What follows belongs to an exercise in optimizing a design on an open flow for small area, a short achievable clock period and few clock cycles; a production flow would make more cautious choices.
Function was checked by simulation only, so behaviour that the tests miss may differ from the original.
The series may have gaps, and a smaller design here may also do less where the tests do not look.

==> design.v <==
module RSA ( key_in, mod_in, data_in, data_out, key_ready, mod_ready, data_ready, resetn, CLK, finish, key_end, mod_end, data_out_ready,state );   
   input           CLK, resetn;
   input [31:0]    key_in, mod_in, data_in;
   input           key_ready, mod_ready, data_ready;
   output          finish;
   output [31:0]   data_out;
   output          key_end, mod_end, data_out_ready;
   output [2:0] state;
   reg [1023:0]    Krg;
   wire [4:0]      count;
   wire [1:0]      InOutMem;
   wire [2:0]      state;
   wire [31:0]     w_data, d_out, r_data_m, r_data_s, r_data0, r_data1, d_in;
   wire [30:16]    MBCon;
   wire [8:0]      MemCon_m, MemCon_s, MemCon0, MemCon1, MemCon_i, MemCon_o;
   wire            MemSel;
   wire [1:0]      DSel;
   wire            v, sign;
   wire            ENKey;
   wire            key_bit;
   parameter       INIT     = 3'h1;
   parameter       IDLE     = 3'h2;
   parameter       KEY_GET  = 3'h3;
   parameter       MOD_GET  = 3'h4;
   parameter       DATA_GET = 3'h5;
   parameter       DATA_OUT = 3'h6;
   parameter       EnCRYPT  = 3'h7;
   always @(posedge CLK) begin
      if (resetn == 1'b0)                  
    Krg <= 1024'h0;
      else if (state == KEY_GET)     
    Krg <= {key_in, Krg[1023:32]};
      else if (ENKey == 1'b1)       
        Krg <= {Krg[1022:0], Krg[1023]}; 
   end
   assign key_bit = Krg[1023]; 
   assign data_out = r_data_m;           
   function [31:0] mux2_1_32;
      input [31:0] a, b;
      input Sel;
      case (Sel)
        1'b0: mux2_1_32 = a;
        1'b1: mux2_1_32 = b;
      endcase
   endfunction  
   function [8:0] mux3_1_9;
      input [8:0] a, b, c, d;
      input [2:0] Sel;
      case (Sel)
        3'b000: mux3_1_9 = a;
        3'b100: mux3_1_9 = b;
    3'b010: mux3_1_9 = c;
    3'b110: mux3_1_9 = c;
    3'b001: mux3_1_9 = d;
    3'b101: mux3_1_9 = d;
        default: mux3_1_9 = a;
      endcase
   endfunction  
   function [31:0] mux3_1_32;
      input [31:0] a, b, c;
      input [1:0] Sel;
      case (Sel)
        2'b00: mux3_1_32 = a;
        2'b01: mux3_1_32 = b;
        2'b10: mux3_1_32 = c;
        default: mux3_1_32 = a;
      endcase
   endfunction  
   assign d_in = (state == MOD_GET) ? mod_in : data_in;
   assign w_data = mux3_1_32(d_out, r_data_m, d_in, DSel);
   assign v = r_data_s[0];
   RSA_MultiplicationBlock  MULT_BLK     (CLK, resetn, MBCon, r_data_m, r_data_s, d_out, sign);
   RSA_SequencerBlock       SEQ_BLK    
     (CLK, resetn, 1'b1, key_ready, mod_ready, data_ready, key_bit, sign, v, MBCon, MemCon_m, MemCon_s, ENKey, MemSel, DSel, count, InOutMem, state, finish, key_end, mod_end, data_out_ready);
   assign MemCon_i = (state == MOD_GET) ? {2'b11, 2'b10, count}:{2'b11, 2'b01, count};
   assign MemCon_o = {2'b01, 2'b00, count};
   assign MemCon0 = mux3_1_9(MemCon_m, MemCon_s, MemCon_i, MemCon_o, {MemSel, InOutMem});
   assign MemCon1 = mux3_1_9(MemCon_s, MemCon_m, MemCon_i, MemCon_o, {MemSel, InOutMem});
   assign r_data_m = mux2_1_32(r_data0, r_data1, MemSel);
   assign r_data_s = mux2_1_32(r_data1, r_data0, MemSel);
   RSA_Memory MEM0 (r_data0, CLK, ~MemCon0[7], ~MemCon0[8], MemCon0[6:0], w_data);
   RSA_Memory MEM1 (r_data1, CLK, ~MemCon1[7], ~MemCon1[8], MemCon1[6:0], w_data);
endmodule  
module RSA_Memory ( Q, CLK, CEN, WEN, A, D);   
   input         CLK;
   input  [31:0] D;          
   input  [6:0]  A;          
   input     CEN, WEN;   
   output [31:0] Q;          
   reg [31:0]    mem [0:127];
   reg [31:0]    Q;
   wire      MemW, MemR;   
   assign MemW = (WEN == 0) & (CEN == 0);
   assign MemR = (WEN == 1) & (CEN == 0);
   always @(posedge CLK) begin
      if (MemW) begin
     mem[A] <= D;
      end
      else if (MemR)
    Q <= mem[A];
   end
endmodule  
module RSA_SequencerBlock (CLK, resetn, enable, key_ready, mod_ready, data_ready, key_bit, sign, v, MBCon, MemCon_m, MemCon_s, EnKey, MemSel, DSel, count, InOutMem, state, finish, key_end, mod_end, data_out_ready);
   input          CLK, resetn, enable, key_ready, mod_ready, data_ready;   
   input          key_bit;
   input      sign;
   input      v;
   output [30:16] MBCon;
   output [8:0]   MemCon_m, MemCon_s;
   output     EnKey;
   output     MemSel;
   output [1:0]   DSel;
   output [4:0]   count;
   output [1:0]   InOutMem;
   output [2:0]   state;
   output     finish, key_end, mod_end, data_out_ready;
   wire [30:0]    Con, Con_MM, Con_MR, Con_IN, Con_C, Con_O;  
   wire [9:0]     i;
   wire [4:0]     j, jj, jp1;
   wire       Cy_mr, Cy_m, Cy_r, sign;
   wire       Hlt_MM, Hlt_MR, Hlt_IN, Hlt_C, Hlt_O;  
   wire       Start_MM, Start_MR, Start_IN, Start_C, Start_O;  
   wire [6:0]     ad_m, ad_s;
   wire [11:0]    Pc;
   wire       Pc_MM, Fin, Hlt;
   reg        exp, msb, s;
   reg [4:0]      count;
   reg        Rst, key_endrg, data_out_readyrg, mod_endrg, Start;
   reg        key_endrg_tmp, mod_endrg_tmp;
   reg [1:0]      InOutMem;
   reg [2:0]      state;
   parameter       INIT     = 3'h1;   
   parameter       IDLE     = 3'h2; 
   parameter       KEY_GET  = 3'h3; 
   parameter       MOD_GET  = 3'h4;  
   parameter       DATA_GET = 3'h5; 
   parameter       DATA_OUT = 3'h6; 
   parameter       ENCRYPT  = 3'h7; 
   always @(posedge CLK) begin
      if (resetn == 1'b0) begin 
         state <= INIT; 
         Rst <= 1'b0;         
         data_out_readyrg <= 1'b0;
         key_endrg <= 1'b0;
         mod_endrg <= 1'b0;
         key_endrg_tmp <= 1'b0;
         mod_endrg_tmp <= 1'b0;
         count <= 5'b00000;
         InOutMem <= 2'b00;
         Start <= 1'b0;                                 
      end
      else if (enable == 1'b1) begin                    
     case(state)                                        
           INIT:                                        
         if (key_ready ==  1'b1)
           state <= KEY_GET; 
         else if (mod_ready == 1'b1) begin
           state <= MOD_GET;
           InOutMem <= 2'b10;                              
         end
       KEY_GET: begin                     
          if (count == 5'b11111) begin    
             state <= IDLE;                   
             key_endrg <= 1'b1;               
             key_endrg_tmp <= 1'b1;           
             count <= 5'b00000;               
          end
          else 
            count <= count + 1;               
       end
       MOD_GET: begin                   
          if (count == 5'b11111) begin  
            state <= IDLE;                 
            mod_endrg <= 1'b1;             
            mod_endrg_tmp <= 1'b1;         
            InOutMem <= 2'b00;             
            count <= 5'b00000;             
          end
          else
        count <= count + 1;             
       end
       DATA_GET: begin                  
          if (count == 5'b11111) begin  
         state <= ENCRYPT;              
         InOutMem <= 2'b00;             
         count <= 5'b00000;             
         Start <= 1'b1;                 
          end
          else
        count <= count + 1;              
       end
       ENCRYPT: begin                
          if (Hlt == 1'b1) begin     
         state <= DATA_OUT;          
         data_out_readyrg <= 1'b1;   
         InOutMem <= 2'b01;          
         count <= 5'b00000;          
          end
          else
        Start <= 1'b0;               
       end
       DATA_OUT: begin                        
          if (data_out_readyrg == 1'b1) begin 
         data_out_readyrg <= 1'b0;            
         count <= count + 1;                  
          end
          else if (count == 5'b11111) begin  
         state <= IDLE;                       
         InOutMem <= 2'b00;                   
         count <= 5'b00000;                   
         Rst <= 1'b1;                         
          end
          else
        count <= count + 1;                   
       end
       IDLE: begin                           
          if (key_ready == 1'b1) begin      
             state <= KEY_GET;                  
             data_out_readyrg <= 1'b0;          
             key_endrg_tmp <= 1'b0;             
             mod_endrg_tmp <= 1'b0;             
             Rst <= 1'b0;                       
          end
          else if (mod_ready == 1'b1) begin 
            state <= MOD_GET;                  
            InOutMem <= 2'b10;                 
            data_out_readyrg <= 1'b0;          
            key_endrg_tmp <= 1'b0;             
            mod_endrg_tmp <= 1'b0;             
            Rst <= 1'b0;                      
          end
          else if (mod_endrg == 1'b1 && key_endrg == 1'b1 && data_ready == 1'b1) begin  
            state <= DATA_GET;              
            InOutMem <= 2'b10;               
            data_out_readyrg <= 1'b0;                  
            key_endrg_tmp <= 1'b0;              
            mod_endrg_tmp <= 1'b0;              
            Rst <= 1'b0;                     
          end
          else begin                   
            data_out_readyrg <= 1'b0;                  
            key_endrg_tmp <= 1'b0;              
            mod_endrg_tmp <= 1'b0;              
            Rst <= 1'b0;                       
          end 
       end 
       default: state <= IDLE;          
     endcase
     end 
   end 
   assign finish = ~(state == INIT || state == IDLE);
   assign key_end = key_endrg_tmp;
   assign mod_end = mod_endrg_tmp;
   assign data_out_ready = data_out_readyrg;
   always @(posedge CLK) begin       
     if (resetn == 1'b0)                
       s <= 1'b0;                     
     else if (Pc[0] == 1'b1)          
       s <= 1'b0;                     
     else if (Hlt_MM == 1'b1)         
       s <= ~((sign ^ v) ^ s);       
   end
   assign MemSel = s | Pc[3];         
   always @(posedge CLK) begin       
     if (resetn == 1'b0)                
       exp <= 1'b0;                   
     else if (Pc[0] == 1'b1)          
       exp <= 1'b0;                   
     else if (Pc[4] == 1'b1)          
       exp <= key_bit;                
   end
   always @(posedge CLK) begin       
     if (resetn == 1'b0)                
       msb <= 1'b0;                   
     else if (Pc[0] == 1'b1)          
       msb <= 1'b0;                   
     else if (Pc[7] == 1'b1)          
       msb <= exp;                    
   end
   function [30:0] mux5_1;           
      input [30:0] a, b, c, d, e;
      input [4:0] Sel;
      case (Sel)
    5'b00000: mux5_1 = 31'b0000000000000000000000000000000;
    5'b00001: mux5_1 = a;                      
    5'b00010: mux5_1 = b;                      
    5'b00100: mux5_1 = c;                      
    5'b01000: mux5_1 = d;                      
    5'b10000: mux5_1 = e;                      
    default: mux5_1 = 31'b0000000000000000000000000000000;
      endcase
   endfunction 
   assign Pc_MM = Pc[5] | Pc[6] | Pc[10];
   assign Con = mux5_1(Con_MM, Con_MR, Con_IN, Con_C, Con_O,
                       {Pc[9], Pc[3], Pc[1], Pc[2], Pc_MM});
   assign Fin = Hlt_MM | Hlt_MR | Hlt_IN | Hlt_C | Hlt_O | Start;
   RSA_MemoryAddressController MEM_CON      (i[4:0], j, jj, jp1, Pc[5], Con[5:0], ad_m, ad_s);
   RSA_LoopController          LOOP_CON     (CLK, resetn, Con[11:6], {Pc[8],Pc[0]}, i, j, jj, jp1, Cy_mr, Cy_m, Cy_r);
   RSA_ModExpSequencer         MODEXP_SEQ   (CLK, resetn, Rst, msb, exp, Cy_mr, Fin, Pc);
   RSA_StartGen               START_MM     (CLK, resetn, Rst, Hlt_MM, Pc_MM, Start_MM);   
   RSA_MontMultSequencer       MONTMULT_SEQ (CLK, resetn, Start_MM, i, Cy_m, Pc[5], Con_MM, Hlt_MM);
   RSA_StartGen               START_MR     (CLK, resetn, Rst, Hlt_MR, Pc[2], Start_MR);
   RSA_MontRedcSequencer       MONTREDC_SEQ (CLK, resetn, Start_MR, i, sign, Cy_m, Cy_mr, Con_MR, Hlt_MR);
   RSA_StartGen                START_IN     (CLK, resetn, Rst, Hlt_IN, Pc[1], Start_IN);
   RSA_InvNSequencer           INVN_SEQ     (CLK, resetn, Start_IN, Cy_r, Con_IN, Hlt_IN);
   RSA_StartGen                START_C      (CLK, resetn, Rst, Hlt_C, Pc[3], Start_C);
   RSA_CpSequencer             Cp_SEQ       (CLK, resetn, Start_C, Cy_m, Con_C, Hlt_C);
   RSA_StartGen                START_O      (CLK, resetn, Rst, Hlt_O, Pc[9], Start_O);
   RSA_OneSequencer            ONE_SEQ      (CLK, resetn, Start_O, Cy_m, Con_O, Hlt_O);
   assign MBCon = Con[30:16];
   assign MemCon_m = {Con[15:14], ad_m};
   assign MemCon_s = {Con[13:12], ad_s};
   assign Hlt = Pc[11];
   assign DSel = {Pc[0], Pc[3]};
   assign EnKey = Pc[8];
endmodule  
module RSA_StartGen (CLK, resetn, Rst, Hlt, Pc, Start);
   input  CLK, resetn, Rst, Hlt, Pc;
   output Start;
   reg    rgt;
   always @(posedge CLK) begin       
     if (resetn == 1'b0)                
       rgt <= 1'b0;                   
     else if (Rst == 1'b1)            
       rgt <= 1'b0;                   
     else if (Hlt == 1'b1)            
       rgt <= 1'b0;                   
     else
       rgt <= rgt | Pc;           
   end
   assign Start = ~rgt & Pc;           
endmodule  
module RSA_ModExpSequencer (CLK, resetn, Rst, Msb, Exp, Cy_mr, Fin, pc);
   input         CLK, resetn, Rst;
   input     Msb, Exp;
   input         Cy_mr;
   input     Fin;    
   output [11:0] pc;
   reg    [11:0] pc;
   always @(posedge CLK) begin                   
     if (resetn == 1'b0)                            
       pc <= 12'b000000000001;
     else if (Rst == 1'b1)
       pc <= 12'b000000000001;
     else if (pc[0])
       if (Fin == 1) pc <= {pc[10:0],1'b0};       
       else       pc <= pc;                       
     else if (pc[1] || pc[2] || pc[3] || pc[9] || pc[10])  
       if (Fin == 1) pc <= {pc[10:0],1'b0};       
       else          pc <= pc;                    
     else if (pc[4])
       if (Msb == 1) pc <= {pc[10:0],1'b0};       
       else          pc <= 12'b000010000000;      
     else if (pc[5])
       if (Fin == 1) 
     if (Exp == 1) pc <= {pc[10:0],1'b0};     
     else          pc <= 12'b000100000000;    
       else            pc <= pc;                  
     else if (pc[6])
       if (Fin == 1) pc <= 12'b000100000000;      
       else          pc <= pc;                    
     else if (pc[8])
       if (Cy_mr == 1) pc <= {pc[10:0],1'b0};     
       else            pc <= 12'b000000010000;    
     else
       pc <= {pc[10:0],1'b0};                     
   end
endmodule  
module RSA_MontMultSequencer (CLK, resetn, Start, i, Cy_m, Sel, Con, Hlt);
   input         CLK, resetn, Start;
   input  [9:0]  i;        
   input     Cy_m, Sel;     
   output [30:0] Con;
   output    Hlt;
   reg    [27:0] pc;
   wire      zero;
   assign zero = ~(|(i ^ 10'b0000000000));
   always @(posedge CLK) begin
     if (resetn == 1'b0)
       pc <= 28'b0000000000000000000000000000;
     else if(Start == 1'b1)
       pc <= 28'b0000000000000000000000000001;
     else if (pc[1])
       pc <= 28'b0000000000000000000000001000;       
     else if (pc[5])
       if (zero == 1'b1)
     pc <= {pc[26:0],1'b0};                      
       else 
     pc <= 28'b0000000000000000000100000000;     
     else if (pc[7])
       if (Cy_m == 1'b1)
     pc <= 28'b0000000000000001000000000000;     
       else
     pc <= 28'b0000000000000000000001000000;     
     else if (pc[9])
       pc <= 28'b0000000000000000100000000000;
     else if (pc[11])
       if (Cy_m == 1'b1)
     pc <= {pc[26:0],1'b0};                      
       else
     pc <= 28'b0000000000000000010000000000;     
     else if (pc[17])
       if (Cy_m == 1'b1)
     pc <= {pc[26:0],1'b0};                      
       else
     pc <= 28'b0000000000010000000000000000;     
     else if (pc[21])
       if (Cy_m == 1'b1)
     pc <= {pc[26:0],1'b0};                      
       else
     pc <= 28'b0000000000000000000000000100;     
     else if (pc[23])
       pc <= 28'b0010000000000000000000000000;       
     else if (pc[25])
       if (Cy_m == 1'b1)
     pc <= {pc[26:0],1'b0};                      
       else
     pc <= 28'b0000010000000000000000000000;     
     else
       pc <= {pc[26:0],1'b0};
   end
   function [30:0] decoder;
      input [27:0] pc;
      input Sel, zero;
      case(pc)
    28'b0000000000000000000000000001: if (Sel == 1'b0) decoder = {15'b010100000000000, 4'b0100, 6'b010100, 6'b001000};  
                                     else             decoder = {15'b010100000000000, 4'b0100, 6'b010100, 6'b100000};  
    28'b0000000000000000000000000010: decoder = {15'b000010100001000, 4'b0111, 6'b000000, 6'b000101};  
    28'b0000000000000000000000000100: decoder = {15'b000000000000000, 4'b0101, 6'b000000, 6'b000000};  
    28'b0000000000000000000000001000: if (zero == 1'b1) decoder = {15'b010110000000000, 4'b0100, 6'b000000, 6'b011000};  
                                      else              decoder = {15'b011010000000000, 4'b0100, 6'b000000, 6'b011000};  
    28'b0000000000000000000000010000: decoder = {15'b000110100100000, 4'b0100, 6'b000000, 6'b000000};  
    28'b0000000000000000000000100000: if (Sel == 1'b0) decoder = {15'b000010000000000, 4'b0111, 6'b000100, 6'b001100};  
                                     else              decoder = {15'b000010000000000, 4'b0111, 6'b000100, 6'b100100};  
    28'b0000000000000000000001000000: decoder = {15'b000100100000000, 4'b0000, 6'b000000, 6'b000000};  
    28'b0000000000000000000010000000: decoder = {15'b100000000000000, 4'b0111, 6'b001000, 6'b101000};  
    28'b0000000000000000000100000000: if (Sel == 1'b0) decoder = {15'b000000000000000, 4'b0101, 6'b000000, 6'b001000};  
                                     else              decoder = {15'b000000000000000, 4'b0101, 6'b000000, 6'b100000};  
    28'b0000000000000000001000000000: decoder = {15'b001000100000000, 4'b0001, 6'b000000, 6'b000110};  
    28'b0000000000000000010000000000: decoder = {15'b000000100000000, 4'b0001, 6'b000000, 6'b000110};  
    28'b0000000000000000100000000000: decoder = {15'b101000000000000, 4'b0111, 6'b001000, 6'b101000};  
    28'b0000000000000001000000000000: decoder = {15'b000000000001000, 4'b1101, 6'b000100, 6'b110100};  
    28'b0000000000000010000000000000: decoder = {15'b010010001100000, 4'b0101, 6'b000000, 6'b010000};  
    28'b0000000000000100000000000000: decoder = {15'b011000100000000, 4'b0001, 6'b000000, 6'b000110};  
    28'b0000000000001000000000000000: decoder = {15'b101000000000000, 4'b0100, 6'b001000, 6'b111000};  
    28'b0000000000010000000000000000: decoder = {15'b000000100000000, 4'b0001, 6'b000000, 6'b000110};  
    28'b0000000000100000000000000000: decoder = {15'b101000000000000, 4'b0111, 6'b001000, 6'b111111};  
    28'b0000000001000000000000000000: decoder = {15'b000000000000000, 4'b0101, 6'b000100, 6'b110101};  
    28'b0000000010000000000000000000: decoder = {15'b001010101000000, 4'b0000, 6'b000000, 6'b000000};  
    28'b0000000100000000000000000000: if (Sel == 1'b0) decoder = {15'b100000000000000, 4'b0111, 6'b000000, 6'b001111};  
                                     else              decoder = {15'b100000000000000, 4'b0111, 6'b000000, 6'b100111};  
    28'b0000001000000000000000000000: decoder = {15'b100000100011000, 4'b0011, 6'b100101, 6'b000101};  
    28'b0000010000000000000000000000: decoder = {15'b000000000000000, 4'b0101, 6'b000000, 6'b010000};  
    28'b0000100000000000000000000000: decoder = {15'b001010101000001, 4'b0000, 6'b000000, 6'b000000};  
    28'b0001000000000000000000000000: decoder = {15'b001010001000000, 4'b0100, 6'b000000, 6'b111000};  
    28'b0010000000000000000000000000: decoder = {15'b100000100000001, 4'b1101, 6'b001000, 6'b100110};  
    28'b0100000000000000000000000000: decoder = {15'b000000000000000, 4'b0001, 6'b010100, 6'b000101};  
    28'b0100000000000000000000000000: decoder = {15'b000000000000000, 4'b0000, 6'b000000, 6'b000000};  
    default: decoder = 31'b0000000000000000000000000000000;
      endcase
   endfunction
   assign Con = decoder(pc, Sel, zero);
   assign Hlt = pc[27];
endmodule  
module RSA_MontRedcSequencer (CLK, resetn, Start, i, sign, Cy_m, Cy_mr, Con, Hlt);
   input         CLK, resetn, Start;
   input  [9:0]  i;  
   input     sign;   
   input     Cy_m, Cy_mr;     
   output [30:0] Con;
   output    Hlt;
   reg    [10:0] pc;
   reg      op;
   wire     a;
   wire  [32:0] Contmp;
   assign a = ~(op ^ sign);
   always @(posedge CLK) begin
     if (resetn == 1'b0)
       op <= 1'b0;
     else if(Contmp[31] == 1'b1)
       op <= 1'b0;
     else if (Contmp[32] == 1'b1)
       op <= a;
   end
   always @(posedge CLK) begin
     if (resetn == 1'b0)
       pc <= 11'b00000000000;
     else if (Start == 1'b1)
       pc <= 11'b00000000001;
     else if (pc[2])
       if (op == 1'b0)
     pc <= {pc[9:0],1'b0};         
       else
     pc <= 11'b00000010000;        
     else if (pc[3] || pc[4])  
       pc <= 11'b00000100000;          
     else if (pc[5]) begin
       if (Cy_m == 1'b1) 
     pc <= {pc[9:0],1'b0};         
       else 
     pc <= 10'b0000000100;         
     end
     else if (pc[6]) begin
       if (Cy_mr == 1'b1)
     if (a == 1'b0)
       pc <= {pc[9:0],1'b0};       
     else
       pc <= 11'b10000000000;      
       else
     pc <= 11'b00000000100;        
     end
     else if (pc[9]) begin
       if (Cy_m == 1'b1)
     pc <= {pc[9:0],1'b0};         
       else
     pc <= 11'b00010000000;        
     end
     else
       pc <= {pc[9:0],1'b0};           
   end
   function [32:0] decoder;
      input [10:0] pc;
      input a;
      case(pc)
    11'b00000000001: decoder = {2'b01, 15'b010101010000000, 4'b0000, 6'b010100, 6'b000000};  
    11'b00000000010: decoder = {2'b10, 15'b100000000010000, 4'b0101, 6'b000000, 6'b010001};  
    11'b00000000100: decoder = {2'b00, 15'b000000000000000, 4'b0101, 6'b000000, 6'b010001};  
    11'b00000001000: decoder = {2'b00, 15'b001010101000000, 4'b0000, 6'b000000, 6'b000000};  
    11'b00000010000: decoder = {2'b00, 15'b001010101010001, 4'b0000, 6'b000000, 6'b000000};  
    11'b00000100000: decoder = {2'b00, 15'b100000000000010, 4'b1111, 6'b001000, 6'b001001};  
    11'b00001000000:
      if (a == 1'b0)
        decoder = {2'b10, 15'b010000000000000, 4'b0000, 6'b100101, 6'b000000};  
      else
        decoder = {2'b10, 15'b100000000010000, 4'b0000, 6'b100101, 6'b000000};  
    11'b00010000000: decoder = {2'b00, 15'b000000000000000, 4'b0101, 6'b000000, 6'b010001};  
    11'b00100000000: decoder = {2'b00, 15'b001010101000000, 4'b0000, 6'b000000, 6'b000000};  
    11'b01000000000: decoder = {2'b00, 15'b100000000000000, 4'b1111, 6'b001000, 6'b001001};  
    11'b10000000000: decoder = {2'b00, 15'b000000000000000, 4'b0000, 6'b010100, 6'b000000};  
    default: decoder = 33'b000000000000000000000000000000000;
      endcase
   endfunction
   assign Contmp = decoder(pc, a);
   assign Con = Contmp[30:0];
   assign Hlt = pc[10];
endmodule  
module RSA_InvNSequencer (CLK, resetn, Start, Cy_r, Con, Hlt);
   input         CLK, resetn, Start;
   input     Cy_r;     
   output [30:0] Con;
   output    Hlt;
   reg    [6:0] pc;
   always @(posedge CLK) begin
     if (resetn == 1'b0)
       pc <= 7'b0000000;
     else if (Start == 1'b1)
       pc <= 7'b0000001;
     else if (pc[3])
       if (Cy_r == 1'b1) pc <= {pc[5:0],1'b0};    
       else              pc <=  7'b0000100;       
     else
       pc <= {pc[5:0],1'b0};    
   end
   function [30:0] decoder;  
      input [6:0] pc;
      case(pc)
    7'b0000001: decoder = {15'b010100000000000, 4'b0100, 6'b010100, 6'b010000};  
    7'b0000010: decoder = {15'b000010100000000, 4'b0001, 6'b100001, 6'b000010};  
    7'b0000100: decoder = {15'b000010101100100, 4'b0000, 6'b000000, 6'b000000};  
    7'b0001000: decoder = {15'b000010100100100, 4'b1101, 6'b100001, 6'b011010};  
    7'b0010000: decoder = {15'b000000000000000, 4'b0100, 6'b000000, 6'b011000};  
    7'b0100000: decoder = {15'b100110101010001, 4'b0000, 6'b000000, 6'b000000};  
    7'b1000000: decoder = {15'b000000000000000, 4'b1111, 6'b010100, 6'b011011};  
    default: decoder = 31'b0000000000000000000000000000000;
      endcase
   endfunction
   assign Con = decoder(pc);
   assign Hlt = pc[6];
endmodule  
module RSA_CpSequencer (CLK, resetn, Start, Cy_m, Con, Hlt);
   input         CLK, resetn, Start;
   input         Cy_m;
   output [30:0] Con;
   output        Hlt;
   reg    [3:0] pc;
   always @(posedge CLK) begin
     if (resetn == 1'b0)
       pc <= 4'b0000;
     else if (Start == 1'b1)
       pc <= 4'b0001;
     else if (pc[2])
       if (Cy_m == 1'b1) pc <= {pc[2:0],1'b0};
       else              pc <= 4'b0010;
     else 
       pc <= {pc[2:0],1'b0};   
   end
   function [30:0] decoder;
      input [3:0] pc;
      case(pc)
    4'b0001: decoder = {15'b000000000000000, 4'b0000, 6'b010100, 6'b000000};  
    4'b0010: decoder = {15'b000000000000000, 4'b0100, 6'b000000, 6'b001000};  
    4'b0100: decoder = {15'b000000000000000, 4'b0011, 6'b101000, 6'b000000};  
    4'b1000: decoder = {15'b000000000000000, 4'b0000, 6'b010100, 6'b000000};  
    default: decoder = 31'b0000000000000000000000000000000;
      endcase
   endfunction
   assign Con = decoder(pc);
   assign Hlt = pc[3];
endmodule  
module RSA_OneSequencer (CLK, resetn, Start, Cy_m, Con, Hlt);
   input         CLK, resetn, Start;
   input         Cy_m;
   output [30:0] Con;
   output        Hlt;
   reg    [4:0] pc;
   always @(posedge CLK) begin
     if (resetn == 1'b0)
       pc <= 5'b00000;
     else if (Start == 1'b1) 
       pc <= 5'b00001;
     else if (pc[3])
       if (Cy_m == 1'b1) pc <= {pc[3:0],1'b0};
       else              pc <= pc;
     else 
       pc <= {pc[3:0],1'b0};   
   end
   function [30:0] decoder;
      input [4:0] pc;
      case(pc)
    5'b00001: decoder = {15'b100000000010000, 4'b0000, 6'b000100, 6'b000000};  
    5'b00010: decoder = {15'b000000000001000, 4'b1100, 6'b001000, 6'b001000};  
    5'b00100: decoder = {15'b010000000000000, 4'b0000, 6'b000000, 6'b000000};  
    5'b01000: decoder = {15'b000000000001000, 4'b1100, 6'b001000, 6'b001000};  
    5'b10000: decoder = {15'b000000000000000, 4'b0000, 6'b000000, 6'b000000};  
    default: decoder = 31'b0000000000000000000000000000000;
      endcase
   endfunction
   assign Con = decoder(pc);
   assign Hlt = pc[4];
endmodule  
module RSA_LoopController (CLK, resetn, Con, Pc, i, j, jj, jp1, Cy_mr, Cy_m, Cy_r);
   input        CLK, resetn; 
   input  [5:0] Con;
   input  [1:0] Pc;
   output [9:0] i;
   output [4:0] j, jj, jp1;
   output   Cy_mr, Cy_m, Cy_r;
   reg [9:0]    i, i_me;
   reg [4:0]    j, jj;
   wire [9:0]   add_in;
   wire [10:0]  q;
   function [9:0] mux3_1;
      input [4:0] a;
      input [9:0] b, c;
      input [1:0] Sel;
      case (Sel)
        2'b00: mux3_1 = {5'b00000, a};
        2'b01: mux3_1 = b;
    2'b10: mux3_1 = c;
    default: mux3_1 = c;
      endcase
   endfunction
   assign add_in = mux3_1(j, i, i_me, {Pc[1], Con[0]});      
   assign q = add_in + 10'b0000000001;
   assign Cy_r = q[5];
   assign Cy_m = q[5];
   assign Cy_mr = q[10];           
   always @(posedge CLK) begin
     if (resetn == 1'b0)
       i <= 10'b0000000000;
     else if (Con[4] == 1'b1)
       i <= 10'b0000000000;
     else if (Con[5] == 1'b1)
       i <= q;
   end
   always @(posedge CLK) begin
     if (resetn == 1'b0)
       j <= 5'b00000;
     else if (Con[2] == 1'b1)
       j <= 5'b00000;
     else if (Con[3] == 1'b1)
       j <= q[4:0];
   end
   always @(posedge CLK) begin
     if (resetn == 1'b0)
       jj <= 5'b00000;
     else if (Con[3] == 1'b1)
       jj <= j;
   end
   always @(posedge CLK) begin
     if (resetn == 1'b0)
       i_me <= 10'b0000000000;
     else if (Pc[0] == 1'b1)
       i_me <= 10'b0000000000;
     else if (Pc[1] == 1'b1)
       i_me <= q;      
   end
   assign jp1 = q[4:0];
endmodule  
module RSA_MemoryAddressController (i, j, jj, jp1, Sel, Con, ad_m, ad_s);
   input  [4:0] i, j, jj, jp1;
   input    Sel;
   input  [5:0] Con;
   output [6:0] ad_m;
   output [6:0] ad_s;
   function [6:0] adg_m;
      input [4:0] i, j, jp1;
      input [2:0] Con;
      input Sel;
      case (Con)
        3'b000: adg_m = {2'b00, i};     
        3'b001: adg_m = {2'b01, j};     
        3'b010: adg_m = {2'b10, j};     
    3'b011: adg_m = 7'b1100000;     
        3'b100: adg_m = {2'b00, j};     
        3'b101: adg_m = (Sel == 1'b0)? {2'b01, jp1} : {2'b00, jp1};   
        3'b110: adg_m = 7'b1100011;     
        3'b111: adg_m = {2'b10, jp1};   
        default: adg_m = 7'b0000000;
      endcase
   endfunction
   assign ad_m = adg_m(i, j, jp1, Con[5:3], Sel);
   function [6:0] adg_s;
      input [4:0] i, j, jj, jp1;
      input [2:0] Con;
      case (Con)
        3'b000: adg_s = {2'b00, j};     
        3'b001: adg_s = {2'b01, j};     
        3'b010: adg_s = {2'b10, j};     
    3'b011: adg_s = 7'b1100000;     
        3'b100: adg_s = 7'b1100001;     
        3'b101: adg_s = 7'b1100010;     
        3'b110: adg_s = {2'b00, jp1};   
        3'b111: adg_s = {2'b00, jj};    
        default: adg_s = 7'b0000000;
      endcase
   endfunction
   assign ad_s = adg_s(i, j, jj, jp1, Con[2:0]);
endmodule  
module RSA_MultiplicationBlock (CLK, resetn, Con, d_in0, d_in1, d_out, sign);
   input          CLK, resetn;
   input  [30:16] Con;             
   input  [31:0]  d_in0, d_in1;    
   output [31:0]  d_out;           
   output         sign;            
   wire [31:0]  c, x, y;
   wire [32:0]  z;
   wire [31:0]  regc_in, regx_in, regy_in, regz_out;
   wire [63:0]  q;
   function [31:0] mux4_1;
      input [31:0] a, b, c, d;
      input [1:0] Sel;
      case (Sel)
        2'b00: mux4_1 = a;
        2'b01: mux4_1 = b;
        2'b10: mux4_1 = c;
    2'b11: mux4_1 = d;
      endcase
   endfunction  
   function [31:0] mux3_1;
      input [31:0] a, b, c;
      input [1:0] Sel;
      case (Sel)
        2'b00: mux3_1 = a;
        2'b01: mux3_1 = b;
        2'b10: mux3_1 = c;
        default: mux3_1 = a;
      endcase
   endfunction  
   function [31:0] mux2_1;
      input [31:0] a, b;
      input Sel;
      case (Sel)
        1'b0: mux2_1 = a;
        1'b1: mux2_1 = b;
      endcase
   endfunction  
   function [32:0] mux2_1_shift;
      input [31:0] a;
      input Sel;
      case (Sel)
        1'b0: mux2_1_shift = {1'b0,a};      
        1'b1: mux2_1_shift = {a,1'b0};       
      endcase
   endfunction  
   function  [31:0] exor;
      input [31:0] d;
      input Inv;
      integer i;
      for (i = 0; i <= 31; i = i + 1) begin
        exor[i] = d[i] ^ Inv;
      end
   endfunction  
   assign regx_in = mux4_1(d_in0, q[31:0], 32'h00000001, d_in1, Con[22:21]);
   assign d_out = mux2_1(q[31:0], c, Con[19]);
   assign regc_in = mux2_1(q[63:32], 32'h00000001, Con[20]);
   assign regy_in = mux2_1(exor(d_in0, Con[16]), q[31:0], Con[18]);
   assign z = mux2_1_shift(regz_out, Con[17]);
   assign sign = c[0];
   RSA_Register32 REG_C (CLK, resetn, Con[30], Con[29], regc_in, c);
   RSA_Register32 REG_Z (CLK, resetn, Con[28], Con[27], d_in1, regz_out);
   RSA_Register32 REG_X (CLK, resetn, Con[26], Con[25], regx_in, x);
   RSA_Register32 REG_Y (CLK, resetn, Con[24], Con[23], regy_in, y);
   RSA_ArithCore ArithCore (x, y, z, c, q);
endmodule  
module RSA_Register32 (CLK, resetn, enable, Rst, d, q);
   input  CLK, resetn, enable, Rst;
   input  [31:0] d;
   output [31:0] q;
   reg    [31:0] q;
   always @(posedge CLK) begin
     if (resetn == 1'b0)
       q <= 32'h00000000;
     else if (Rst == 1'b1)
       q <= 32'h00000000;
     else if (enable == 1'b1)
       q <= d;
   end
endmodule  
module RSA_ArithCore (x, y, z, c, q);
   input  [31:0] x, y, c;
   input  [32:0] z;
   output [63:0] q;
   assign q = z + c + x * y;
endmodule  
==> run.sh <==
#!/bin/bash
# synth_recipe.tcl (not shown) runs the flow's synth.tcl, then flattens the netlist and writes it again
# the make line also repeats each setting of config.mk as NAME=value (left out here)
make -C /OpenROAD-flow-scripts/flow DESIGN_CONFIG=/design/flow/config.mk WORK_HOME=/design/flow/orfs CLKGATE_MAP_FILE= SYNTH_SCRIPT=/design/flow/synth_recipe.tcl finish
==> config.mk <==
export PLATFORM = sky130hd
export DESIGN_NAME = RSA
export DESIGN_NICKNAME = RSA
export VERILOG_FILES = /design/flow/design.v
export SDC_FILE = /design/flow/constraint.sdc
export NUM_CORES = 8
export LEC_CHECK = 0
export CAP_MARGIN = 20
export CORE_MARGIN = 2
export CORE_UTILIZATION = 40
export SLEW_MARGIN = 20
export SYNTH_MEMORY_MAX_BITS = 8192
==> constraint.sdc <==
create_clock -name core_clock -period 14.0 [get_ports {CLK}]
set_input_delay 2.8000 -clock core_clock [delete_from_list [all_inputs] [get_ports {CLK}]]
set_output_delay 2.8000 -clock core_clock [all_outputs]
set_load 0.01 [all_outputs]
run_1/clk_routes.png
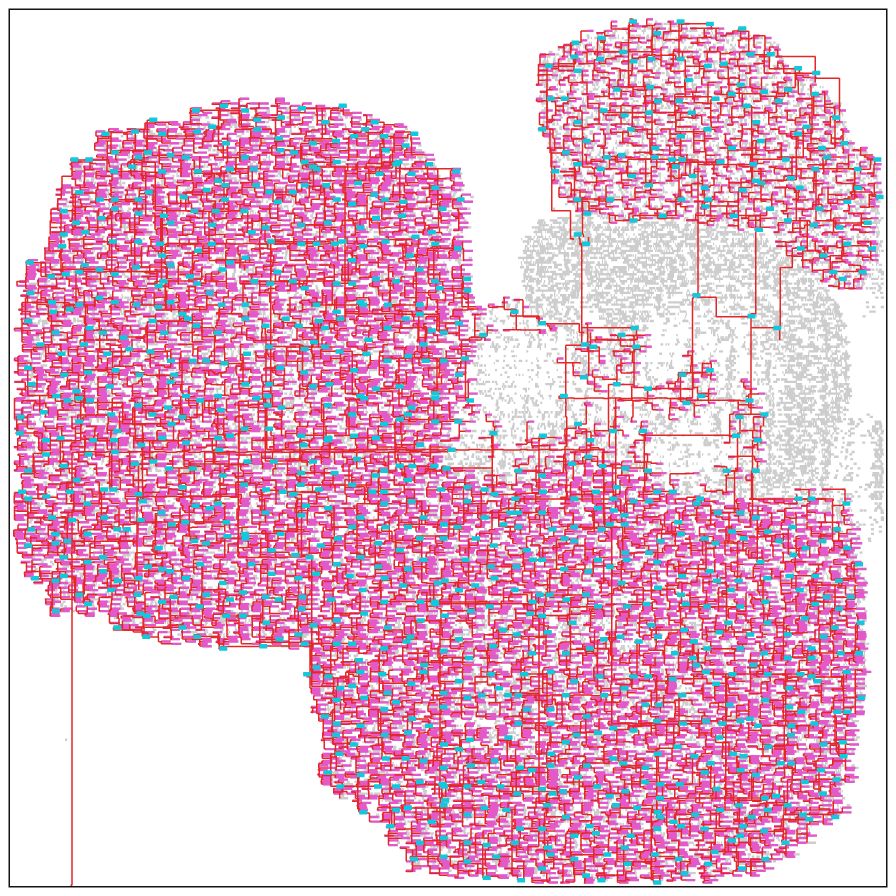
flip-flops -> magenta  # count 9531
clock wires -> red  # length 113 mm
clock drivers -> cyan  # count 968
routed clock nets = 969
flops lie = spread over the die

run_1/placement_by_type.png
Fill, decap, tap and diode cells in gray.
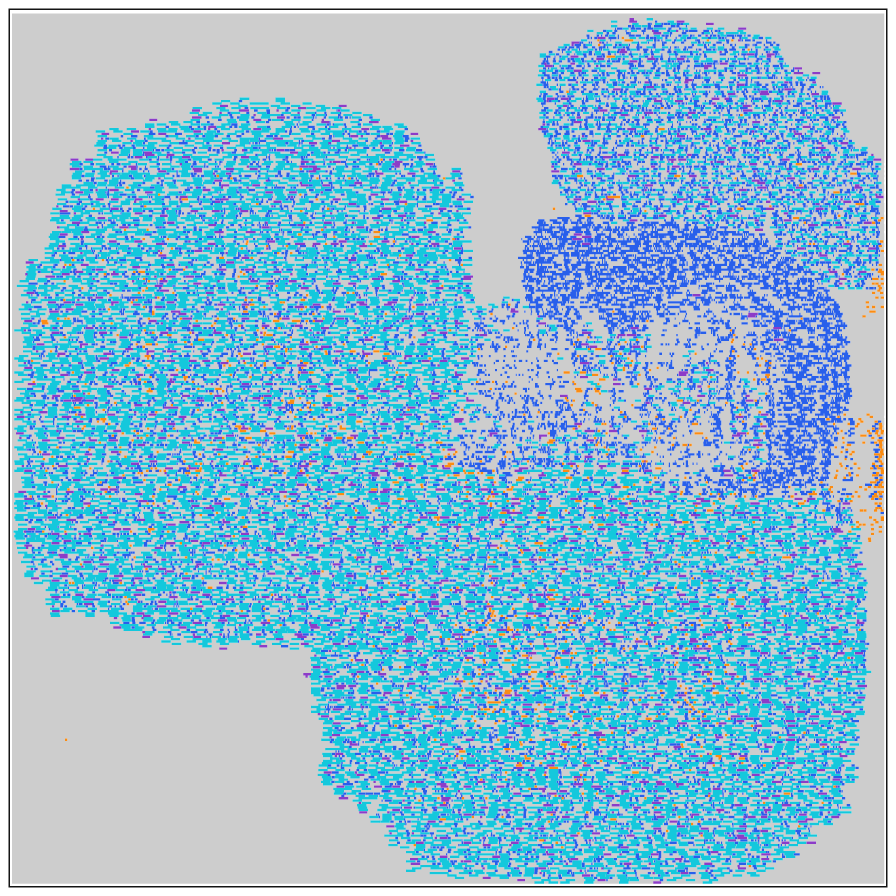
clock drivers and dummy loads -> purple  # cells 1793, share of their area 7.0%
other buffers and delay cells -> orange  # cells 1343, share of their area 2.7%
combinational and other logic -> blue  # cells 17779, share of their area 30%
flops -> cyan  # cells 9531, share of their area 61%

run_1/worst_path.png
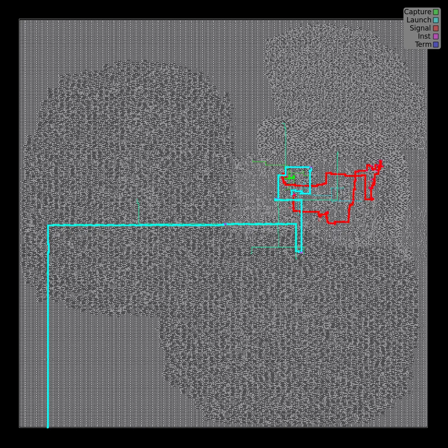
fin cells: 44196
final worst slack: 0.701 ns
Fin Setup TNS: 0 ns
post-layout util: 45.6%
min Tclk post-route: 13.30 ns

==> results.json, run 1 <==
{
  "outcome": "no timing/DRC/antenna violations",
  "ios": 140,
  "cp-start-kind": "register",
  "ys_async_sr_fraction_pct": 0,
  "yosys.area.top_type_share_pct": 60.2,
  "fp.dieW_um": 1020,
  "initial_core_util_pct": 40.1,
  "ctsHoldBuffers": 0,
  "htreeDepth": 6,
  "cts_num_sinks": 9531,
  "grt_pass1_wl_um": 2160000,
  "synth_area_leaders": "edfxtp_1, dfxtp_1, fa_1",
  "seq_area_frac_synth_pct": 66.4,
  "rr_startpoint": "SEQ_BLK.MONTREDC_SEQ.pc[7]",
  "cp-startpoint": "SEQ_BLK.MONTREDC_SEQ.pc[7]",
  "placed_cells": 42285,
  "num_rows": 372,
  "synth_flop_cell": "edfxtp_1",
  "cts_tree": "done",
  "cts_root_buffer": "clkbuf_16",
  "arrival_ns": 14.34,
  "syn_area_per_cell_um2": 14.0,
  "die_h_um": 1020,
  "yosysMostFrequentCell": "edfxtp_1",
  "fmax_mhz": 75.2,
  "die-area_mm2": 1.04,
  "preCtsSetupSlack_ns": 0.431,
  "setup_viol_count_final": 0,
  "ys_seq_elements": 9531,
  "gp_congestion": 0.954,
  "grt_pass1_vias": 264977,
  "synth-edff-count": 8256,
  "drc": 0,
  "hold_path_class": "register to register",
  "post_cts_buffers": 0,
  "numCtsBuffers": 968,
  "holdWs_ns": 0.424,
  "clk_latency_ns": 1.40,
  "max_stage_delay_ns": 0.56,
  "worst_pin_slew_ns": 1.43,
  "antenna_left": 0,
  "synthCells": 29463,
  "vias": 280996,
  "cap_violations": 0,
  "post-route-period-util_pct": 95.0,
  "wl_per_cell_um": 35.5,
  "avgViaCountPerCell": 6.36,
  "cp_data_required_time_ns": 15.04,
  "syn_area_mm2": 0.412,
  "overflow": 0,
  "nNetsFinal": 30963,
  "grt_setup_unrepaired": "false",
  "dr.first_iter.drc_count": 44571,
  "ctsResizeCount": 0,
  "yosysTopAreaCell": "edfxtp_1",
  "cp_slowest_cell": "fa_1",
  "n_fill_cell": 90424,
  "grt_max_degree": 243,
  "yosys_warnings": 14,
  "critPathMostFrequentCell": "fa_1",
  "grt_util_all_layers_pct": 29.2,
  "routed_wirelength_um": 1570000,
  "ys_top_cells_by_count": "edfxtp_1, nand2_1, nor2_1, mux2i_1, a211oi_1",
  "port_buffers": 139,
  "dp_hpwl_um": 941000,
  "clkTransAtPathRegs_ns": 0.06,
  "yosysUniqueCellTypes": 104,
  "clk_path_buf_depth": 5,
  "first_pass_iters": 9,
  "cp_max_fo": 5,
  "layout-drive-gt1-share_pct": 13.0,
  "hold_start": "Krg[103]",
  "area_growth_pct": 13.6,
  "slew_violations": 0,
  "antenna_found_initial": 149,
  "worst_setup_path_end_kind": "register",
  "core_area_mm2": 1.03,
  "crit_type": "register to register",
  "hold_viol": 0,
  "max_slew_margin_pct": 4.64,
  "clock_skew_ns": 0.242
}
Testbench counts for the RTL of run 1, summed over its fixed seeds: cycles 29,961,241.
[run 1: state kept, by name, summed over array words and instances (netlist names), 10 cells and up]
signal,flops
MEM0.mem,4096
MEM1.mem,4096
Krg,1024
MEM0.Q,32
MEM1.Q,32
MULT_BLK.REG_C.q,32
MULT_BLK.REG_X.q,32
MULT_BLK.REG_Y.q,32
MULT_BLK.REG_Z.q,32
SEQ_BLK.MONTMULT_SEQ.pc,28
SEQ_BLK.MODEXP_SEQ.pc,12
SEQ_BLK.MONTREDC_SEQ.pc,11
SEQ_BLK.LOOP_CON.i,10
SEQ_BLK.LOOP_CON.i_me,10
[run 1: per-stage QoR]
step	setup TNS, ns	area, um^2
finish	0	468000
CTS	0	467000
floorplan	-9975.75	412000
global route	0	467000
global placement	0	435000
detailed placement	0	435000
[run 1: kinds of logic (layout without fill, tap and decap cells)]
family                   count (synthesis)  after routing  synth area share [%]
other                                    0             99                     0
flip-flops                            9531           9531                  66.4
XOR/XNOR                               158            158                 0.336
AND/OR/NAND/NOR                       6344           6344                  6.49
adder cells (fa/ha/maj)               1239           1239                  5.46
multiplexers                          2651           2651                  6.97
buffers and inverters                 3153           4136                  3.05
AO/OA/AOI/OAI                         6387           6387                  11.3
[run 1: worst max-delay path, delay by kind of cell, from the launching register on]
family                   cells  cell delay [ns]
AO/OA/AOI/OAI               22             4.75
XOR/XNOR                     2             0.35
buffers and inverters       11             1.21
flip-flops                   1             0.32
AND/OR/NAND/NOR              9             1.83
adder cells (fa/ha/maj)     10             4.68
[run 1: per-layer routing]
metal	routed length, um	GRT usage (%)
met4	87100	13.4
met2	663000	42.4
met1	594000	39.9
met5	685	0
met3	224000	9.57
[run 1: cells in the final DEF (no fill, tap or decap), drive strengths merged, types with 516 or more instances in the layout]
cell    Yosys  routed
buf       872    1197
clkbuf   1281    1222
mux2      729     729
inv       998    1023
o21ai     516     516
a221oi    616     616
a211oi   1387    1387
mux2i    1821    1821
nand2    3137    3137
a21oi    1365    1365
fa        931     931
edfxtp   8256    8256
dfxtp    1275    1275
nor2     1877    1877
[run 1: final timing paths]
check | to | slack, ns | depth (start not counted)
max | MULT_BLK.REG_C.q[28] | 0.70 | 54
max reg2reg | MULT_BLK.REG_C.q[28] | 0.70 | 54
min | Krg[71] | 0.42 | 2
min reg2reg | Krg[71] | 0.42 | 2
[run 1: cell type report]
cell class / instances / area, um^2 / share of cell area, %
Multi-Input combinational cell: 16779 / 129000 / 27.7
Antenna cell: 99 / 248 / 0.0530
Tap cell: 13651 / 17100 / 3.65
Clock buffer: 1216 / 25500 / 5.46
Sequential cell: 9531 / 273000 / 58.5
Inverter: 1000 / 3760 / 0.804
Clock inverter: 577 / 5910 / 1.26
Timing Repair Buffer: 1343 / 12200 / 2.61
==> run 2: a larger rewrite; changed files in full <==
==> design.v <==
module RSA ( key_in, mod_in, data_in, data_out, key_ready, mod_ready, data_ready, resetn, CLK, finish, key_end, mod_end, data_out_ready,state );
   input           CLK, resetn;
   input [31:0]    key_in, mod_in, data_in;
   input           key_ready, mod_ready, data_ready;
   output          finish;
   output [31:0]   data_out;
   output          key_end, mod_end, data_out_ready;
   output [2:0]    state;
   localparam [2:0] INIT     = 3'h1;
   localparam [2:0] IDLE     = 3'h2;
   localparam [2:0] KEY_GET  = 3'h3;
   localparam [2:0] MOD_GET  = 3'h4;
   localparam [2:0] DATA_GET = 3'h5;
   localparam [2:0] DATA_OUT = 3'h6;
   localparam [2:0] ENCRYPT  = 3'h7;
   localparam [3:0] EG_IDLE = 4'd0;
   localparam [3:0] EG_INIT = 4'd1;    
   localparam [3:0] EG_WS1  = 4'd2;    
   localparam [3:0] EG_WS2  = 4'd3;    
   localparam [3:0] EG_PRE  = 4'd4;    
   localparam [3:0] EG_RUN  = 4'd5;    
   localparam [3:0] EG_RES  = 4'd6;    
   localparam [3:0] EG_NEXT = 4'd7;    
   localparam [3:0] EG_DONE = 4'd8;
   localparam [3:0] PH_DBLA  = 4'd0;
   localparam [3:0] PH_SQ    = 4'd1;
   localparam [3:0] PH_CONV  = 4'd2;
   localparam [3:0] PH_RED   = 4'd3;
   localparam [3:0] PH_DBLB  = 4'd4;
   localparam [3:0] PH_LOOP  = 4'd5;
   localparam [3:0] PH_FINAL = 4'd6;
   localparam [3:0] PH_FRED  = 4'd7;
   localparam [3:0] PH_END   = 4'd8;
   localparam [1:0] SRC_A   = 2'd0;
   localparam [1:0] SRC_X   = 2'd1;
   localparam [1:0] SRC_ONE = 2'd2;
   reg [2:0]  st, st_n;
   reg [4:0]  cnt;
   reg        fin_r, kend_r, mend_r, dor_r, keyok, modok;
   reg [3:0]  eg;
   wire       eng_start = (st == DATA_GET) && (cnt == 5'd31);
   always @(*) begin
      st_n = st;
      case (st)
        INIT, IDLE:
          if (key_ready) st_n = KEY_GET;
          else if (mod_ready) st_n = MOD_GET;
          else if (st == IDLE && keyok && modok && data_ready) st_n = DATA_GET;
        KEY_GET, MOD_GET:
          if (cnt == 5'd31) st_n = IDLE;
        DATA_GET:
          if (cnt == 5'd31) st_n = ENCRYPT;
        ENCRYPT:
          if (eg == EG_DONE) st_n = DATA_OUT;
        DATA_OUT:
          if (!dor_r && cnt == 5'd31) st_n = IDLE;
        default: st_n = IDLE;
      endcase
   end
   always @(posedge CLK) begin
      if (resetn == 1'b0) begin
         st     <= INIT;
         fin_r  <= 1'b0;
         cnt    <= 5'd0;
         kend_r <= 1'b0;
         mend_r <= 1'b0;
         dor_r  <= 1'b0;
         keyok  <= 1'b0;
         modok  <= 1'b0;
      end
      else begin
         st    <= st_n;
         fin_r <= !(st_n == INIT || st_n == IDLE);
         kend_r <= (st == KEY_GET) && (cnt == 5'd31);
         mend_r <= (st == MOD_GET) && (cnt == 5'd31);
         if (st == KEY_GET && cnt == 5'd31) keyok <= 1'b1;
         if (st == MOD_GET && cnt == 5'd31) modok <= 1'b1;
         case (st)
           KEY_GET, MOD_GET, DATA_GET: cnt <= cnt + 5'd1;
           ENCRYPT: begin
              cnt <= 5'd0;
              if (eg == EG_DONE) dor_r <= 1'b1;
           end
           DATA_OUT: begin
              dor_r <= 1'b0;
              cnt <= cnt + 5'd1;
           end
           default: cnt <= 5'd0;
         endcase
      end
   end
   assign state          = st;
   assign finish         = fin_r;
   assign key_end        = kend_r;
   assign mod_end        = mend_r;
   assign data_out_ready = dor_r;
   reg [1023:0] E;           
   reg [1023:0] N;           
   reg [1027:0] X;           
   reg [1024:0] A;           
   reg [1025:0] S, C;        
   reg          cin;         
   reg [3:0]    Np;          
   reg [4:0]    topw_idx;    
   reg [4:0]    topw_msb;    
   reg          mexam;
   reg [4:0]    mexam_idx;
   assign data_out = A[31:0];
   reg [3:0]    phase;
   reg [1:0]    src;
   reg [10:0]   dcnt;
   reg [2:0]    sqcnt;
   reg [4:0]    wcnt;
   reg          wsdbl, bor, pmsb, ge;
   reg [8:0]    di;
   reg [3:0]    a_reg;
   reg          res_first;
   reg [10:0]   ebits;
   reg          scan_act, found, first, sqd, mld;
   localparam integer W = 1030;
   wire [W-1:0] Sx = {4'b0, S};
   wire [W-1:0] Cx = {4'b0, C};
   wire [W-1:0] Bx = {5'b0, A};
   wire [W-1:0] Nx = {6'b0, N};
   wire [3:0] P  = a_reg * A[3:0];
   wire [3:0] T  = S[3:0] + C[3:0] + P + {3'b0, cin};
   wire [3:0] q  = T * Np;
   wire [W-1:0] r2 = a_reg[0] ? Bx        : {W{1'b0}};
   wire [W-1:0] r3 = a_reg[1] ? (Bx << 1) : {W{1'b0}};
   wire [W-1:0] r4 = a_reg[2] ? (Bx << 2) : {W{1'b0}};
   wire [W-1:0] r5 = a_reg[3] ? (Bx << 3) : {W{1'b0}};
   wire [W-1:0] n0 = q[0] ? Nx        : {W{1'b0}};
   wire [W-1:0] n1 = q[1] ? (Nx << 1) : {W{1'b0}};
   wire [W-1:0] n2 = q[2] ? (Nx << 2) : {W{1'b0}};
   wire [W-1:0] n3 = q[3] ? (Nx << 3) : {W{1'b0}};
   wire [W-1:0] s1a = Sx ^ Cx ^ r2;
   wire [W-1:0] c1a = {((Sx & Cx) | (Sx & r2) | (Cx & r2)), cin} ;
   wire [W-1:0] s1b = r3 ^ r4 ^ r5;
   wire [W-1:0] c1b = {((r3 & r4) | (r3 & r5) | (r4 & r5)), 1'b0};
   wire [W-1:0] s2  = s1a ^ c1a ^ s1b;
   wire [W-1:0] c2  = {((s1a & c1a) | (s1a & s1b) | (c1a & s1b)), 1'b0};
   wire [W-1:0] e0  = s2 ^ c2 ^ c1b;
   wire [W-1:0] e1  = {((s2 & c2) | (s2 & c1b) | (c2 & c1b)), 1'b0};
   wire [W-1:0] s4  = e0 ^ e1 ^ n0;
   wire [W-1:0] c4  = {((e0 & e1) | (e0 & n0) | (e1 & n0)), 1'b0};
   wire [W-1:0] s5  = n1 ^ n2 ^ n3;
   wire [W-1:0] c5  = {((n1 & n2) | (n1 & n3) | (n2 & n3)), 1'b0};
   wire [W-1:0] s6  = s4 ^ c4 ^ s5;
   wire [W-1:0] c6  = {((s4 & c4) | (s4 & s5) | (c4 & s5)), 1'b0};
   wire [W-1:0] s7  = s6 ^ c6 ^ c5;
   wire [W-1:0] c7  = {((s6 & c6) | (s6 & c5) | (c6 & c5)), 1'b0};
   wire [1025:0] S_mm   = s7[W-1:4];
   wire [1025:0] C_mm   = c7[W-1:4];
   wire          cin_mm = |{s7[3:0], c7[3:0]};
   wire [1026:0] rc;
   wire [1025:0] rsum;
   wire [1025:0] C_res;
   wire [128:0]  cbound;
   genvar gp;
   generate
      for (gp = 0; gp < 1026; gp = gp + 1) begin : g_res
         wire ci;
         if (gp == 0) begin : g_c0
            assign ci = cin;
         end else if (gp % 8 == 0) begin : g_cb
            assign ci = 1'b0;
         end else begin : g_cr
            assign ci = rc[gp];
         end
         assign rsum[gp]  = S[gp] ^ C[gp] ^ ci;
         assign rc[gp+1]  = (S[gp] & C[gp]) | (S[gp] & ci) | (C[gp] & ci);
         if (gp % 8 == 0 && gp > 0) begin : g_cout
            assign C_res[gp] = rc[gp];
            assign cbound[gp/8] = C[gp];
         end else begin : g_cz
            assign C_res[gp] = 1'b0;
         end
      end
   endgenerate
   assign rc[0] = 1'b0;
   assign cbound[0] = 1'b0;
   wire c_zero = ~|cbound;
   wire [1027:0] Aext = {3'b0, A};
   wire [4*512-1:0] lv0;
   genvar gl, gi;
   generate
      for (gi = 0; gi < 512; gi = gi + 1) begin : g_leaf
         if (gi < 257) begin : g_l
            assign lv0[4*gi +: 4] = Aext[4*gi +: 4];
         end else begin : g_z
            assign lv0[4*gi +: 4] = 4'b0;
         end
      end
   endgenerate
   wire [4*256-1:0] lv1;
   wire [4*128-1:0] lv2;
   wire [4*64-1:0]  lv3;
   wire [4*32-1:0]  lv4;
   wire [4*16-1:0]  lv5;
   wire [4*8-1:0]   lv6;
   wire [4*4-1:0]   lv7;
   wire [4*2-1:0]   lv8;
   wire [3:0]       lv9;
   generate
      for (gi = 0; gi < 256; gi = gi + 1) begin : g_t1
         assign lv1[4*gi +: 4] = di[0] ? lv0[4*(2*gi+1) +: 4] : lv0[4*(2*gi) +: 4];
      end
      for (gi = 0; gi < 128; gi = gi + 1) begin : g_t2
         assign lv2[4*gi +: 4] = di[1] ? lv1[4*(2*gi+1) +: 4] : lv1[4*(2*gi) +: 4];
      end
      for (gi = 0; gi < 64; gi = gi + 1) begin : g_t3
         assign lv3[4*gi +: 4] = di[2] ? lv2[4*(2*gi+1) +: 4] : lv2[4*(2*gi) +: 4];
      end
      for (gi = 0; gi < 32; gi = gi + 1) begin : g_t4
         assign lv4[4*gi +: 4] = di[3] ? lv3[4*(2*gi+1) +: 4] : lv3[4*(2*gi) +: 4];
      end
      for (gi = 0; gi < 16; gi = gi + 1) begin : g_t5
         assign lv5[4*gi +: 4] = di[4] ? lv4[4*(2*gi+1) +: 4] : lv4[4*(2*gi) +: 4];
      end
      for (gi = 0; gi < 8; gi = gi + 1) begin : g_t6
         assign lv6[4*gi +: 4] = di[5] ? lv5[4*(2*gi+1) +: 4] : lv5[4*(2*gi) +: 4];
      end
      for (gi = 0; gi < 4; gi = gi + 1) begin : g_t7
         assign lv7[4*gi +: 4] = di[6] ? lv6[4*(2*gi+1) +: 4] : lv6[4*(2*gi) +: 4];
      end
      for (gi = 0; gi < 2; gi = gi + 1) begin : g_t8
         assign lv8[4*gi +: 4] = di[7] ? lv7[4*(2*gi+1) +: 4] : lv7[4*(2*gi) +: 4];
      end
   endgenerate
   assign lv9 = di[8] ? lv8[7:4] : lv8[3:0];
   wire [3:0] dig_next = (src == SRC_A) ? lv9 :
                         (src == SRC_X) ? X[3:0] :
                         ((di == 9'd0) ? 4'd1 : 4'd0);
   wire [31:0] aw  = A[31:0];
   wire [31:0] nw  = N[31:0];
   wire [31:0] opa = wsdbl ? {aw[30:0], pmsb} : aw;
   wire [32:0] dif = {1'b0, opa} - {1'b0, nw} - {32'b0, bor};
   wire        bout = dif[32];
   wire [31:0] initw = (wcnt == topw_idx) ? (32'd1 << topw_msb) : 32'd0;
   wire [11:0] m_dbl = 12'd1036 - {2'b0, topw_idx, 5'b0} - {7'b0, topw_msb};
   wire [31:0] ntop = N[1023:992];
   reg  [4:0]  ntop_msb;
   integer k;
   always @(*) begin
      ntop_msb = 5'd0;
      for (k = 0; k < 32; k = k + 1)
        if (ntop[k]) ntop_msb = k[4:0];
   end
   reg [3:0] np_f;
   always @(*) begin
      case (ntop[3:0])
        4'd1:  np_f = 4'd15;
        4'd3:  np_f = 4'd5;
        4'd5:  np_f = 4'd3;
        4'd7:  np_f = 4'd9;
        4'd9:  np_f = 4'd7;
        4'd11: np_f = 4'd13;
        4'd13: np_f = 4'd11;
        4'd15: np_f = 4'd1;
        default: np_f = 4'd0;
      endcase
   end
   wire etop = E[1023];
   reg rotE_cmd;        
   reg copyX;           
   always @(posedge CLK) begin
      if (resetn == 1'b0) begin
         eg <= EG_IDLE;
         scan_act <= 1'b0;
         rotE_cmd <= 1'b0;
         copyX <= 1'b0;
      end
      else begin
         rotE_cmd <= 1'b0;
         copyX <= 1'b0;
         if (eng_start) begin
            ebits <= 11'd0;
            scan_act <= 1'b1;
            found <= 1'b0;
         end
         else if (scan_act) begin
            if (etop) begin
               found <= 1'b1;
               scan_act <= 1'b0;
            end
            else if (ebits[10]) begin
               scan_act <= 1'b0;
            end
            else
              ebits <= ebits + 11'd1;
         end
         else if (rotE_cmd)
           ebits <= ebits + 11'd1;
         case (eg)
           EG_IDLE: begin
              if (eng_start) begin
                 eg <= EG_INIT;
                 wcnt <= 5'd0;
                 phase <= PH_DBLA;
                 dcnt <= m_dbl[10:0];
                 first <= 1'b1;
                 sqd <= 1'b0;
                 mld <= 1'b0;
              end
           end
           EG_INIT: begin
              wcnt <= wcnt + 5'd1;
              if (wcnt == 5'd31) eg <= EG_NEXT;
           end
           EG_WS1: begin
              wcnt <= wcnt + 5'd1;
              bor <= bout;
              pmsb <= aw[31];
              if (wcnt == 5'd31) begin
                 ge <= (wsdbl ? aw[31] : A[1024]) | ~bout;
                 eg <= EG_WS2;
                 bor <= 1'b0;
                 pmsb <= 1'b0;
              end
           end
           EG_WS2: begin
              wcnt <= wcnt + 5'd1;
              bor <= bout;
              pmsb <= aw[31];
              if (wcnt == 5'd31) eg <= EG_NEXT;
           end
           EG_PRE: begin
              di <= di + 9'd1;
              eg <= EG_RUN;
           end
           EG_RUN: begin
              di <= di + 9'd1;
              if (di == 9'd257) begin
                 eg <= EG_RES;
                 res_first <= 1'b1;
              end
           end
           EG_RES: begin
              res_first <= 1'b0;
              if (!res_first && c_zero) eg <= EG_NEXT;
           end
           EG_NEXT: begin
              case (phase)
                PH_DBLA:
                  if (dcnt != 11'd0) begin
                     dcnt <= dcnt - 11'd1;
                     wsdbl <= 1'b1;
                     wcnt <= 5'd0; bor <= 1'b0; pmsb <= 1'b0;
                     eg <= EG_WS1;
                  end
                  else begin
                     phase <= PH_SQ;
                     sqcnt <= 3'd7;
                  end
                PH_SQ:
                  if (sqcnt != 3'd0) begin
                     sqcnt <= sqcnt - 3'd1;
                     src <= SRC_A;
                     di <= 9'd0;
                     eg <= EG_PRE;
                  end
                  else begin
                     phase <= PH_CONV;
                  end
                PH_CONV: begin
                   src <= SRC_X;
                   di <= 9'd0;
                   eg <= EG_PRE;
                   phase <= PH_RED;
                end
                PH_RED: begin
                   wsdbl <= 1'b0;
                   wcnt <= 5'd0; bor <= 1'b0; pmsb <= 1'b0;
                   eg <= EG_WS1;
                   phase <= PH_DBLB;
                   dcnt <= 11'd4;
                end
                PH_DBLB:
                  if (dcnt != 11'd0) begin
                     dcnt <= dcnt - 11'd1;
                     wsdbl <= 1'b1;
                     wcnt <= 5'd0; bor <= 1'b0; pmsb <= 1'b0;
                     eg <= EG_WS1;
                  end
                  else begin
                     copyX <= 1'b1;
                     phase <= PH_LOOP;
                  end
                PH_LOOP:
                  if (scan_act || copyX) begin
                  end
                  else if (!found) begin
                     phase <= PH_FINAL;
                  end
                  else if (first) begin
                     first <= 1'b0;
                     rotE_cmd <= 1'b1;
                  end
                  else if (rotE_cmd) begin
                  end
                  else if (ebits[10]) begin
                     phase <= PH_FINAL;
                  end
                  else if (!sqd) begin
                     sqd <= 1'b1;
                     src <= SRC_A;
                     di <= 9'd0;
                     eg <= EG_PRE;
                  end
                  else if (etop && !mld) begin
                     mld <= 1'b1;
                     src <= SRC_X;
                     di <= 9'd0;
                     eg <= EG_PRE;
                  end
                  else begin
                     sqd <= 1'b0;
                     mld <= 1'b0;
                     rotE_cmd <= 1'b1;
                  end
                PH_FINAL: begin
                   src <= SRC_ONE;
                   di <= 9'd0;
                   eg <= EG_PRE;
                   phase <= PH_FRED;
                end
                PH_FRED: begin
                   wsdbl <= 1'b0;
                   wcnt <= 5'd0; bor <= 1'b0; pmsb <= 1'b0;
                   eg <= EG_WS1;
                   phase <= PH_END;
                end
                PH_END: eg <= EG_DONE;
                default: ;
              endcase
           end
           EG_DONE: eg <= EG_IDLE;
           default: eg <= EG_IDLE;
         endcase
      end
   end
   wire wordop = (eg == EG_INIT) || (eg == EG_WS1) || (eg == EG_WS2) ||
                 (st == DATA_OUT && !dor_r);
   wire [31:0] topword = (eg == EG_INIT) ? initw :
                         (eg == EG_WS2)  ? (ge ? dif[31:0] : opa) : aw;
   always @(posedge CLK) begin
      if (st == KEY_GET)
        E <= {key_in, E[1023:32]};
      else if ((scan_act && !etop && !ebits[10]) || rotE_cmd)
        E <= {E[1022:0], E[1023]};
      if (st == MOD_GET)
        N <= {mod_in, N[1023:32]};
      else if (eg == EG_WS1 || eg == EG_WS2)
        N <= {N[31:0], N[1023:32]};
      mexam <= (st == MOD_GET);
      mexam_idx <= cnt;
      if (mexam) begin
         if (mexam_idx == 5'd0) begin
            Np <= np_f;
            topw_idx <= 5'd0;
            topw_msb <= ntop_msb;
         end
         else if (ntop != 32'd0) begin
            topw_idx <= mexam_idx;
            topw_msb <= ntop_msb;
         end
      end
      if (st == DATA_GET)
        X <= {4'b0, data_in, X[1023:32]};
      else if (copyX)
        X <= {3'b0, A};
      else if (src == SRC_X && (eg == EG_PRE || (eg == EG_RUN && di != 9'd257)))
        X <= {X[3:0], X[1027:4]};
      if (eg == EG_RES)
        A <= rsum[1024:0];
      else if (wordop) begin
         A[1023:0] <= {topword, A[1023:32]};
         if (eg == EG_INIT || eg == EG_WS2) A[1024] <= 1'b0;
      end
      if (eg == EG_RES) begin
         S <= rsum;
         C <= C_res;
      end
      else if (eg == EG_PRE) begin
         S <= 1026'd0;
         C <= 1026'd0;
      end
      else begin
         S <= S_mm;
         C <= C_mm;
      end
      cin <= (eg == EG_RUN) ? cin_mm : 1'b0;
      a_reg <= dig_next;
   end
endmodule
==> results.json, run 2 <==
{
  "routed_wirelength_um": 1640000,
  "max_slew_margin_pct": 16.5,
  "clk_latency_ns": 1.20,
  "ff2ff_path_depth": 22,
  "ctsHoldBuffers": 0,
  "largest_reg_flops": 1028,
  "rr_startpoint": "A[0]",
  "r2r-end": "S[719]",
  "clk_path_buf_depth": 5,
  "place_area_mm2": 0.519,
  "hold_path_class": "register to register",
  "ctsResizeCount": 0,
  "min_path_cells": 0,
  "ys_seq_elements": 6253,
  "ys_async_sr_fraction_pct": 0,
  "die_h_um": 1120,
  "die-area_mm2": 1.26,
  "cp_max_fo": 116,
  "post-route-period-util_pct": 58.9,
  "worst_setup_path_end_kind": "register",
  "grt_max_degree": 255,
  "grt_pass1_vias": 365016,
  "vias": 331714,
  "antenna_found_initial": 135,
  "hold_viol": 0,
  "overflow": 0,
  "drc": 0,
  "regMostFlops": "X",
  "hold_start": "cnt[4]",
  "yosysUniqueCellTypes": 78,
  "syn_area_mm2": 0.501,
  "port_buffers": 139,
  "dp_hpwl_um": 1140000,
  "initial_core_util_pct": 40.0,
  "core_area_mm2": 1.25,
  "num_rows": 411,
  "mostFrequentLayoutCell": "nand2_1",
  "area_growth_pct": 8.91,
  "placed_cells": 61142,
  "synth_flop_cell": "edfxtp_1",
  "layout-drive-gt1-share_pct": 4.24,
  "syn_area_per_cell_um2": 10.9,
  "reg_top3": "X x1028, C x1026, S x1026",
  "cap_violations": 0,
  "post_cts_buffers": 0,
  "layout_common_cells": "nand2_1, fa_1, and2_1",
  "clkTransAtPathRegs_ns": 0.06,
  "crit_type": "register to register",
  "nNetsFinal": 54625,
  "outcome": "no timing/DRC/antenna violations",
  "cp-start-kind": "register",
  "preCtsSetupSlack_ns": 5.76,
  "yosysMostFrequentCell": "nand2_1",
  "synth_area_leaders": "fa_1, edfxtp_1, and2_1",
  "r2r_slack_ns": 5.75,
  "yosysTopAreaCell": "fa_1",
  "first_pass_iters": 6,
  "avgViaCountPerCell": 5.29,
  "antenna_left": 0,
  "ys_top_cells_by_count": "nand2_1, fa_1, and2_1, inv_1, edfxtp_1"
}
Testbench counts for the RTL of run 2, summed over its fixed seeds: cycles 1,706,047.
## run 2: changes by cell type in the layout (fill, tap and decap cells not counted), sizes merged, moves of 813 or more
cell,change
a21oi,-1233
nor2,-1731
a211oi,-1374
edfxtp,-4091
fa,+8164
and2,+6781
dfxtp,+813
nand2,+7565
inv,+5775
## run 2: cell type report
type,instances,area (um^2),area share [%]
tap,16726,20900,3.84
clock inverter,387,4770,0.874
antenna,84,210,0.0386
timing repair buffer,557,5560,1.02
clock buffer,1040,21100,3.88
multi-input combinational,30826,300000,55.1
sequential,6253,167000,30.6
inverter,6783,25500,4.67
## run 2: per-stage QoR
stage | utilization (%) | hold slack [ns]
6_report | 43.6 | 0.355
3_5_place_dp | 41.5 | 0.345
2_1_floorplan | - | 0.337
4_1_cts | 43.6 | 0.355
3_3_place_gp | 41.5 | 0.344
5_1_grt | 43.6 | 0.360
## run 2: worst max path at each step
| stage | from | to | slack, ns | cells past startpoint |
|---|---|---|---|---|
| after floorplan | st[0] | A[0] | -36.86 | 3 |
| after global placement | A[0] | S[719] | 5.75 | 23 |
| after detailed placement | A[0] | S[687] | 5.76 | 23 |
| after CTS | a_reg[2] | S[719] | 5.77 | 23 |
| after global routing | a_reg[2] | S[719] | 5.71 | 24 |
| final | A[0] | S[719] | 5.75 | 22 |
## run 2: critical path, cell delays in order (launching register included)
cell      delay, ns
edfxtp_1       0.73
and2_1         0.27
fa_1           0.43
ha_1           0.32
fa_1           0.48
and2_1         0.19
ha_1           0.28
ha_1           0.33
ha_4           0.16
xor2_1         0.16
xnor2_1        0.20
xnor2_1        0.16
xnor2_1        0.18
xnor2_4        0.47
buf_16         0.23
buf_12         0.44
buf_12         0.53
and2_1         0.28
fa_1           0.44
fa_1           0.60
inv_1          0.09
fa_1           0.49
o22ai_1        0.07
## run 2: cell families (layout without fill, tap and decap cells)
logic type                 count (synthesis)  in the layout  synth area share (%)
buffers and inverters                   8916           8767                  6.74
DFF                                     6253           6253                  33.3
xor gates and xnor gates                  82             82                 0.145
and+or+nand+nor                        18147          18147                  17.3
muxes                                   1380           1380                  3.45
adders and majority gates               9338           9338                  37.0
AOI/OAI and AO/OA                       1879           1879                  2.11
other                                      0             84                     0
## run 2: routing by layer
metal | up-vias | share of wire (%) | track usage (%)
met3 | 3189 | 9.4 | 5.98
met4 | 40 | 5.0 | 11.6
met5 | - | 0.019 | 0
met1 | 175717 | 40 | 35.3
li1 | 137932 | - | -
met2 | 14836 | 45 | 40.5
run_2/io_fan.png
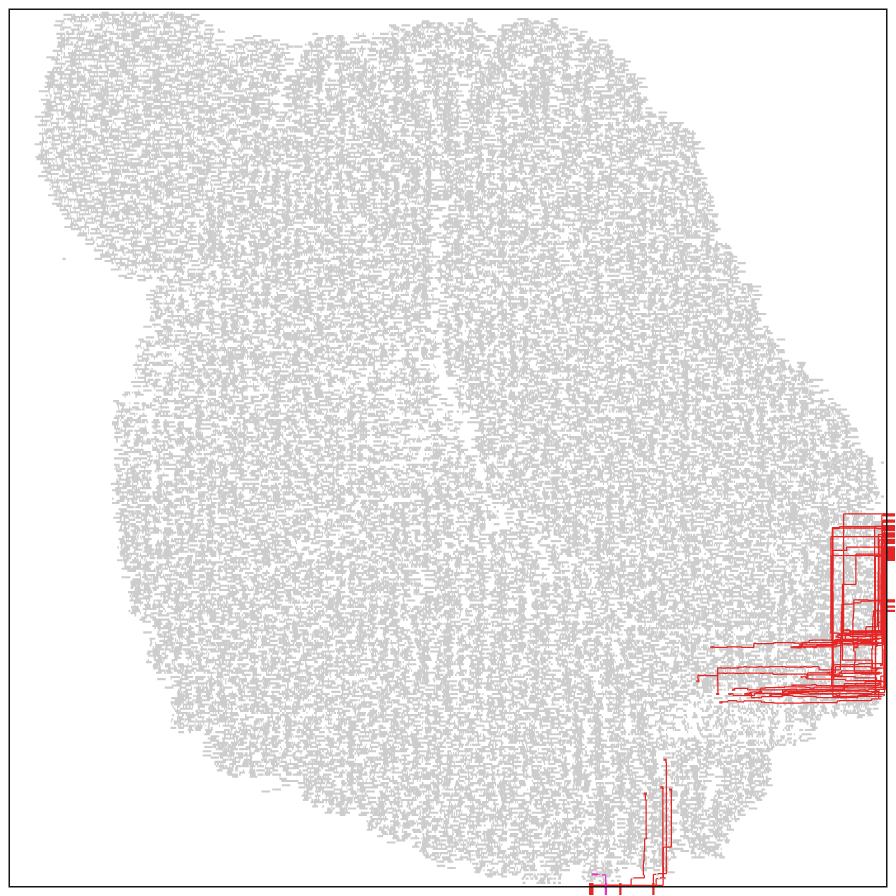
mod_in -> red  # direction input, end cells 32, wire 9740 um
key_end -> magenta  # direction output, end cells 1, wire 22.7 um

run_2/clk_routes.png
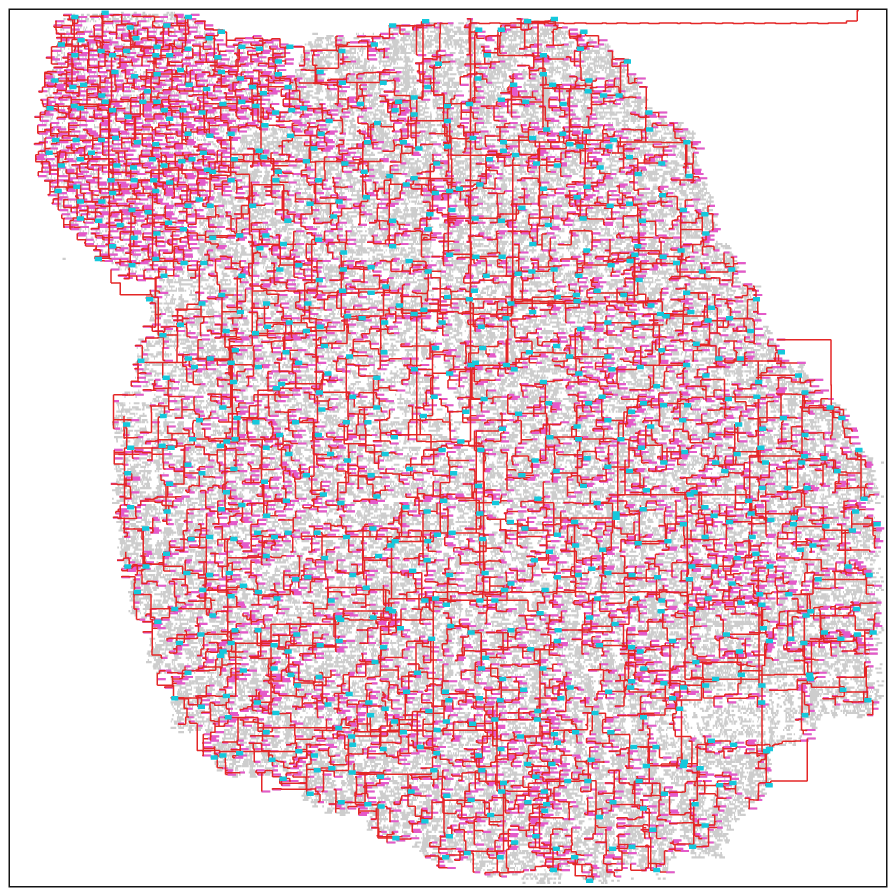
clock drivers -> cyan  # count 765
clock wires -> red  # length 104 mm
flip-flops -> magenta  # count 6253
routed clock nets = 766

run_2/placement_by_type.png
Fill, decap, tap and diode cells in gray.
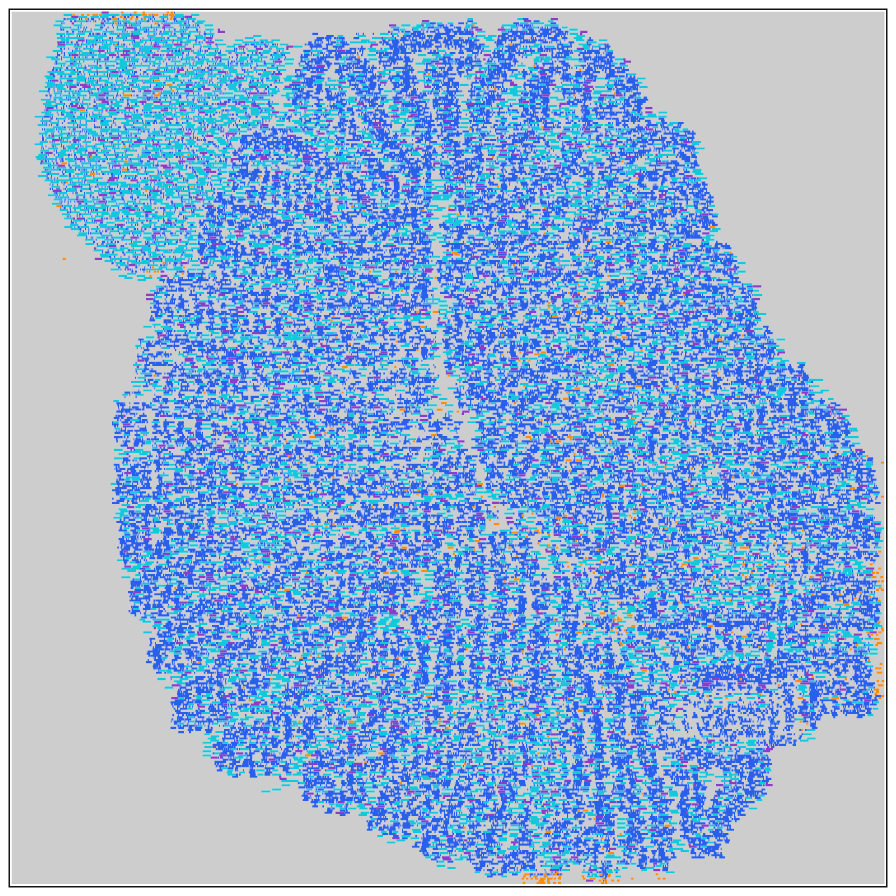
combinational and other logic -> blue  # cells 37609, share of their area 62%
clock drivers and dummy loads -> purple  # cells 1427, share of their area 4.9%
other buffers and delay cells -> orange  # cells 557, share of their area 1.1%
flops -> cyan  # cells 6253, share of their area 32%

run_2/worst_path.png
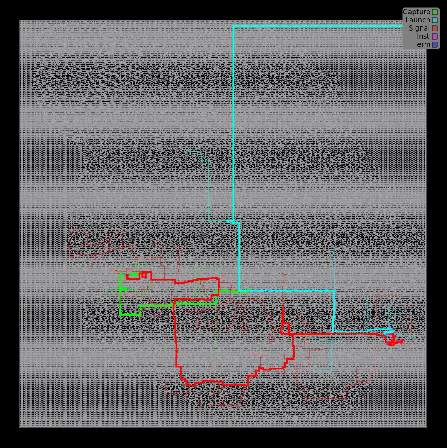

==> run 3: a larger rewrite; changed files in full <==
==> design.v <==
module RSA ( key_in, mod_in, data_in, data_out, key_ready, mod_ready, data_ready, resetn, CLK, finish, key_end, mod_end, data_out_ready,state );
   input           CLK, resetn;
   input [31:0]    key_in, mod_in, data_in;
   input           key_ready, mod_ready, data_ready;
   output          finish;
   output [31:0]   data_out;
   output          key_end, mod_end, data_out_ready;
   output [2:0]    state;
   localparam [2:0] INIT     = 3'h1;
   localparam [2:0] IDLE     = 3'h2;
   localparam [2:0] KEY_GET  = 3'h3;
   localparam [2:0] MOD_GET  = 3'h4;
   localparam [2:0] DATA_GET = 3'h5;
   localparam [2:0] DATA_OUT = 3'h6;
   localparam [2:0] ENCRYPT  = 3'h7;
   localparam [3:0] EG_IDLE = 4'd0;
   localparam [3:0] EG_INIT = 4'd1;    
   localparam [3:0] EG_WS   = 4'd2;    
   localparam [3:0] EG_PRE1 = 4'd4;    
   localparam [3:0] EG_PRE2 = 4'd5;    
   localparam [3:0] EG_RUN  = 4'd6;    
   localparam [3:0] EG_RES  = 4'd7;    
   localparam [3:0] EG_NEXT = 4'd8;    
   localparam [3:0] EG_DONE = 4'd9;
   localparam [3:0] PH_DBLA  = 4'd0;
   localparam [3:0] PH_SQ    = 4'd1;
   localparam [3:0] PH_CONV  = 4'd2;
   localparam [3:0] PH_FIX1  = 4'd3;
   localparam [3:0] PH_DBLB  = 4'd4;
   localparam [3:0] PH_LOOP  = 4'd5;
   localparam [3:0] PH_FINAL = 4'd6;
   localparam [3:0] PH_FFIX  = 4'd7;
   localparam [3:0] PH_END   = 4'd8;
   localparam [1:0] SRC_A   = 2'd0;
   localparam [1:0] SRC_X   = 2'd1;
   localparam [1:0] SRC_ONE = 2'd2;
   reg [2:0]  st, st_n;
   reg [4:0]  cnt;
   reg        fin_r, kend_r, mend_r, dor_r, keyok, modok;
   reg [3:0]  eg;
   wire       eng_start = (st == DATA_GET) && (cnt == 5'd31);
   always @(*) begin
      st_n = st;
      case (st)
        INIT, IDLE:
          if (key_ready) st_n = KEY_GET;
          else if (mod_ready) st_n = MOD_GET;
          else if (st == IDLE && keyok && modok && data_ready) st_n = DATA_GET;
        KEY_GET, MOD_GET:
          if (cnt == 5'd31) st_n = IDLE;
        DATA_GET:
          if (cnt == 5'd31) st_n = ENCRYPT;
        ENCRYPT:
          if (eg == EG_DONE) st_n = DATA_OUT;
        DATA_OUT:
          if (!dor_r && cnt == 5'd31) st_n = IDLE;
        default: st_n = IDLE;
      endcase
   end
   always @(posedge CLK) begin
      if (resetn == 1'b0) begin
         st     <= INIT;
         fin_r  <= 1'b0;
         cnt    <= 5'd0;
         kend_r <= 1'b0;
         mend_r <= 1'b0;
         dor_r  <= 1'b0;
         keyok  <= 1'b0;
         modok  <= 1'b0;
      end
      else begin
         st    <= st_n;
         fin_r <= !(st_n == INIT || st_n == IDLE);
         kend_r <= (st == KEY_GET) && (cnt == 5'd31);
         mend_r <= (st == MOD_GET) && (cnt == 5'd31);
         if (st == KEY_GET && cnt == 5'd31) keyok <= 1'b1;
         if (st == MOD_GET && cnt == 5'd31) modok <= 1'b1;
         case (st)
           KEY_GET, MOD_GET, DATA_GET: cnt <= cnt + 5'd1;
           ENCRYPT: begin
              cnt <= 5'd0;
              if (eg == EG_DONE) dor_r <= 1'b1;
           end
           DATA_OUT: begin
              dor_r <= 1'b0;
              cnt <= cnt + 5'd1;
           end
           default: cnt <= 5'd0;
         endcase
      end
   end
   assign state          = st;
   assign finish         = fin_r;
   assign key_end        = kend_r;
   assign mod_end        = mend_r;
   assign data_out_ready = dor_r;
   reg [1023:0] E;           
   reg [1023:0] N;           
   reg [1027:0] X;           
   reg [1024:0] A;           
   reg [1026:0] nS, nC;      
   reg [3:0]    Np;          
   reg [4:0]    topw_idx;    
   reg [4:0]    topw_msb;    
   reg          mexam;
   reg [4:0]    mexam_idx;
   reg [31:0]   dout_r;
   assign data_out = dout_r;
   reg [3:0]    phase;
   reg [1:0]    src;
   reg [10:0]   dcnt;
   reg [2:0]    sqcnt;
   reg [4:0]    wcnt;
   reg          wsdbl, cy, pmsb;
   reg [8:0]    di;          
   reg [3:0]    a_pre;       
   reg [3:0]    a_reg;       
   reg          a_regm;      
   reg [5:0]    PL;          
   reg [2:0]    cin;         
   reg          res_first;
   reg [10:0]   ebits;
   reg          scan_act, found, first, sqd, mld;
   function [2:0] booth;
      input b2, b1, b0;
      begin
         booth[2] = b2 & ~(b1 & b0);
         booth[1] = b1 ^ b0;
         booth[0] = (b2 & ~b1 & ~b0) | (~b2 & b1 & b0);
      end
   endfunction
   function [5:0] lowcols;
      input [5:0] sel;      
      input [3:0] m;
      reg [3:0] r0;
      reg [1:0] r1;
      begin
         r0[0] = (sel[1] & m[0]) ^ sel[2];
         r0[1] = ((sel[1] & m[1]) | (sel[0] & m[0])) ^ sel[2];
         r0[2] = ((sel[1] & m[2]) | (sel[0] & m[1])) ^ sel[2];
         r0[3] = ((sel[1] & m[3]) | (sel[0] & m[2])) ^ sel[2];
         r1[0] = (sel[4] & m[0]) ^ sel[5];
         r1[1] = ((sel[4] & m[1]) | (sel[3] & m[0])) ^ sel[5];
         lowcols = {2'b0, r0} + {2'b0, r1, 2'b0} + {5'b0, sel[2]} + {3'b0, sel[5], 2'b0};
      end
   endfunction
   localparam integer W = 1031;
   wire [2:0] sa0 = booth(a_reg[1], a_reg[0], a_regm);
   wire [2:0] sa1 = booth(a_reg[3], a_reg[2], a_reg[1]);
   wire [6:0] e_lo = {3'b0, ~nS[3:0]} + {3'b0, ~nC[3:0]} + {1'b0, PL} + {4'b0, cin};
   wire [3:0] t_lo = e_lo[3:0];
   reg  [5:0] qsel;
   reg  [5:0] qz;
   reg  [3:0] qv;
   reg  [5:0] qs_t [0:15];
   reg  [5:0] qz_t [0:15];
   integer ti;
   always @(*) begin
      for (ti = 0; ti < 16; ti = ti + 1) begin
         qv = ti[3:0] * Np;
         qs_t[ti] = {booth(qv[3], qv[2], qv[1]), booth(qv[1], qv[0], 1'b0)};
         qz_t[ti] = lowcols(qs_t[ti], N[3:0]);
      end
      qsel = qs_t[t_lo];
      qz   = qz_t[t_lo];
   end
   wire [6:0] l_sum = e_lo + {1'b0, qz};
   wire [2:0] c4 = l_sum[6:4];         
   wire [W-1:0] Bx  = {{(W-1025){A[1024]}}, A};
   wire [W-1:0] Nx  = {{(W-1024){1'b0}}, N};
   wire [W-1:0] na0 = ~((({W{sa0[1]}} & Bx) | ({W{sa0[0]}} & {Bx[W-2:0], 1'b0})) ^ {W{sa0[2]}});
   wire [W-1:0] na1 = ~((({W{sa1[1]}} & {Bx[W-3:0], 2'b0}) | ({W{sa1[0]}} & {Bx[W-4:0], 3'b0})) ^ {W{sa1[2]}});
   wire [W-1:0] nq0 = ~((({W{qsel[1]}} & Nx) | ({W{qsel[0]}} & {Nx[W-2:0], 1'b0})) ^ {W{qsel[2]}});
   wire [W-1:0] nq1 = ~((({W{qsel[4]}} & {Nx[W-3:0], 2'b0}) | ({W{qsel[3]}} & {Nx[W-4:0], 3'b0})) ^ {W{qsel[5]}});
   wire [1:0] s_t = ~nS[1026:1025];
   wire [1:0] c_t = ~nC[1026:1025];
   wire ext_s = |{s_t, c_t};
   wire ext_c = &{s_t, c_t};
   wire [W-1:0] nSx = {{(W-1027){~ext_s}}, nS};
   wire [W-1:0] nCx = {{(W-1027){~ext_c}}, nC};
   wire [1030:0] cs_s1, cs_c1;
   rsa_fav #(1027) cs_f1_4 (nSx[1030:4], nCx[1030:4], na0[1030:4], cs_s1[1030:4], cs_c1[1030:4]);
   wire [1030:0] cs_s2, cs_c2;
   rsa_haiv #(1) cs_h2_4 (cs_s1[4], na1[4], cs_s2[4:4], cs_c2[4:4]);
   rsa_fav #(1026) cs_f2_5 (cs_s1[1030:5], cs_c1[1029:4], na1[1030:5], cs_s2[1030:5], cs_c2[1030:5]);
   wire [1030:0] cs_s3, cs_c3;
   rsa_haiv #(1) cs_h3_4 (cs_s2[4], nq0[4], cs_s3[4:4], cs_c3[4:4]);
   rsa_fav #(1026) cs_f3_5 (cs_s2[1030:5], cs_c2[1029:4], nq0[1030:5], cs_s3[1030:5], cs_c3[1030:5]);
   wire [1030:0] cs_s4, cs_c4;
   rsa_haiv #(1) cs_h4_4 (cs_s3[4], nq1[4], cs_s4[4:4], cs_c4[4:4]);
   rsa_fav #(1026) cs_f4_5 (cs_s3[1030:5], cs_c3[1029:4], nq1[1030:5], cs_s4[1030:5], cs_c4[1030:5]);
   wire [1030:0] ncsa_s = {cs_s4[1030:4], {4{1'b1}}};
   wire [1030:0] ncsa_c = {cs_c4[1029:4], {5{1'b1}}};
   wire [1026:0] nS_mm = ncsa_s[W-1:4];
   wire [1026:0] nC_mm = ncsa_c[W-1:4];
   wire [5:0] sp0 = {booth(a_pre[3], a_pre[2], a_pre[1]),
                     booth(a_pre[1], a_pre[0], (eg == EG_PRE2) ? 1'b0 : a_reg[3])};
   wire [5:0] pl_nx = lowcols(sp0, A[3:0]);
   wire [9:0] rs0 = {2'b0, ~nS[7:0]} + {2'b0, ~nC[7:0]} + {7'b0, cin};
   wire [1027:0] nrc;
   wire [1026:0] nrsum;
   wire [1026:0] nC_res;
   wire [128:0]  cbound;
   genvar gp;
   generate
      for (gp = 0; gp < 1027; gp = gp + 1) begin : g_res
         wire ci;
         if (gp < 8) begin : g_b0
            assign nrsum[gp] = ~rs0[gp];
            assign nrc[gp+1] = 1'b1;
         end else begin : g_bk
            if (gp % 8 == 0) begin : g_cb
               assign ci = 1'b1;
            end else begin : g_cr
               assign ci = nrc[gp];
            end
            rsa_fa FA (nS[gp], nC[gp], ci, nrsum[gp], nrc[gp+1]);
         end
         if (gp == 8 || gp == 9) begin : g_c8
            assign nC_res[gp] = ~rs0[gp];
            if (gp == 8) begin : g_cb8
               assign cbound[1] = ~nC[8];
            end
         end else if (gp % 8 == 0 && gp > 0) begin : g_cout
            assign nC_res[gp] = nrc[gp];
            assign cbound[gp/8] = ~nC[gp];
         end else begin : g_cz
            assign nC_res[gp] = 1'b1;
         end
      end
   endgenerate
   assign nrc[0] = 1'b1;
   assign cbound[0] = 1'b0;
   wire c_zero = ~|cbound;
   wire [1027:0] Aext = {{3{A[1024]}}, A};
   wire [4*512-1:0] lv0;
   genvar gi;
   generate
      for (gi = 0; gi < 512; gi = gi + 1) begin : g_leaf
         if (gi < 257) begin : g_l
            assign lv0[4*gi +: 4] = Aext[4*gi +: 4];
         end else begin : g_z
            assign lv0[4*gi +: 4] = 4'b0;
         end
      end
   endgenerate
   wire [4*256-1:0] lv1;
   wire [4*128-1:0] lv2;
   wire [4*64-1:0]  lv3;
   wire [4*32-1:0]  lv4;
   wire [4*16-1:0]  lv5;
   wire [4*8-1:0]   lv6;
   wire [4*4-1:0]   lv7;
   wire [4*2-1:0]   lv8;
   wire [3:0]       lv9;
   generate
      for (gi = 0; gi < 256; gi = gi + 1) begin : g_t1
         assign lv1[4*gi +: 4] = di[0] ? lv0[4*(2*gi+1) +: 4] : lv0[4*(2*gi) +: 4];
      end
      for (gi = 0; gi < 128; gi = gi + 1) begin : g_t2
         assign lv2[4*gi +: 4] = di[1] ? lv1[4*(2*gi+1) +: 4] : lv1[4*(2*gi) +: 4];
      end
      for (gi = 0; gi < 64; gi = gi + 1) begin : g_t3
         assign lv3[4*gi +: 4] = di[2] ? lv2[4*(2*gi+1) +: 4] : lv2[4*(2*gi) +: 4];
      end
      for (gi = 0; gi < 32; gi = gi + 1) begin : g_t4
         assign lv4[4*gi +: 4] = di[3] ? lv3[4*(2*gi+1) +: 4] : lv3[4*(2*gi) +: 4];
      end
      for (gi = 0; gi < 16; gi = gi + 1) begin : g_t5
         assign lv5[4*gi +: 4] = di[4] ? lv4[4*(2*gi+1) +: 4] : lv4[4*(2*gi) +: 4];
      end
      for (gi = 0; gi < 8; gi = gi + 1) begin : g_t6
         assign lv6[4*gi +: 4] = di[5] ? lv5[4*(2*gi+1) +: 4] : lv5[4*(2*gi) +: 4];
      end
      for (gi = 0; gi < 4; gi = gi + 1) begin : g_t7
         assign lv7[4*gi +: 4] = di[6] ? lv6[4*(2*gi+1) +: 4] : lv6[4*(2*gi) +: 4];
      end
      for (gi = 0; gi < 2; gi = gi + 1) begin : g_t8
         assign lv8[4*gi +: 4] = di[7] ? lv7[4*(2*gi+1) +: 4] : lv7[4*(2*gi) +: 4];
      end
   endgenerate
   assign lv9 = di[8] ? lv8[7:4] : lv8[3:0];
   wire [3:0] dig_fetch = (src == SRC_A) ? lv9 :
                          (src == SRC_X) ? X[3:0] :
                          ((di == 9'd0) ? 4'd1 : 4'd0);
   wire fetch = (eg == EG_PRE1) || (eg == EG_PRE2) || (eg == EG_RUN);
   wire        sgn  = A[1024];
   wire [31:0] aw   = A[31:0];
   wire [31:0] nw   = N[31:0];
   wire        wsub = wsdbl & ~sgn;
   wire        wadd = sgn;
   wire [31:0] opa  = wsdbl ? {aw[30:0], pmsb} : aw;
   wire [31:0] opn  = wsub ? ~nw : (wadd ? nw : 32'd0);
   wire [32:0] wsum = {1'b0, opa} + {1'b0, opn} + {32'b0, cy};
   wire        wsgn = (wsdbl ? aw[31] : sgn) ^ wsub ^ wsum[32];
   wire [31:0] initw = (wcnt == topw_idx) ? (32'd1 << topw_msb) : 32'd0;
   wire [11:0] m_dbl = 12'd1036 - {2'b0, topw_idx, 5'b0} - {7'b0, topw_msb};
   wire [31:0] ntop = N[1023:992];
   reg  [4:0]  ntop_msb;
   integer k;
   always @(*) begin
      ntop_msb = 5'd0;
      for (k = 0; k < 32; k = k + 1)
        if (ntop[k]) ntop_msb = k[4:0];
   end
   reg [3:0] np_f;
   always @(*) begin
      case (ntop[3:0])
        4'd1:  np_f = 4'd15;
        4'd3:  np_f = 4'd5;
        4'd5:  np_f = 4'd3;
        4'd7:  np_f = 4'd9;
        4'd9:  np_f = 4'd7;
        4'd11: np_f = 4'd13;
        4'd13: np_f = 4'd11;
        4'd15: np_f = 4'd1;
        default: np_f = 4'd0;
      endcase
   end
   wire etop = E[1023];
   reg rotE_cmd;        
   reg copyX;           
   always @(posedge CLK) begin
      if (resetn == 1'b0) begin
         eg <= EG_IDLE;
         scan_act <= 1'b0;
         rotE_cmd <= 1'b0;
         copyX <= 1'b0;
      end
      else begin
         rotE_cmd <= 1'b0;
         copyX <= 1'b0;
         if (eng_start) begin
            ebits <= 11'd0;
            scan_act <= 1'b1;
            found <= 1'b0;
         end
         else if (scan_act) begin
            if (etop) begin
               found <= 1'b1;
               scan_act <= 1'b0;
            end
            else if (ebits[10]) begin
               scan_act <= 1'b0;
            end
            else
              ebits <= ebits + 11'd1;
         end
         else if (rotE_cmd)
           ebits <= ebits + 11'd1;
         case (eg)
           EG_IDLE: begin
              if (eng_start) begin
                 eg <= EG_INIT;
                 wcnt <= 5'd0;
                 phase <= PH_DBLA;
                 dcnt <= m_dbl[10:0];
                 first <= 1'b1;
                 sqd <= 1'b0;
                 mld <= 1'b0;
              end
           end
           EG_INIT: begin
              wcnt <= wcnt + 5'd1;
              if (wcnt == 5'd31) eg <= EG_NEXT;
           end
           EG_WS: begin
              wcnt <= wcnt + 5'd1;
              cy <= wsum[32];
              pmsb <= aw[31];
              if (wcnt == 5'd31) eg <= EG_NEXT;
           end
           EG_PRE1: begin
              di <= di + 9'd1;
              eg <= EG_PRE2;
           end
           EG_PRE2: begin
              di <= di + 9'd1;
              eg <= EG_RUN;
           end
           EG_RUN: begin
              di <= di + 9'd1;
              if (di == 9'd258) begin
                 eg <= EG_RES;
                 res_first <= 1'b1;
              end
           end
           EG_RES: begin
              res_first <= 1'b0;
              if (!res_first && c_zero) eg <= EG_NEXT;
           end
           EG_NEXT: begin
              case (phase)
                PH_DBLA:
                  if (dcnt != 11'd0) begin
                     dcnt <= dcnt - 11'd1;
                     wsdbl <= 1'b1;
                     wcnt <= 5'd0; pmsb <= 1'b0;
                     cy <= ~A[1024];
                     eg <= EG_WS;
                  end
                  else begin
                     phase <= PH_SQ;
                     sqcnt <= 3'd7;
                  end
                PH_SQ:
                  if (sqcnt != 3'd0) begin
                     sqcnt <= sqcnt - 3'd1;
                     src <= SRC_A;
                     di <= 9'd0;
                     eg <= EG_PRE1;
                  end
                  else begin
                     phase <= PH_CONV;
                  end
                PH_CONV: begin
                   src <= SRC_X;
                   di <= 9'd0;
                   eg <= EG_PRE1;
                   phase <= PH_FIX1;
                end
                PH_FIX1: begin
                   wsdbl <= 1'b0;
                   wcnt <= 5'd0; pmsb <= 1'b0; cy <= 1'b0;
                   eg <= EG_WS;
                   phase <= PH_DBLB;
                   dcnt <= 11'd4;
                end
                PH_DBLB:
                  if (dcnt != 11'd0) begin
                     dcnt <= dcnt - 11'd1;
                     wsdbl <= 1'b1;
                     wcnt <= 5'd0; pmsb <= 1'b0;
                     cy <= ~A[1024];
                     eg <= EG_WS;
                  end
                  else begin
                     copyX <= 1'b1;
                     phase <= PH_LOOP;
                  end
                PH_LOOP:
                  if (scan_act || copyX) begin
                  end
                  else if (!found) begin
                     phase <= PH_FINAL;
                  end
                  else if (first) begin
                     first <= 1'b0;
                     rotE_cmd <= 1'b1;
                  end
                  else if (rotE_cmd) begin
                  end
                  else if (ebits[10]) begin
                     phase <= PH_FINAL;
                  end
                  else if (!sqd) begin
                     sqd <= 1'b1;
                     src <= SRC_A;
                     di <= 9'd0;
                     eg <= EG_PRE1;
                  end
                  else if (etop && !mld) begin
                     mld <= 1'b1;
                     src <= SRC_X;
                     di <= 9'd0;
                     eg <= EG_PRE1;
                  end
                  else begin
                     sqd <= 1'b0;
                     mld <= 1'b0;
                     rotE_cmd <= 1'b1;
                  end
                PH_FINAL: begin
                   src <= SRC_ONE;
                   di <= 9'd0;
                   eg <= EG_PRE1;
                   phase <= PH_FFIX;
                end
                PH_FFIX: begin
                   wsdbl <= 1'b0;
                   wcnt <= 5'd0; pmsb <= 1'b0; cy <= 1'b0;
                   eg <= EG_WS;
                   phase <= PH_END;
                end
                PH_END: eg <= EG_DONE;
                default: ;
              endcase
           end
           EG_DONE: eg <= EG_IDLE;
           default: eg <= EG_IDLE;
         endcase
      end
   end
   wire wordop = (eg == EG_INIT) || (eg == EG_WS) ||
                 (st == DATA_OUT && cnt != 5'd31);
   wire [31:0] topword = (eg == EG_INIT) ? initw :
                         (eg == EG_WS)   ? wsum[31:0] : aw;
   always @(posedge CLK) begin
      dout_r <= A[31:0];
      if (st == KEY_GET)
        E <= {key_in, E[1023:32]};
      else if ((scan_act && !etop && !ebits[10]) || rotE_cmd)
        E <= {E[1022:0], E[1023]};
      if (st == MOD_GET)
        N <= {mod_in, N[1023:32]};
      else if (eg == EG_WS)
        N <= {N[31:0], N[1023:32]};
      mexam <= (st == MOD_GET);
      mexam_idx <= cnt;
      if (mexam) begin
         if (mexam_idx == 5'd0) begin
            Np <= np_f;
            topw_idx <= 5'd0;
            topw_msb <= ntop_msb;
         end
         else if (ntop != 32'd0) begin
            topw_idx <= mexam_idx;
            topw_msb <= ntop_msb;
         end
      end
      if (st == DATA_GET)
        X <= {4'b0, data_in, X[1023:32]};
      else if (copyX)
        X <= {{3{A[1024]}}, A};
      else if (src == SRC_X && fetch && di < 9'd257)
        X <= {X[3:0], X[1027:4]};
      if (eg == EG_RES)
        A <= ~nrsum[1024:0];
      else if (wordop) begin
         A[1023:0] <= {topword, A[1023:32]};
         if (eg == EG_INIT) A[1024] <= 1'b0;
         if (eg == EG_WS && wcnt == 5'd31) A[1024] <= wsgn;
      end
      if (eg == EG_RES) begin
         nS <= nrsum;
         nC <= nC_res;
      end
      else if (eg == EG_PRE2) begin
         nS <= {1027{1'b1}};
         nC <= {1027{1'b1}};
      end
      else begin
         nS <= nS_mm;
         nC <= nC_mm;
      end
      a_pre  <= dig_fetch;
      a_reg  <= a_pre;
      a_regm <= (eg == EG_PRE2) ? 1'b0 : a_reg[3];
      PL     <= pl_nx;
      cin    <= (eg == EG_RUN) ? c4 : 3'd0;
   end
endmodule
module rsa_fa (a, b, c, s, co);
   input  a, b, c;
   output s, co;
   assign s  = a ^ b ^ c;
   assign co = (a & b) | (a & c) | (b & c);
endmodule
module rsa_hai (a, b, s, co);
   input  a, b;
   output s, co;
   assign s  = ~(a ^ b);
   assign co = a | b;
endmodule
module rsa_fav (a, b, c, s, co);
   parameter integer W = 8;
   input  [W-1:0] a, b, c;
   output [W-1:0] s, co;
   genvar i;
   generate
      for (i = 0; i < W; i = i + 1) begin : g
         rsa_fa FA (a[i], b[i], c[i], s[i], co[i]);
      end
   endgenerate
endmodule
module rsa_haiv (a, b, s, co);
   parameter integer W = 8;
   input  [W-1:0] a, b;
   output [W-1:0] s, co;
   assign s  = ~(a ^ b);
   assign co = a | b;
endmodule
==> config.mk <==
export PLATFORM = sky130hd
export DESIGN_NAME = RSA
export DESIGN_NICKNAME = RSA
export VERILOG_FILES = /design/flow/design.v
export SDC_FILE = /design/flow/constraint.sdc
export NUM_CORES = 8
export LEC_CHECK = 0
export CAP_MARGIN = 20
export CORE_MARGIN = 2
export CORE_UTILIZATION = 40
export SLEW_MARGIN = 20
export SYNTH_HIERARCHICAL = 1
export SYNTH_MEMORY_MAX_BITS = 8192
run_3/worst_path.png
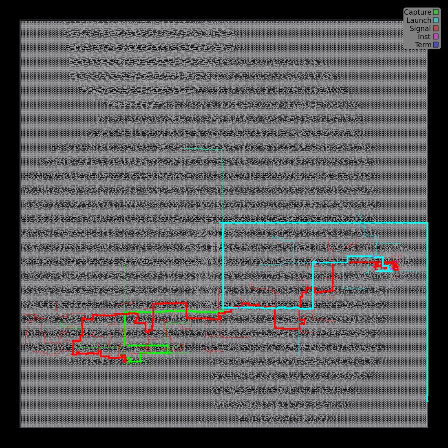
fin cells: 48368
final worst slack: 6.13 ns
min Tclk post-route: 7.87 ns
post-layout util: 43.8%

run_3/clk_routes.png
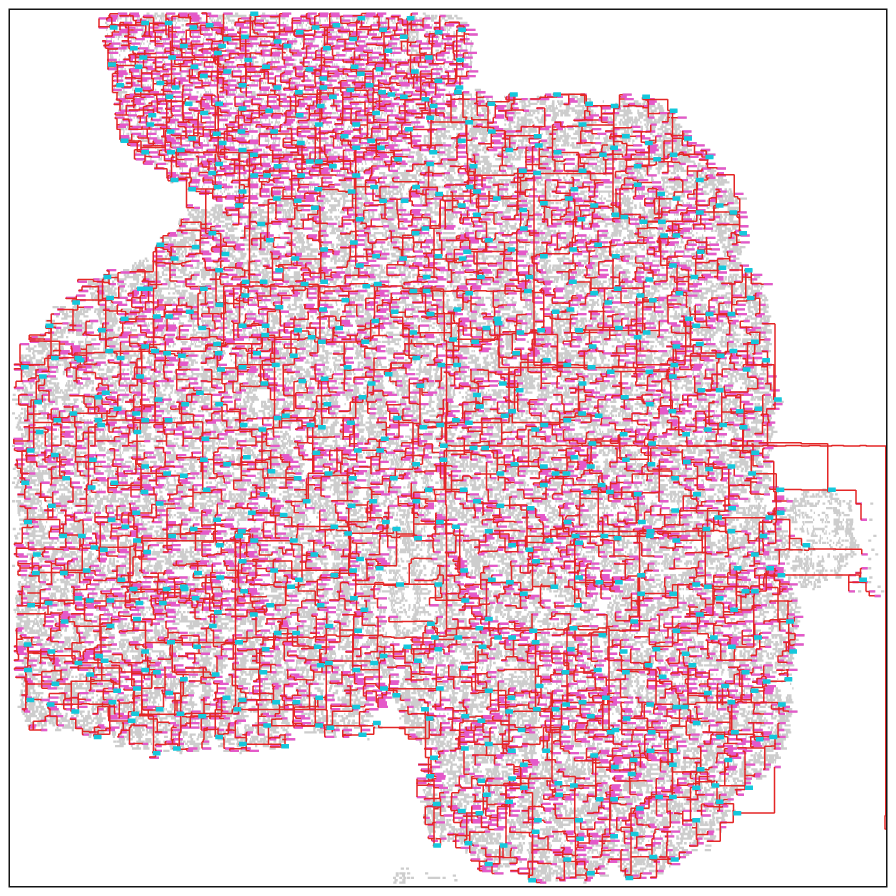
clock drivers -> cyan  # count 746
flip-flops -> magenta  # count 6298
clock wires -> red  # length 96.3 mm
flops lie = spread over the die
routed clock nets = 747

==> results.json, run 3 <==
{
  "outcome": "no timing/DRC/antenna violations",
  "hold_path_class": "register to register",
  "yosysTopAreaCell": "edfxtp_1",
  "overflow": 0,
  "min_path_cells": 0,
  "yosysMostFrequentCell": "nand2_1",
  "ff2ff_path_depth": 17,
  "area_growth_pct": 9.29,
  "synthCells": 34759,
  "grt_pass1_vias": 307448,
  "finalInstanceArea_mm2": 0.461,
  "num_rows": 377,
  "path_cells": "inv_1, fa_1, inv_1, fa_1, ha_1, fa_1, nand2_1, nor2_1, a211oi_1, o221ai_4, buf_4, buf_12, buf_4, a22oi_1, xnor2_1, fa_1, o22a_1",
  "place_area_mm2": 0.436,
  "ys_seq_elements": 6298,
  "nNetsFinal": 38939,
  "path_delay_family": "adder cells",
  "cp_slowest_cell": "fa_1",
  "yosys.area.top_type_share_pct": 29.6,
  "antenna_left": 0,
  "clk_latency_ns": 1.22,
  "initial_core_util_pct": 40.1,
  "layout-drive-gt1-share_pct": 6.02,
  "die_h_um": 1030,
  "syn_area_per_cell_um2": 12.1,
  "fmax_mhz": 127,
  "layout_common_cells": "nand2_1, fa_1, xnor2_1",
  "ctsHoldBuffers": 0,
  "cp_max_fo": 121,
  "syn_area_mm2": 0.422,
  "synth_flop_cell": "edfxtp_1",
  "yosys_warnings": 9,
  "synth_area_leaders": "edfxtp_1, fa_1, dfxtp_1",
  "numCtsBuffers": 746,
  "preCtsSetupSlack_ns": 6.40,
  "post_cts_buffers": 0,
  "core_area_mm2": 1.05,
  "regMostFlops": "X",
  "ys_top_cells_by_count": "nand2_1, fa_1, xnor2_1, edfxtp_1, a22oi_1",
  "synth_mux_area_share_pct": 4.37,
  "crit_buf_inv": 5,
  "cp-start-kind": "register",
  "drc": 0,
  "fp.dieW_um": 1030,
  "arrival_ns": 8.90,
  "synth-compound-area-share_pct": 12.7,
  "avgViaCountPerCell": 6.12,
  "slew_violations": 0,
  "placed_cells": 46811,
  "htreeDepth": 6,
  "dr.first_iter.drc_count": 40077,
  "grt_setup_unrepaired": "false",
  "synth_xor_area_share_pct": 8.81,
  "routed_wirelength_um": 1520000,
  "worst_setup_path_end_kind": "register",
  "critPathMostFrequentCell": "fa_1",
  "vias": 295926,
  "max_slew_margin_pct": 9.76,
  "seq_area_frac_synth_pct": 39.8,
  "synth_top_family_by_area": "adder cells",
  "hold_viol": 0,
  "dp_hpwl_um": 1000000,
  "reg_top3": "X x1028, nS x1027, nC x1026",
  "yosysUniqueCellTypes": 83,
  "max_stage_delay_ns": 1.02,
  "wl_per_cell_um": 31.3,
  "tns_ns": 0,
  "ys_async_sr_fraction_pct": 0,
  "post-route-period-util_pct": 56.2,
  "clock_skew_ns": 0.0904,
  "grt_pass1_wl_um": 2210000,
  "gp_congestion": 0.929,
  "largest_reg_flops": 1028,
  "cap_violations": 0,
  "die-area_mm2": 1.06,
  "synth-simple-area-share_pct": 6.71,
  "antenna_found_initial": 119,
  "synthAdderAreaFrac_pct": 24.9,
  "synth-edff-count": 4164,
  "cp_num_cells": 17,
  "mostFrequentLayoutCell": "nand2_1",
  "ctsResizeCount": 0,
  "first_pass_iters": 7,
  "n_fill_cell": 96587,
  "clk_path_buf_depth": 5,
  "crit_type": "register to register",
  "cts_root_buffer": "clkbuf_16",
  "grt_max_degree": 246,
  "clkTransAtPathRegs_ns": 0.07
}
Testbench counts for the RTL of run 3, summed over its fixed seeds: cycles 1,705,681.
run_3/io_fan.png
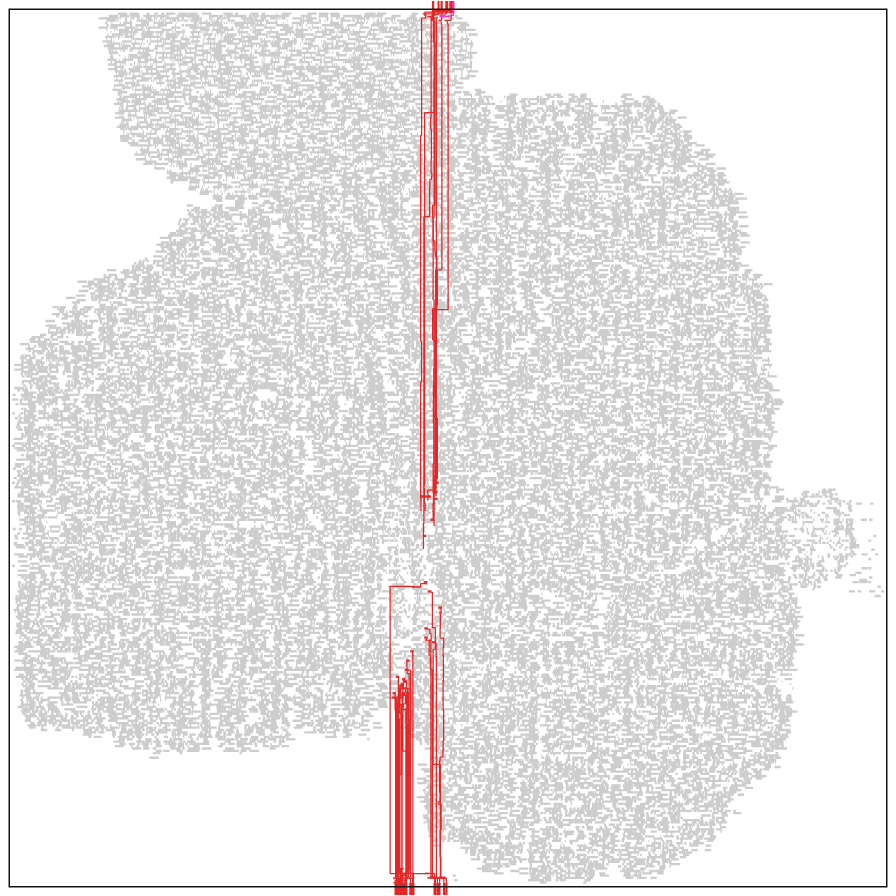
mod_in -> red  # direction input, end cells 32, wire 11500 um
key_end -> magenta  # direction output, end cells 1, wire 13.0 um
top-level port count: 140
# port buffers: 139

## run 3: cell types whose count changed after synthesis, moves of 238 or more
cell,before,now
o22ai_1,282,23
fa_1,9095,5142
a22oi_1,55,4122
inv_1,6782,248
nand2_1,10701,5257
nand2b_1,25,931
and2_1,7068,21
buf_1,30,268
xnor2_1,46,4187
o22a_1,2,993
o21ai_0,1209,2095
## run 3: per-layer routing
layer | wire length (um) | vias up | GRT usage [%]
met5 | 777 | - | 0.152
met4 | 90500 | 72 | 14.5
met3 | 183000 | 3536 | 8.51
met2 | 664000 | 18708 | 41.5
met1 | 578000 | 153523 | 36.9
li1 | - | 120087 | -
## run 3: modules after synthesis, one instance, submodules excluded, a selection
module / times used / cell area, um^2
rsa_fa: 5124 / 20.0
RSA: 1 / 319000
## run 3: path summary, 6_finish.rpt
kind | startpoint | to | slack, ns
setup / recovery | cin[2] | nS[947] | 6.13
hold / removal | cnt[3] | mexam_idx[3] | 0.38
setup reg to reg | cin[2] | nS[947] | 6.13
hold reg to reg | cnt[3] | mexam_idx[3] | 0.38
## run 3: through the flow
stage / utilization (%) / hold WS (ns)
3_5_place_dp: 41.4 / 0.377
2_1_floorplan: - / 0.342
3_3_place_gp: 41.4 / 0.373
5_1_grt: 43.8 / 0.389
6_report: 43.8 / 0.384
4_1_cts: 43.8 / 0.386
## run 3: kinds of logic (layout without fill, tap and decap cells)
logic type | after synthesis | count (layout)
AO/OA/AOI/OAI | 7745 | 7745
buffers and inverters | 2975 | 2280
AND/OR/NAND/NOR | 6768 | 6768
adder cells (fa/ha/maj) | 5297 | 5297
flip-flops | 6298 | 6298
XOR/XNOR | 4243 | 4243
multiplexers | 1432 | 1432
other | 1 | 282
## run 3: worst reg2reg max path: cells and delay by family (launching register included)
kind | cells | cell delay, ns
adder cells (fa/ha/maj) | 5 | 2.61
buffers and inverters | 5 | 2.70
AND/OR/NAND/NOR | 2 | 0.79
AO/OA/AOI/OAI | 4 | 1.01
XOR/XNOR | 1 | 0.26
flip-flops | 1 | 0.36
## run 3: area by class of cell
type | instances | area [um^2] | share of cell area (%)
antenna | 154 | 385 | 0.0836
clock inverter | 421 | 4490 | 0.974
clock buffer | 977 | 20400 | 4.42
tap | 14023 | 17500 | 3.80
timing repair buffer | 627 | 6370 | 1.38
multi-input combinational | 25613 | 243000 | 52.7
inverter | 255 | 972 | 0.211
sequential | 6298 | 168000 | 36.4
run_3/placement_by_type.png
Fill, decap, tap and diode cells in gray.
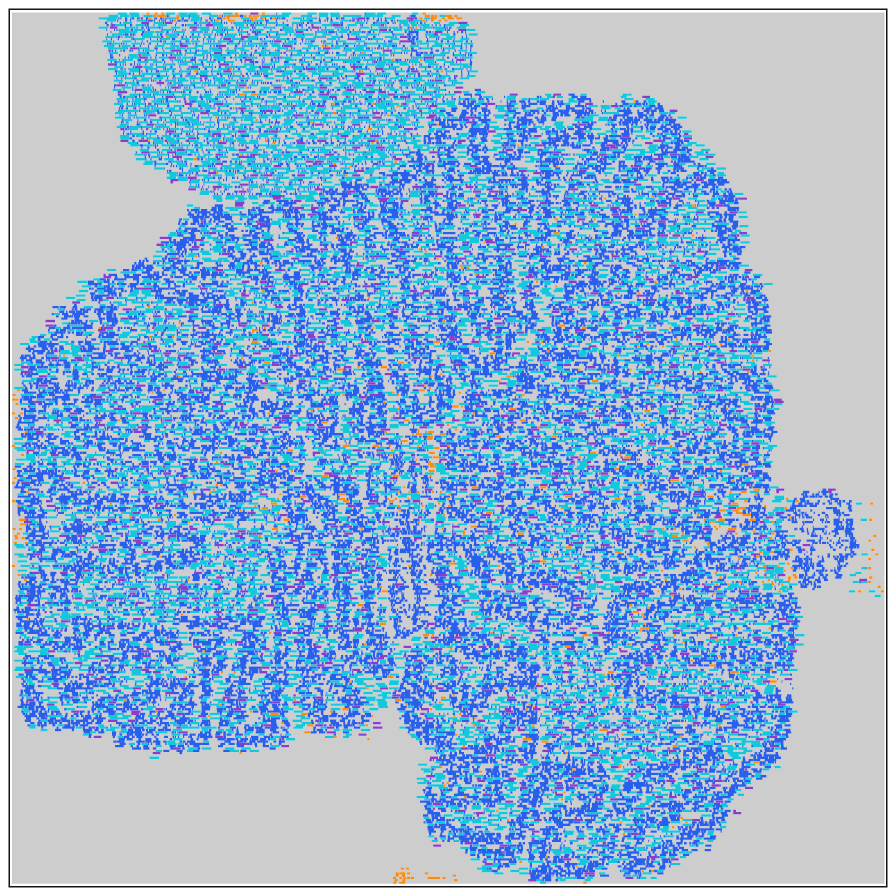

## Run 4: what changed since run 3
==> flow/run.sh (new file) <==
#!/bin/bash
# Layout flow: the standard ORFS flow (standard.sh), run with a setup
# repair margin aimed well below the 14 ns clock, so that repair_timing
# keeps sizing and buffering the critical paths (on the worst 5 % of the
# endpoints) after the 14 ns constraint is met.  The constraints, the
# synthesis and every step are the standard ones.
set -euo pipefail
bash standard.sh SETUP_SLACK_MARGIN=9.3 TNS_END_PERCENT=5 finish > standard_flow.log 2>&1
==> standard.sh (new file) <==
#!/bin/bash
# synth_recipe.tcl (not shown) runs the flow's synth.tcl, then flattens the netlist and writes it again
# the make line also repeats each setting of config.mk as NAME=value (left out here)
make -C /OpenROAD-flow-scripts/flow DESIGN_CONFIG=/design/flow/config.mk WORK_HOME=/design/flow/orfs CLKGATE_MAP_FILE= SYNTH_SCRIPT=/design/flow/synth_recipe.tcl "${@:-finish}"
removed: run.sh
run_4/placement_by_type.png
Fill, decap, tap and diode cells in gray.
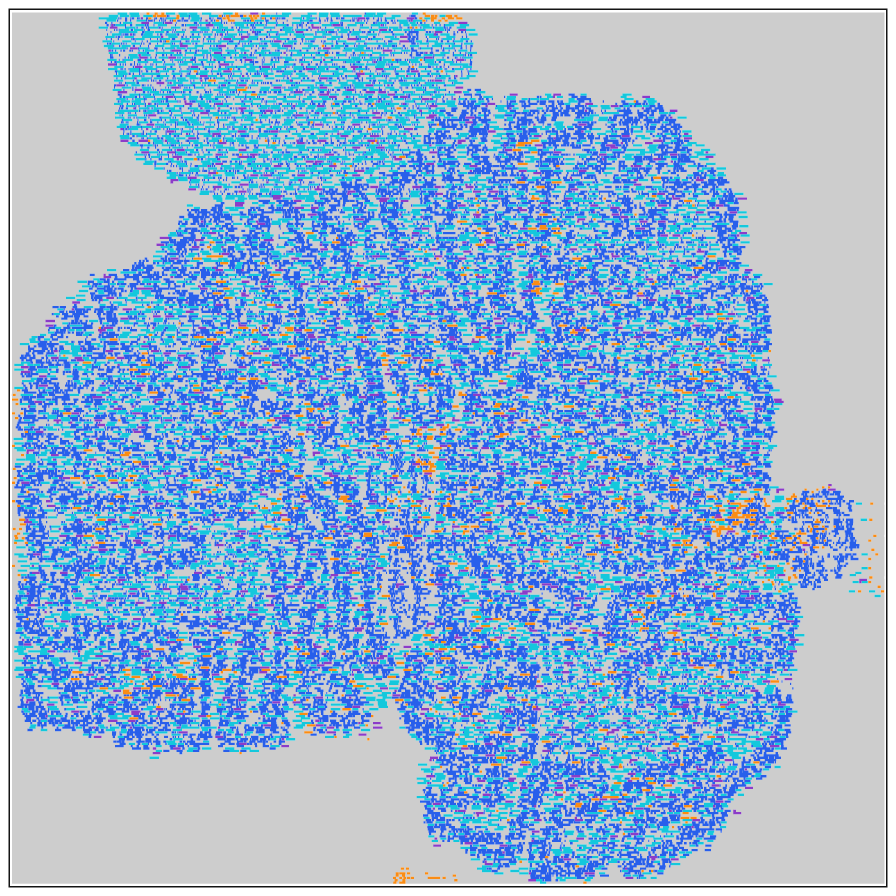
other buffers and delay cells -> orange  # cells 1037, share of their area 3.6%
combinational and other logic -> blue  # cells 25879, share of their area 54%
flops -> cyan  # cells 6298, share of their area 37%
clock drivers and dummy loads -> purple  # cells 1398, share of their area 5.5%
post-layout util: 44.9%
Layout Cell Area excl Fill: 0.473 mm^2
core area: 1.05 mm^2
site row count: 377
fraction of area in registers: 35.5%

run_4/clk_routes.png
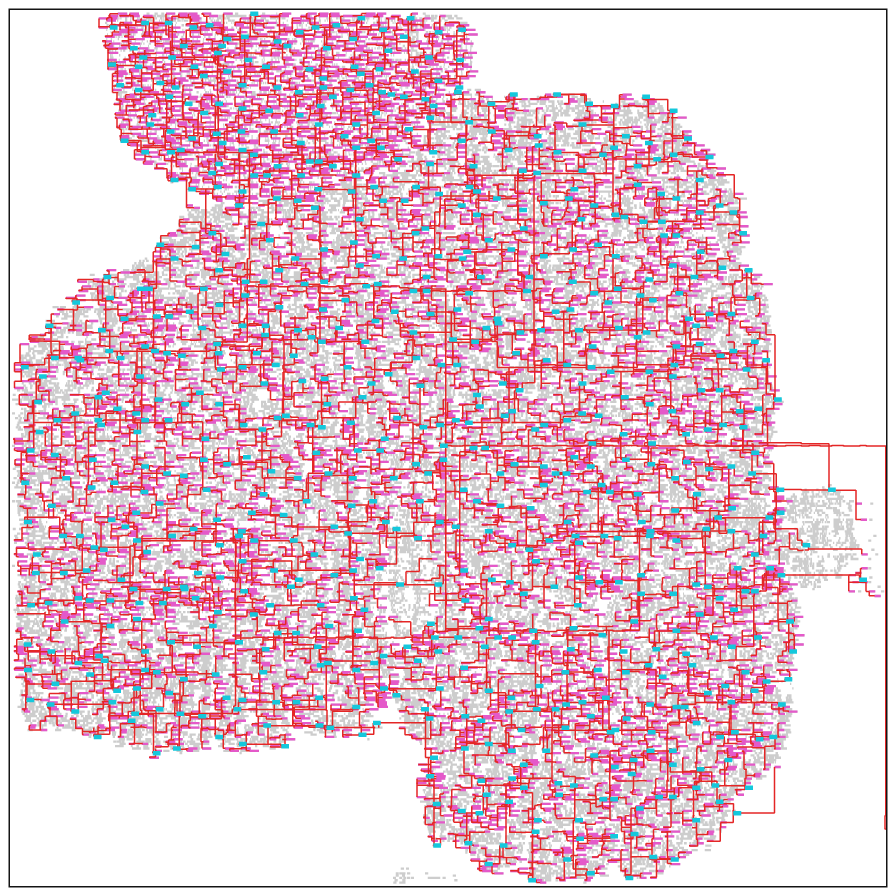
flip-flops -> magenta  # count 6298
clock wires -> red  # length 96.4 mm
clock drivers -> cyan  # count 746
flops lie = spread over the die
Clock Skew: 0.0941 ns
Clk Latency, worst-skew pair: 1.23 ns

run_4/worst_path.png
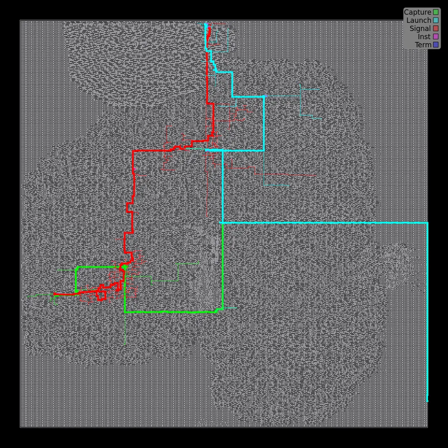
min Tclk post-route: 5.54 ns
final worst slack: 8.46 ns
fin cells: 48845

==> results.json, run 4 <==
{
  "path_delay_family": "buffers and inverters",
  "routed_wirelength_um": 1640000,
  "ys_top_cells_by_count": "nand2_1, fa_1, xnor2_1, edfxtp_1, a22oi_1",
  "yosysUniqueCellTypes": 83,
  "synth_flop_cell": "edfxtp_1",
  "vias": 305805,
  "synthCells": 34759,
  "grt_pass1_wl_um": 2310000,
  "wl_per_cell_um": 33.6,
  "tns_ns": 0,
  "crit_buf_inv": 4,
  "hold_path_class": "register to register",
  "port_buffers": 139,
  "max_stage_delay_ns": 0.81,
  "initial_core_util_pct": 40.1,
  "crit_type": "register to register",
  "clk_path_buf_depth": 5,
  "cp_slowest_cell": "buf_4",
  "yosysTopAreaCell": "edfxtp_1",
  "ios": 140,
  "ff2ff_path_depth": 8,
  "layout_common_cells": "nand2_1, fa_1, edfxtp_1",
  "cp_max_fo": 188,
  "grt_setup_unrepaired": "true",
  "antenna_left": 0,
  "numCtsBuffers": 746,
  "arrival_ns": 6.42,
  "layout-drive-gt1-share_pct": 8.05,
  "critPathMostFrequentCell": "buf_4",
  "synth_area_leaders": "edfxtp_1, fa_1, dfxtp_1",
  "outcome": "no timing/DRC/antenna violations",
  "syn_area_mm2": 0.422,
  "syn_area_per_cell_um2": 12.1,
  "path_cells": "buf_4, nor2b_2, and2_4, buf_4, buf_12, buf_4, nand2_1, o21ai_0",
  "first_pass_iters": 10,
  "area_growth_pct": 12.1,
  "yosysMostFrequentCell": "nand2_1",
  "gp_congestion": 0.929,
  "ctsHoldBuffers": 0,
  "cp_num_cells": 8,
  "min_path_cells": 0,
  "post-route-period-util_pct": 39.6,
  "n_fill_cell": 95357,
  "clkTransAtPathRegs_ns": 0.06,
  "cp-start-kind": "register",
  "ys_async_sr_fraction_pct": 0,
  "hold_viol": 0,
  "regMostFlops": "X",
  "drc": 0,
  "holdWs_ns": 0.384,
  "htreeDepth": 6,
  "die-area_mm2": 1.06,
  "overflow": 0,
  "yosys_warnings": 9,
  "avgViaCountPerCell": 6.26,
  "fmax_mhz": 180
}
run 4: worst paths after layout:
path / from / to / slack [ns]
max: st[0] / X[901] / 8.46
min: cnt[3] / mexam_idx[3] / 0.38
max reg2reg: st[0] / X[901] / 8.46
min reg2reg: cnt[3] / mexam_idx[3] / 0.38
run 4: modules after synthesis (local to each module, per instance), excerpt:
module / area (um^2) / flops+latches / times used / cells inside
rsa_fa: 20.0 / 0 / 5124 / 1
RSA: 319000 / 6298 / 1 / 29620
run 4: cells by family (layout without fill, tap and decap cells):
kind of cell	Yosys count	in the layout	synth area share, %
compound gates	7745	7746	12.7
xor+xnor	4243	4243	8.81
fa+ha+maj	5297	5297	24.9
buf+inv	2975	2694	2.78
flops	6298	6298	39.8
mux	1432	1432	4.37
other cells	1	338	0.000889
simple gates	6768	6774	6.71
run 4: cell type report:
type                       count  area (um^2)  area share [%]
antenna                      210          526           0.111
clock buffer                 977        20400            4.31
clock inverter               421         4490           0.950
inverter                     255         1010           0.214
multi-input combinational  25620       245000            51.8
sequential                  6298       168000            35.5
tap                        14023        17500            3.71
timing repair buffer        1037        16200            3.42
timing repair inverter         4         40.0         0.00846
run 4: through the flow:
step | std cells | cell area (um^2)
after CTS | 48462 | 468000
after global placement | 46810 | 436000
final | 48845 | 473000
after detailed placement | 46811 | 436000
after floorplan | 34886 | 423000
after global routing | 48746 | 473000
run 4: repair_timing:
item,in CTS,in global routing
endpoints found under the hold margin,0,0
gates resized for setup,519,344
pin swaps,102,190
cloned,149,72
setup buffers,104,95
endpoints found under the setup margin,5349,4543
run 4: metal layers:
layer	track usage, %	wire, um
met1	38.5	603000
met3	10.3	226000
met4	16.8	111000
met5	0.300	1580
met2	43.0	700000

-- re-timing with driven ports --
In the flow no input, the clock included, has a driving cell. The finished layouts below were timed again as built, in two steps. Step 1 assumes that a clkbuf_16 drives the clock port and a buf_2 every other input. Step 2 adds t to the input delays and takes it off the output delays; t is the mean of the earliest and latest rising clock arrival at the registers after step 1. Input paths then give back, and output paths get back, about the clock's delay inside the block. Slacks: ideal / step 1 / step 2; pairs: ideal / step 1.
run	shift t [ns]	slack for setup (ns)	latest minus earliest clock arrival (ns)	slew at the worst register clock pin (ns)	worst slew at a driven data input, ns
run 1	1.395	0.701 / 0.701 / 0.701	0.242 / 0.242	0.07 / 0.07	0.10
run 2	1.353	5.750 / 5.750 / 5.750	0.149 / 0.149	0.07 / 0.07	0.31
run 3	1.319	6.130 / 6.130 / 6.130	0.104 / 0.103	0.07 / 0.07	0.23
run 4	1.331	8.460 / 8.460 / 8.460	0.109 / 0.110	0.07 / 0.07	0.21
After both steps every run listed still meets setup and hold.
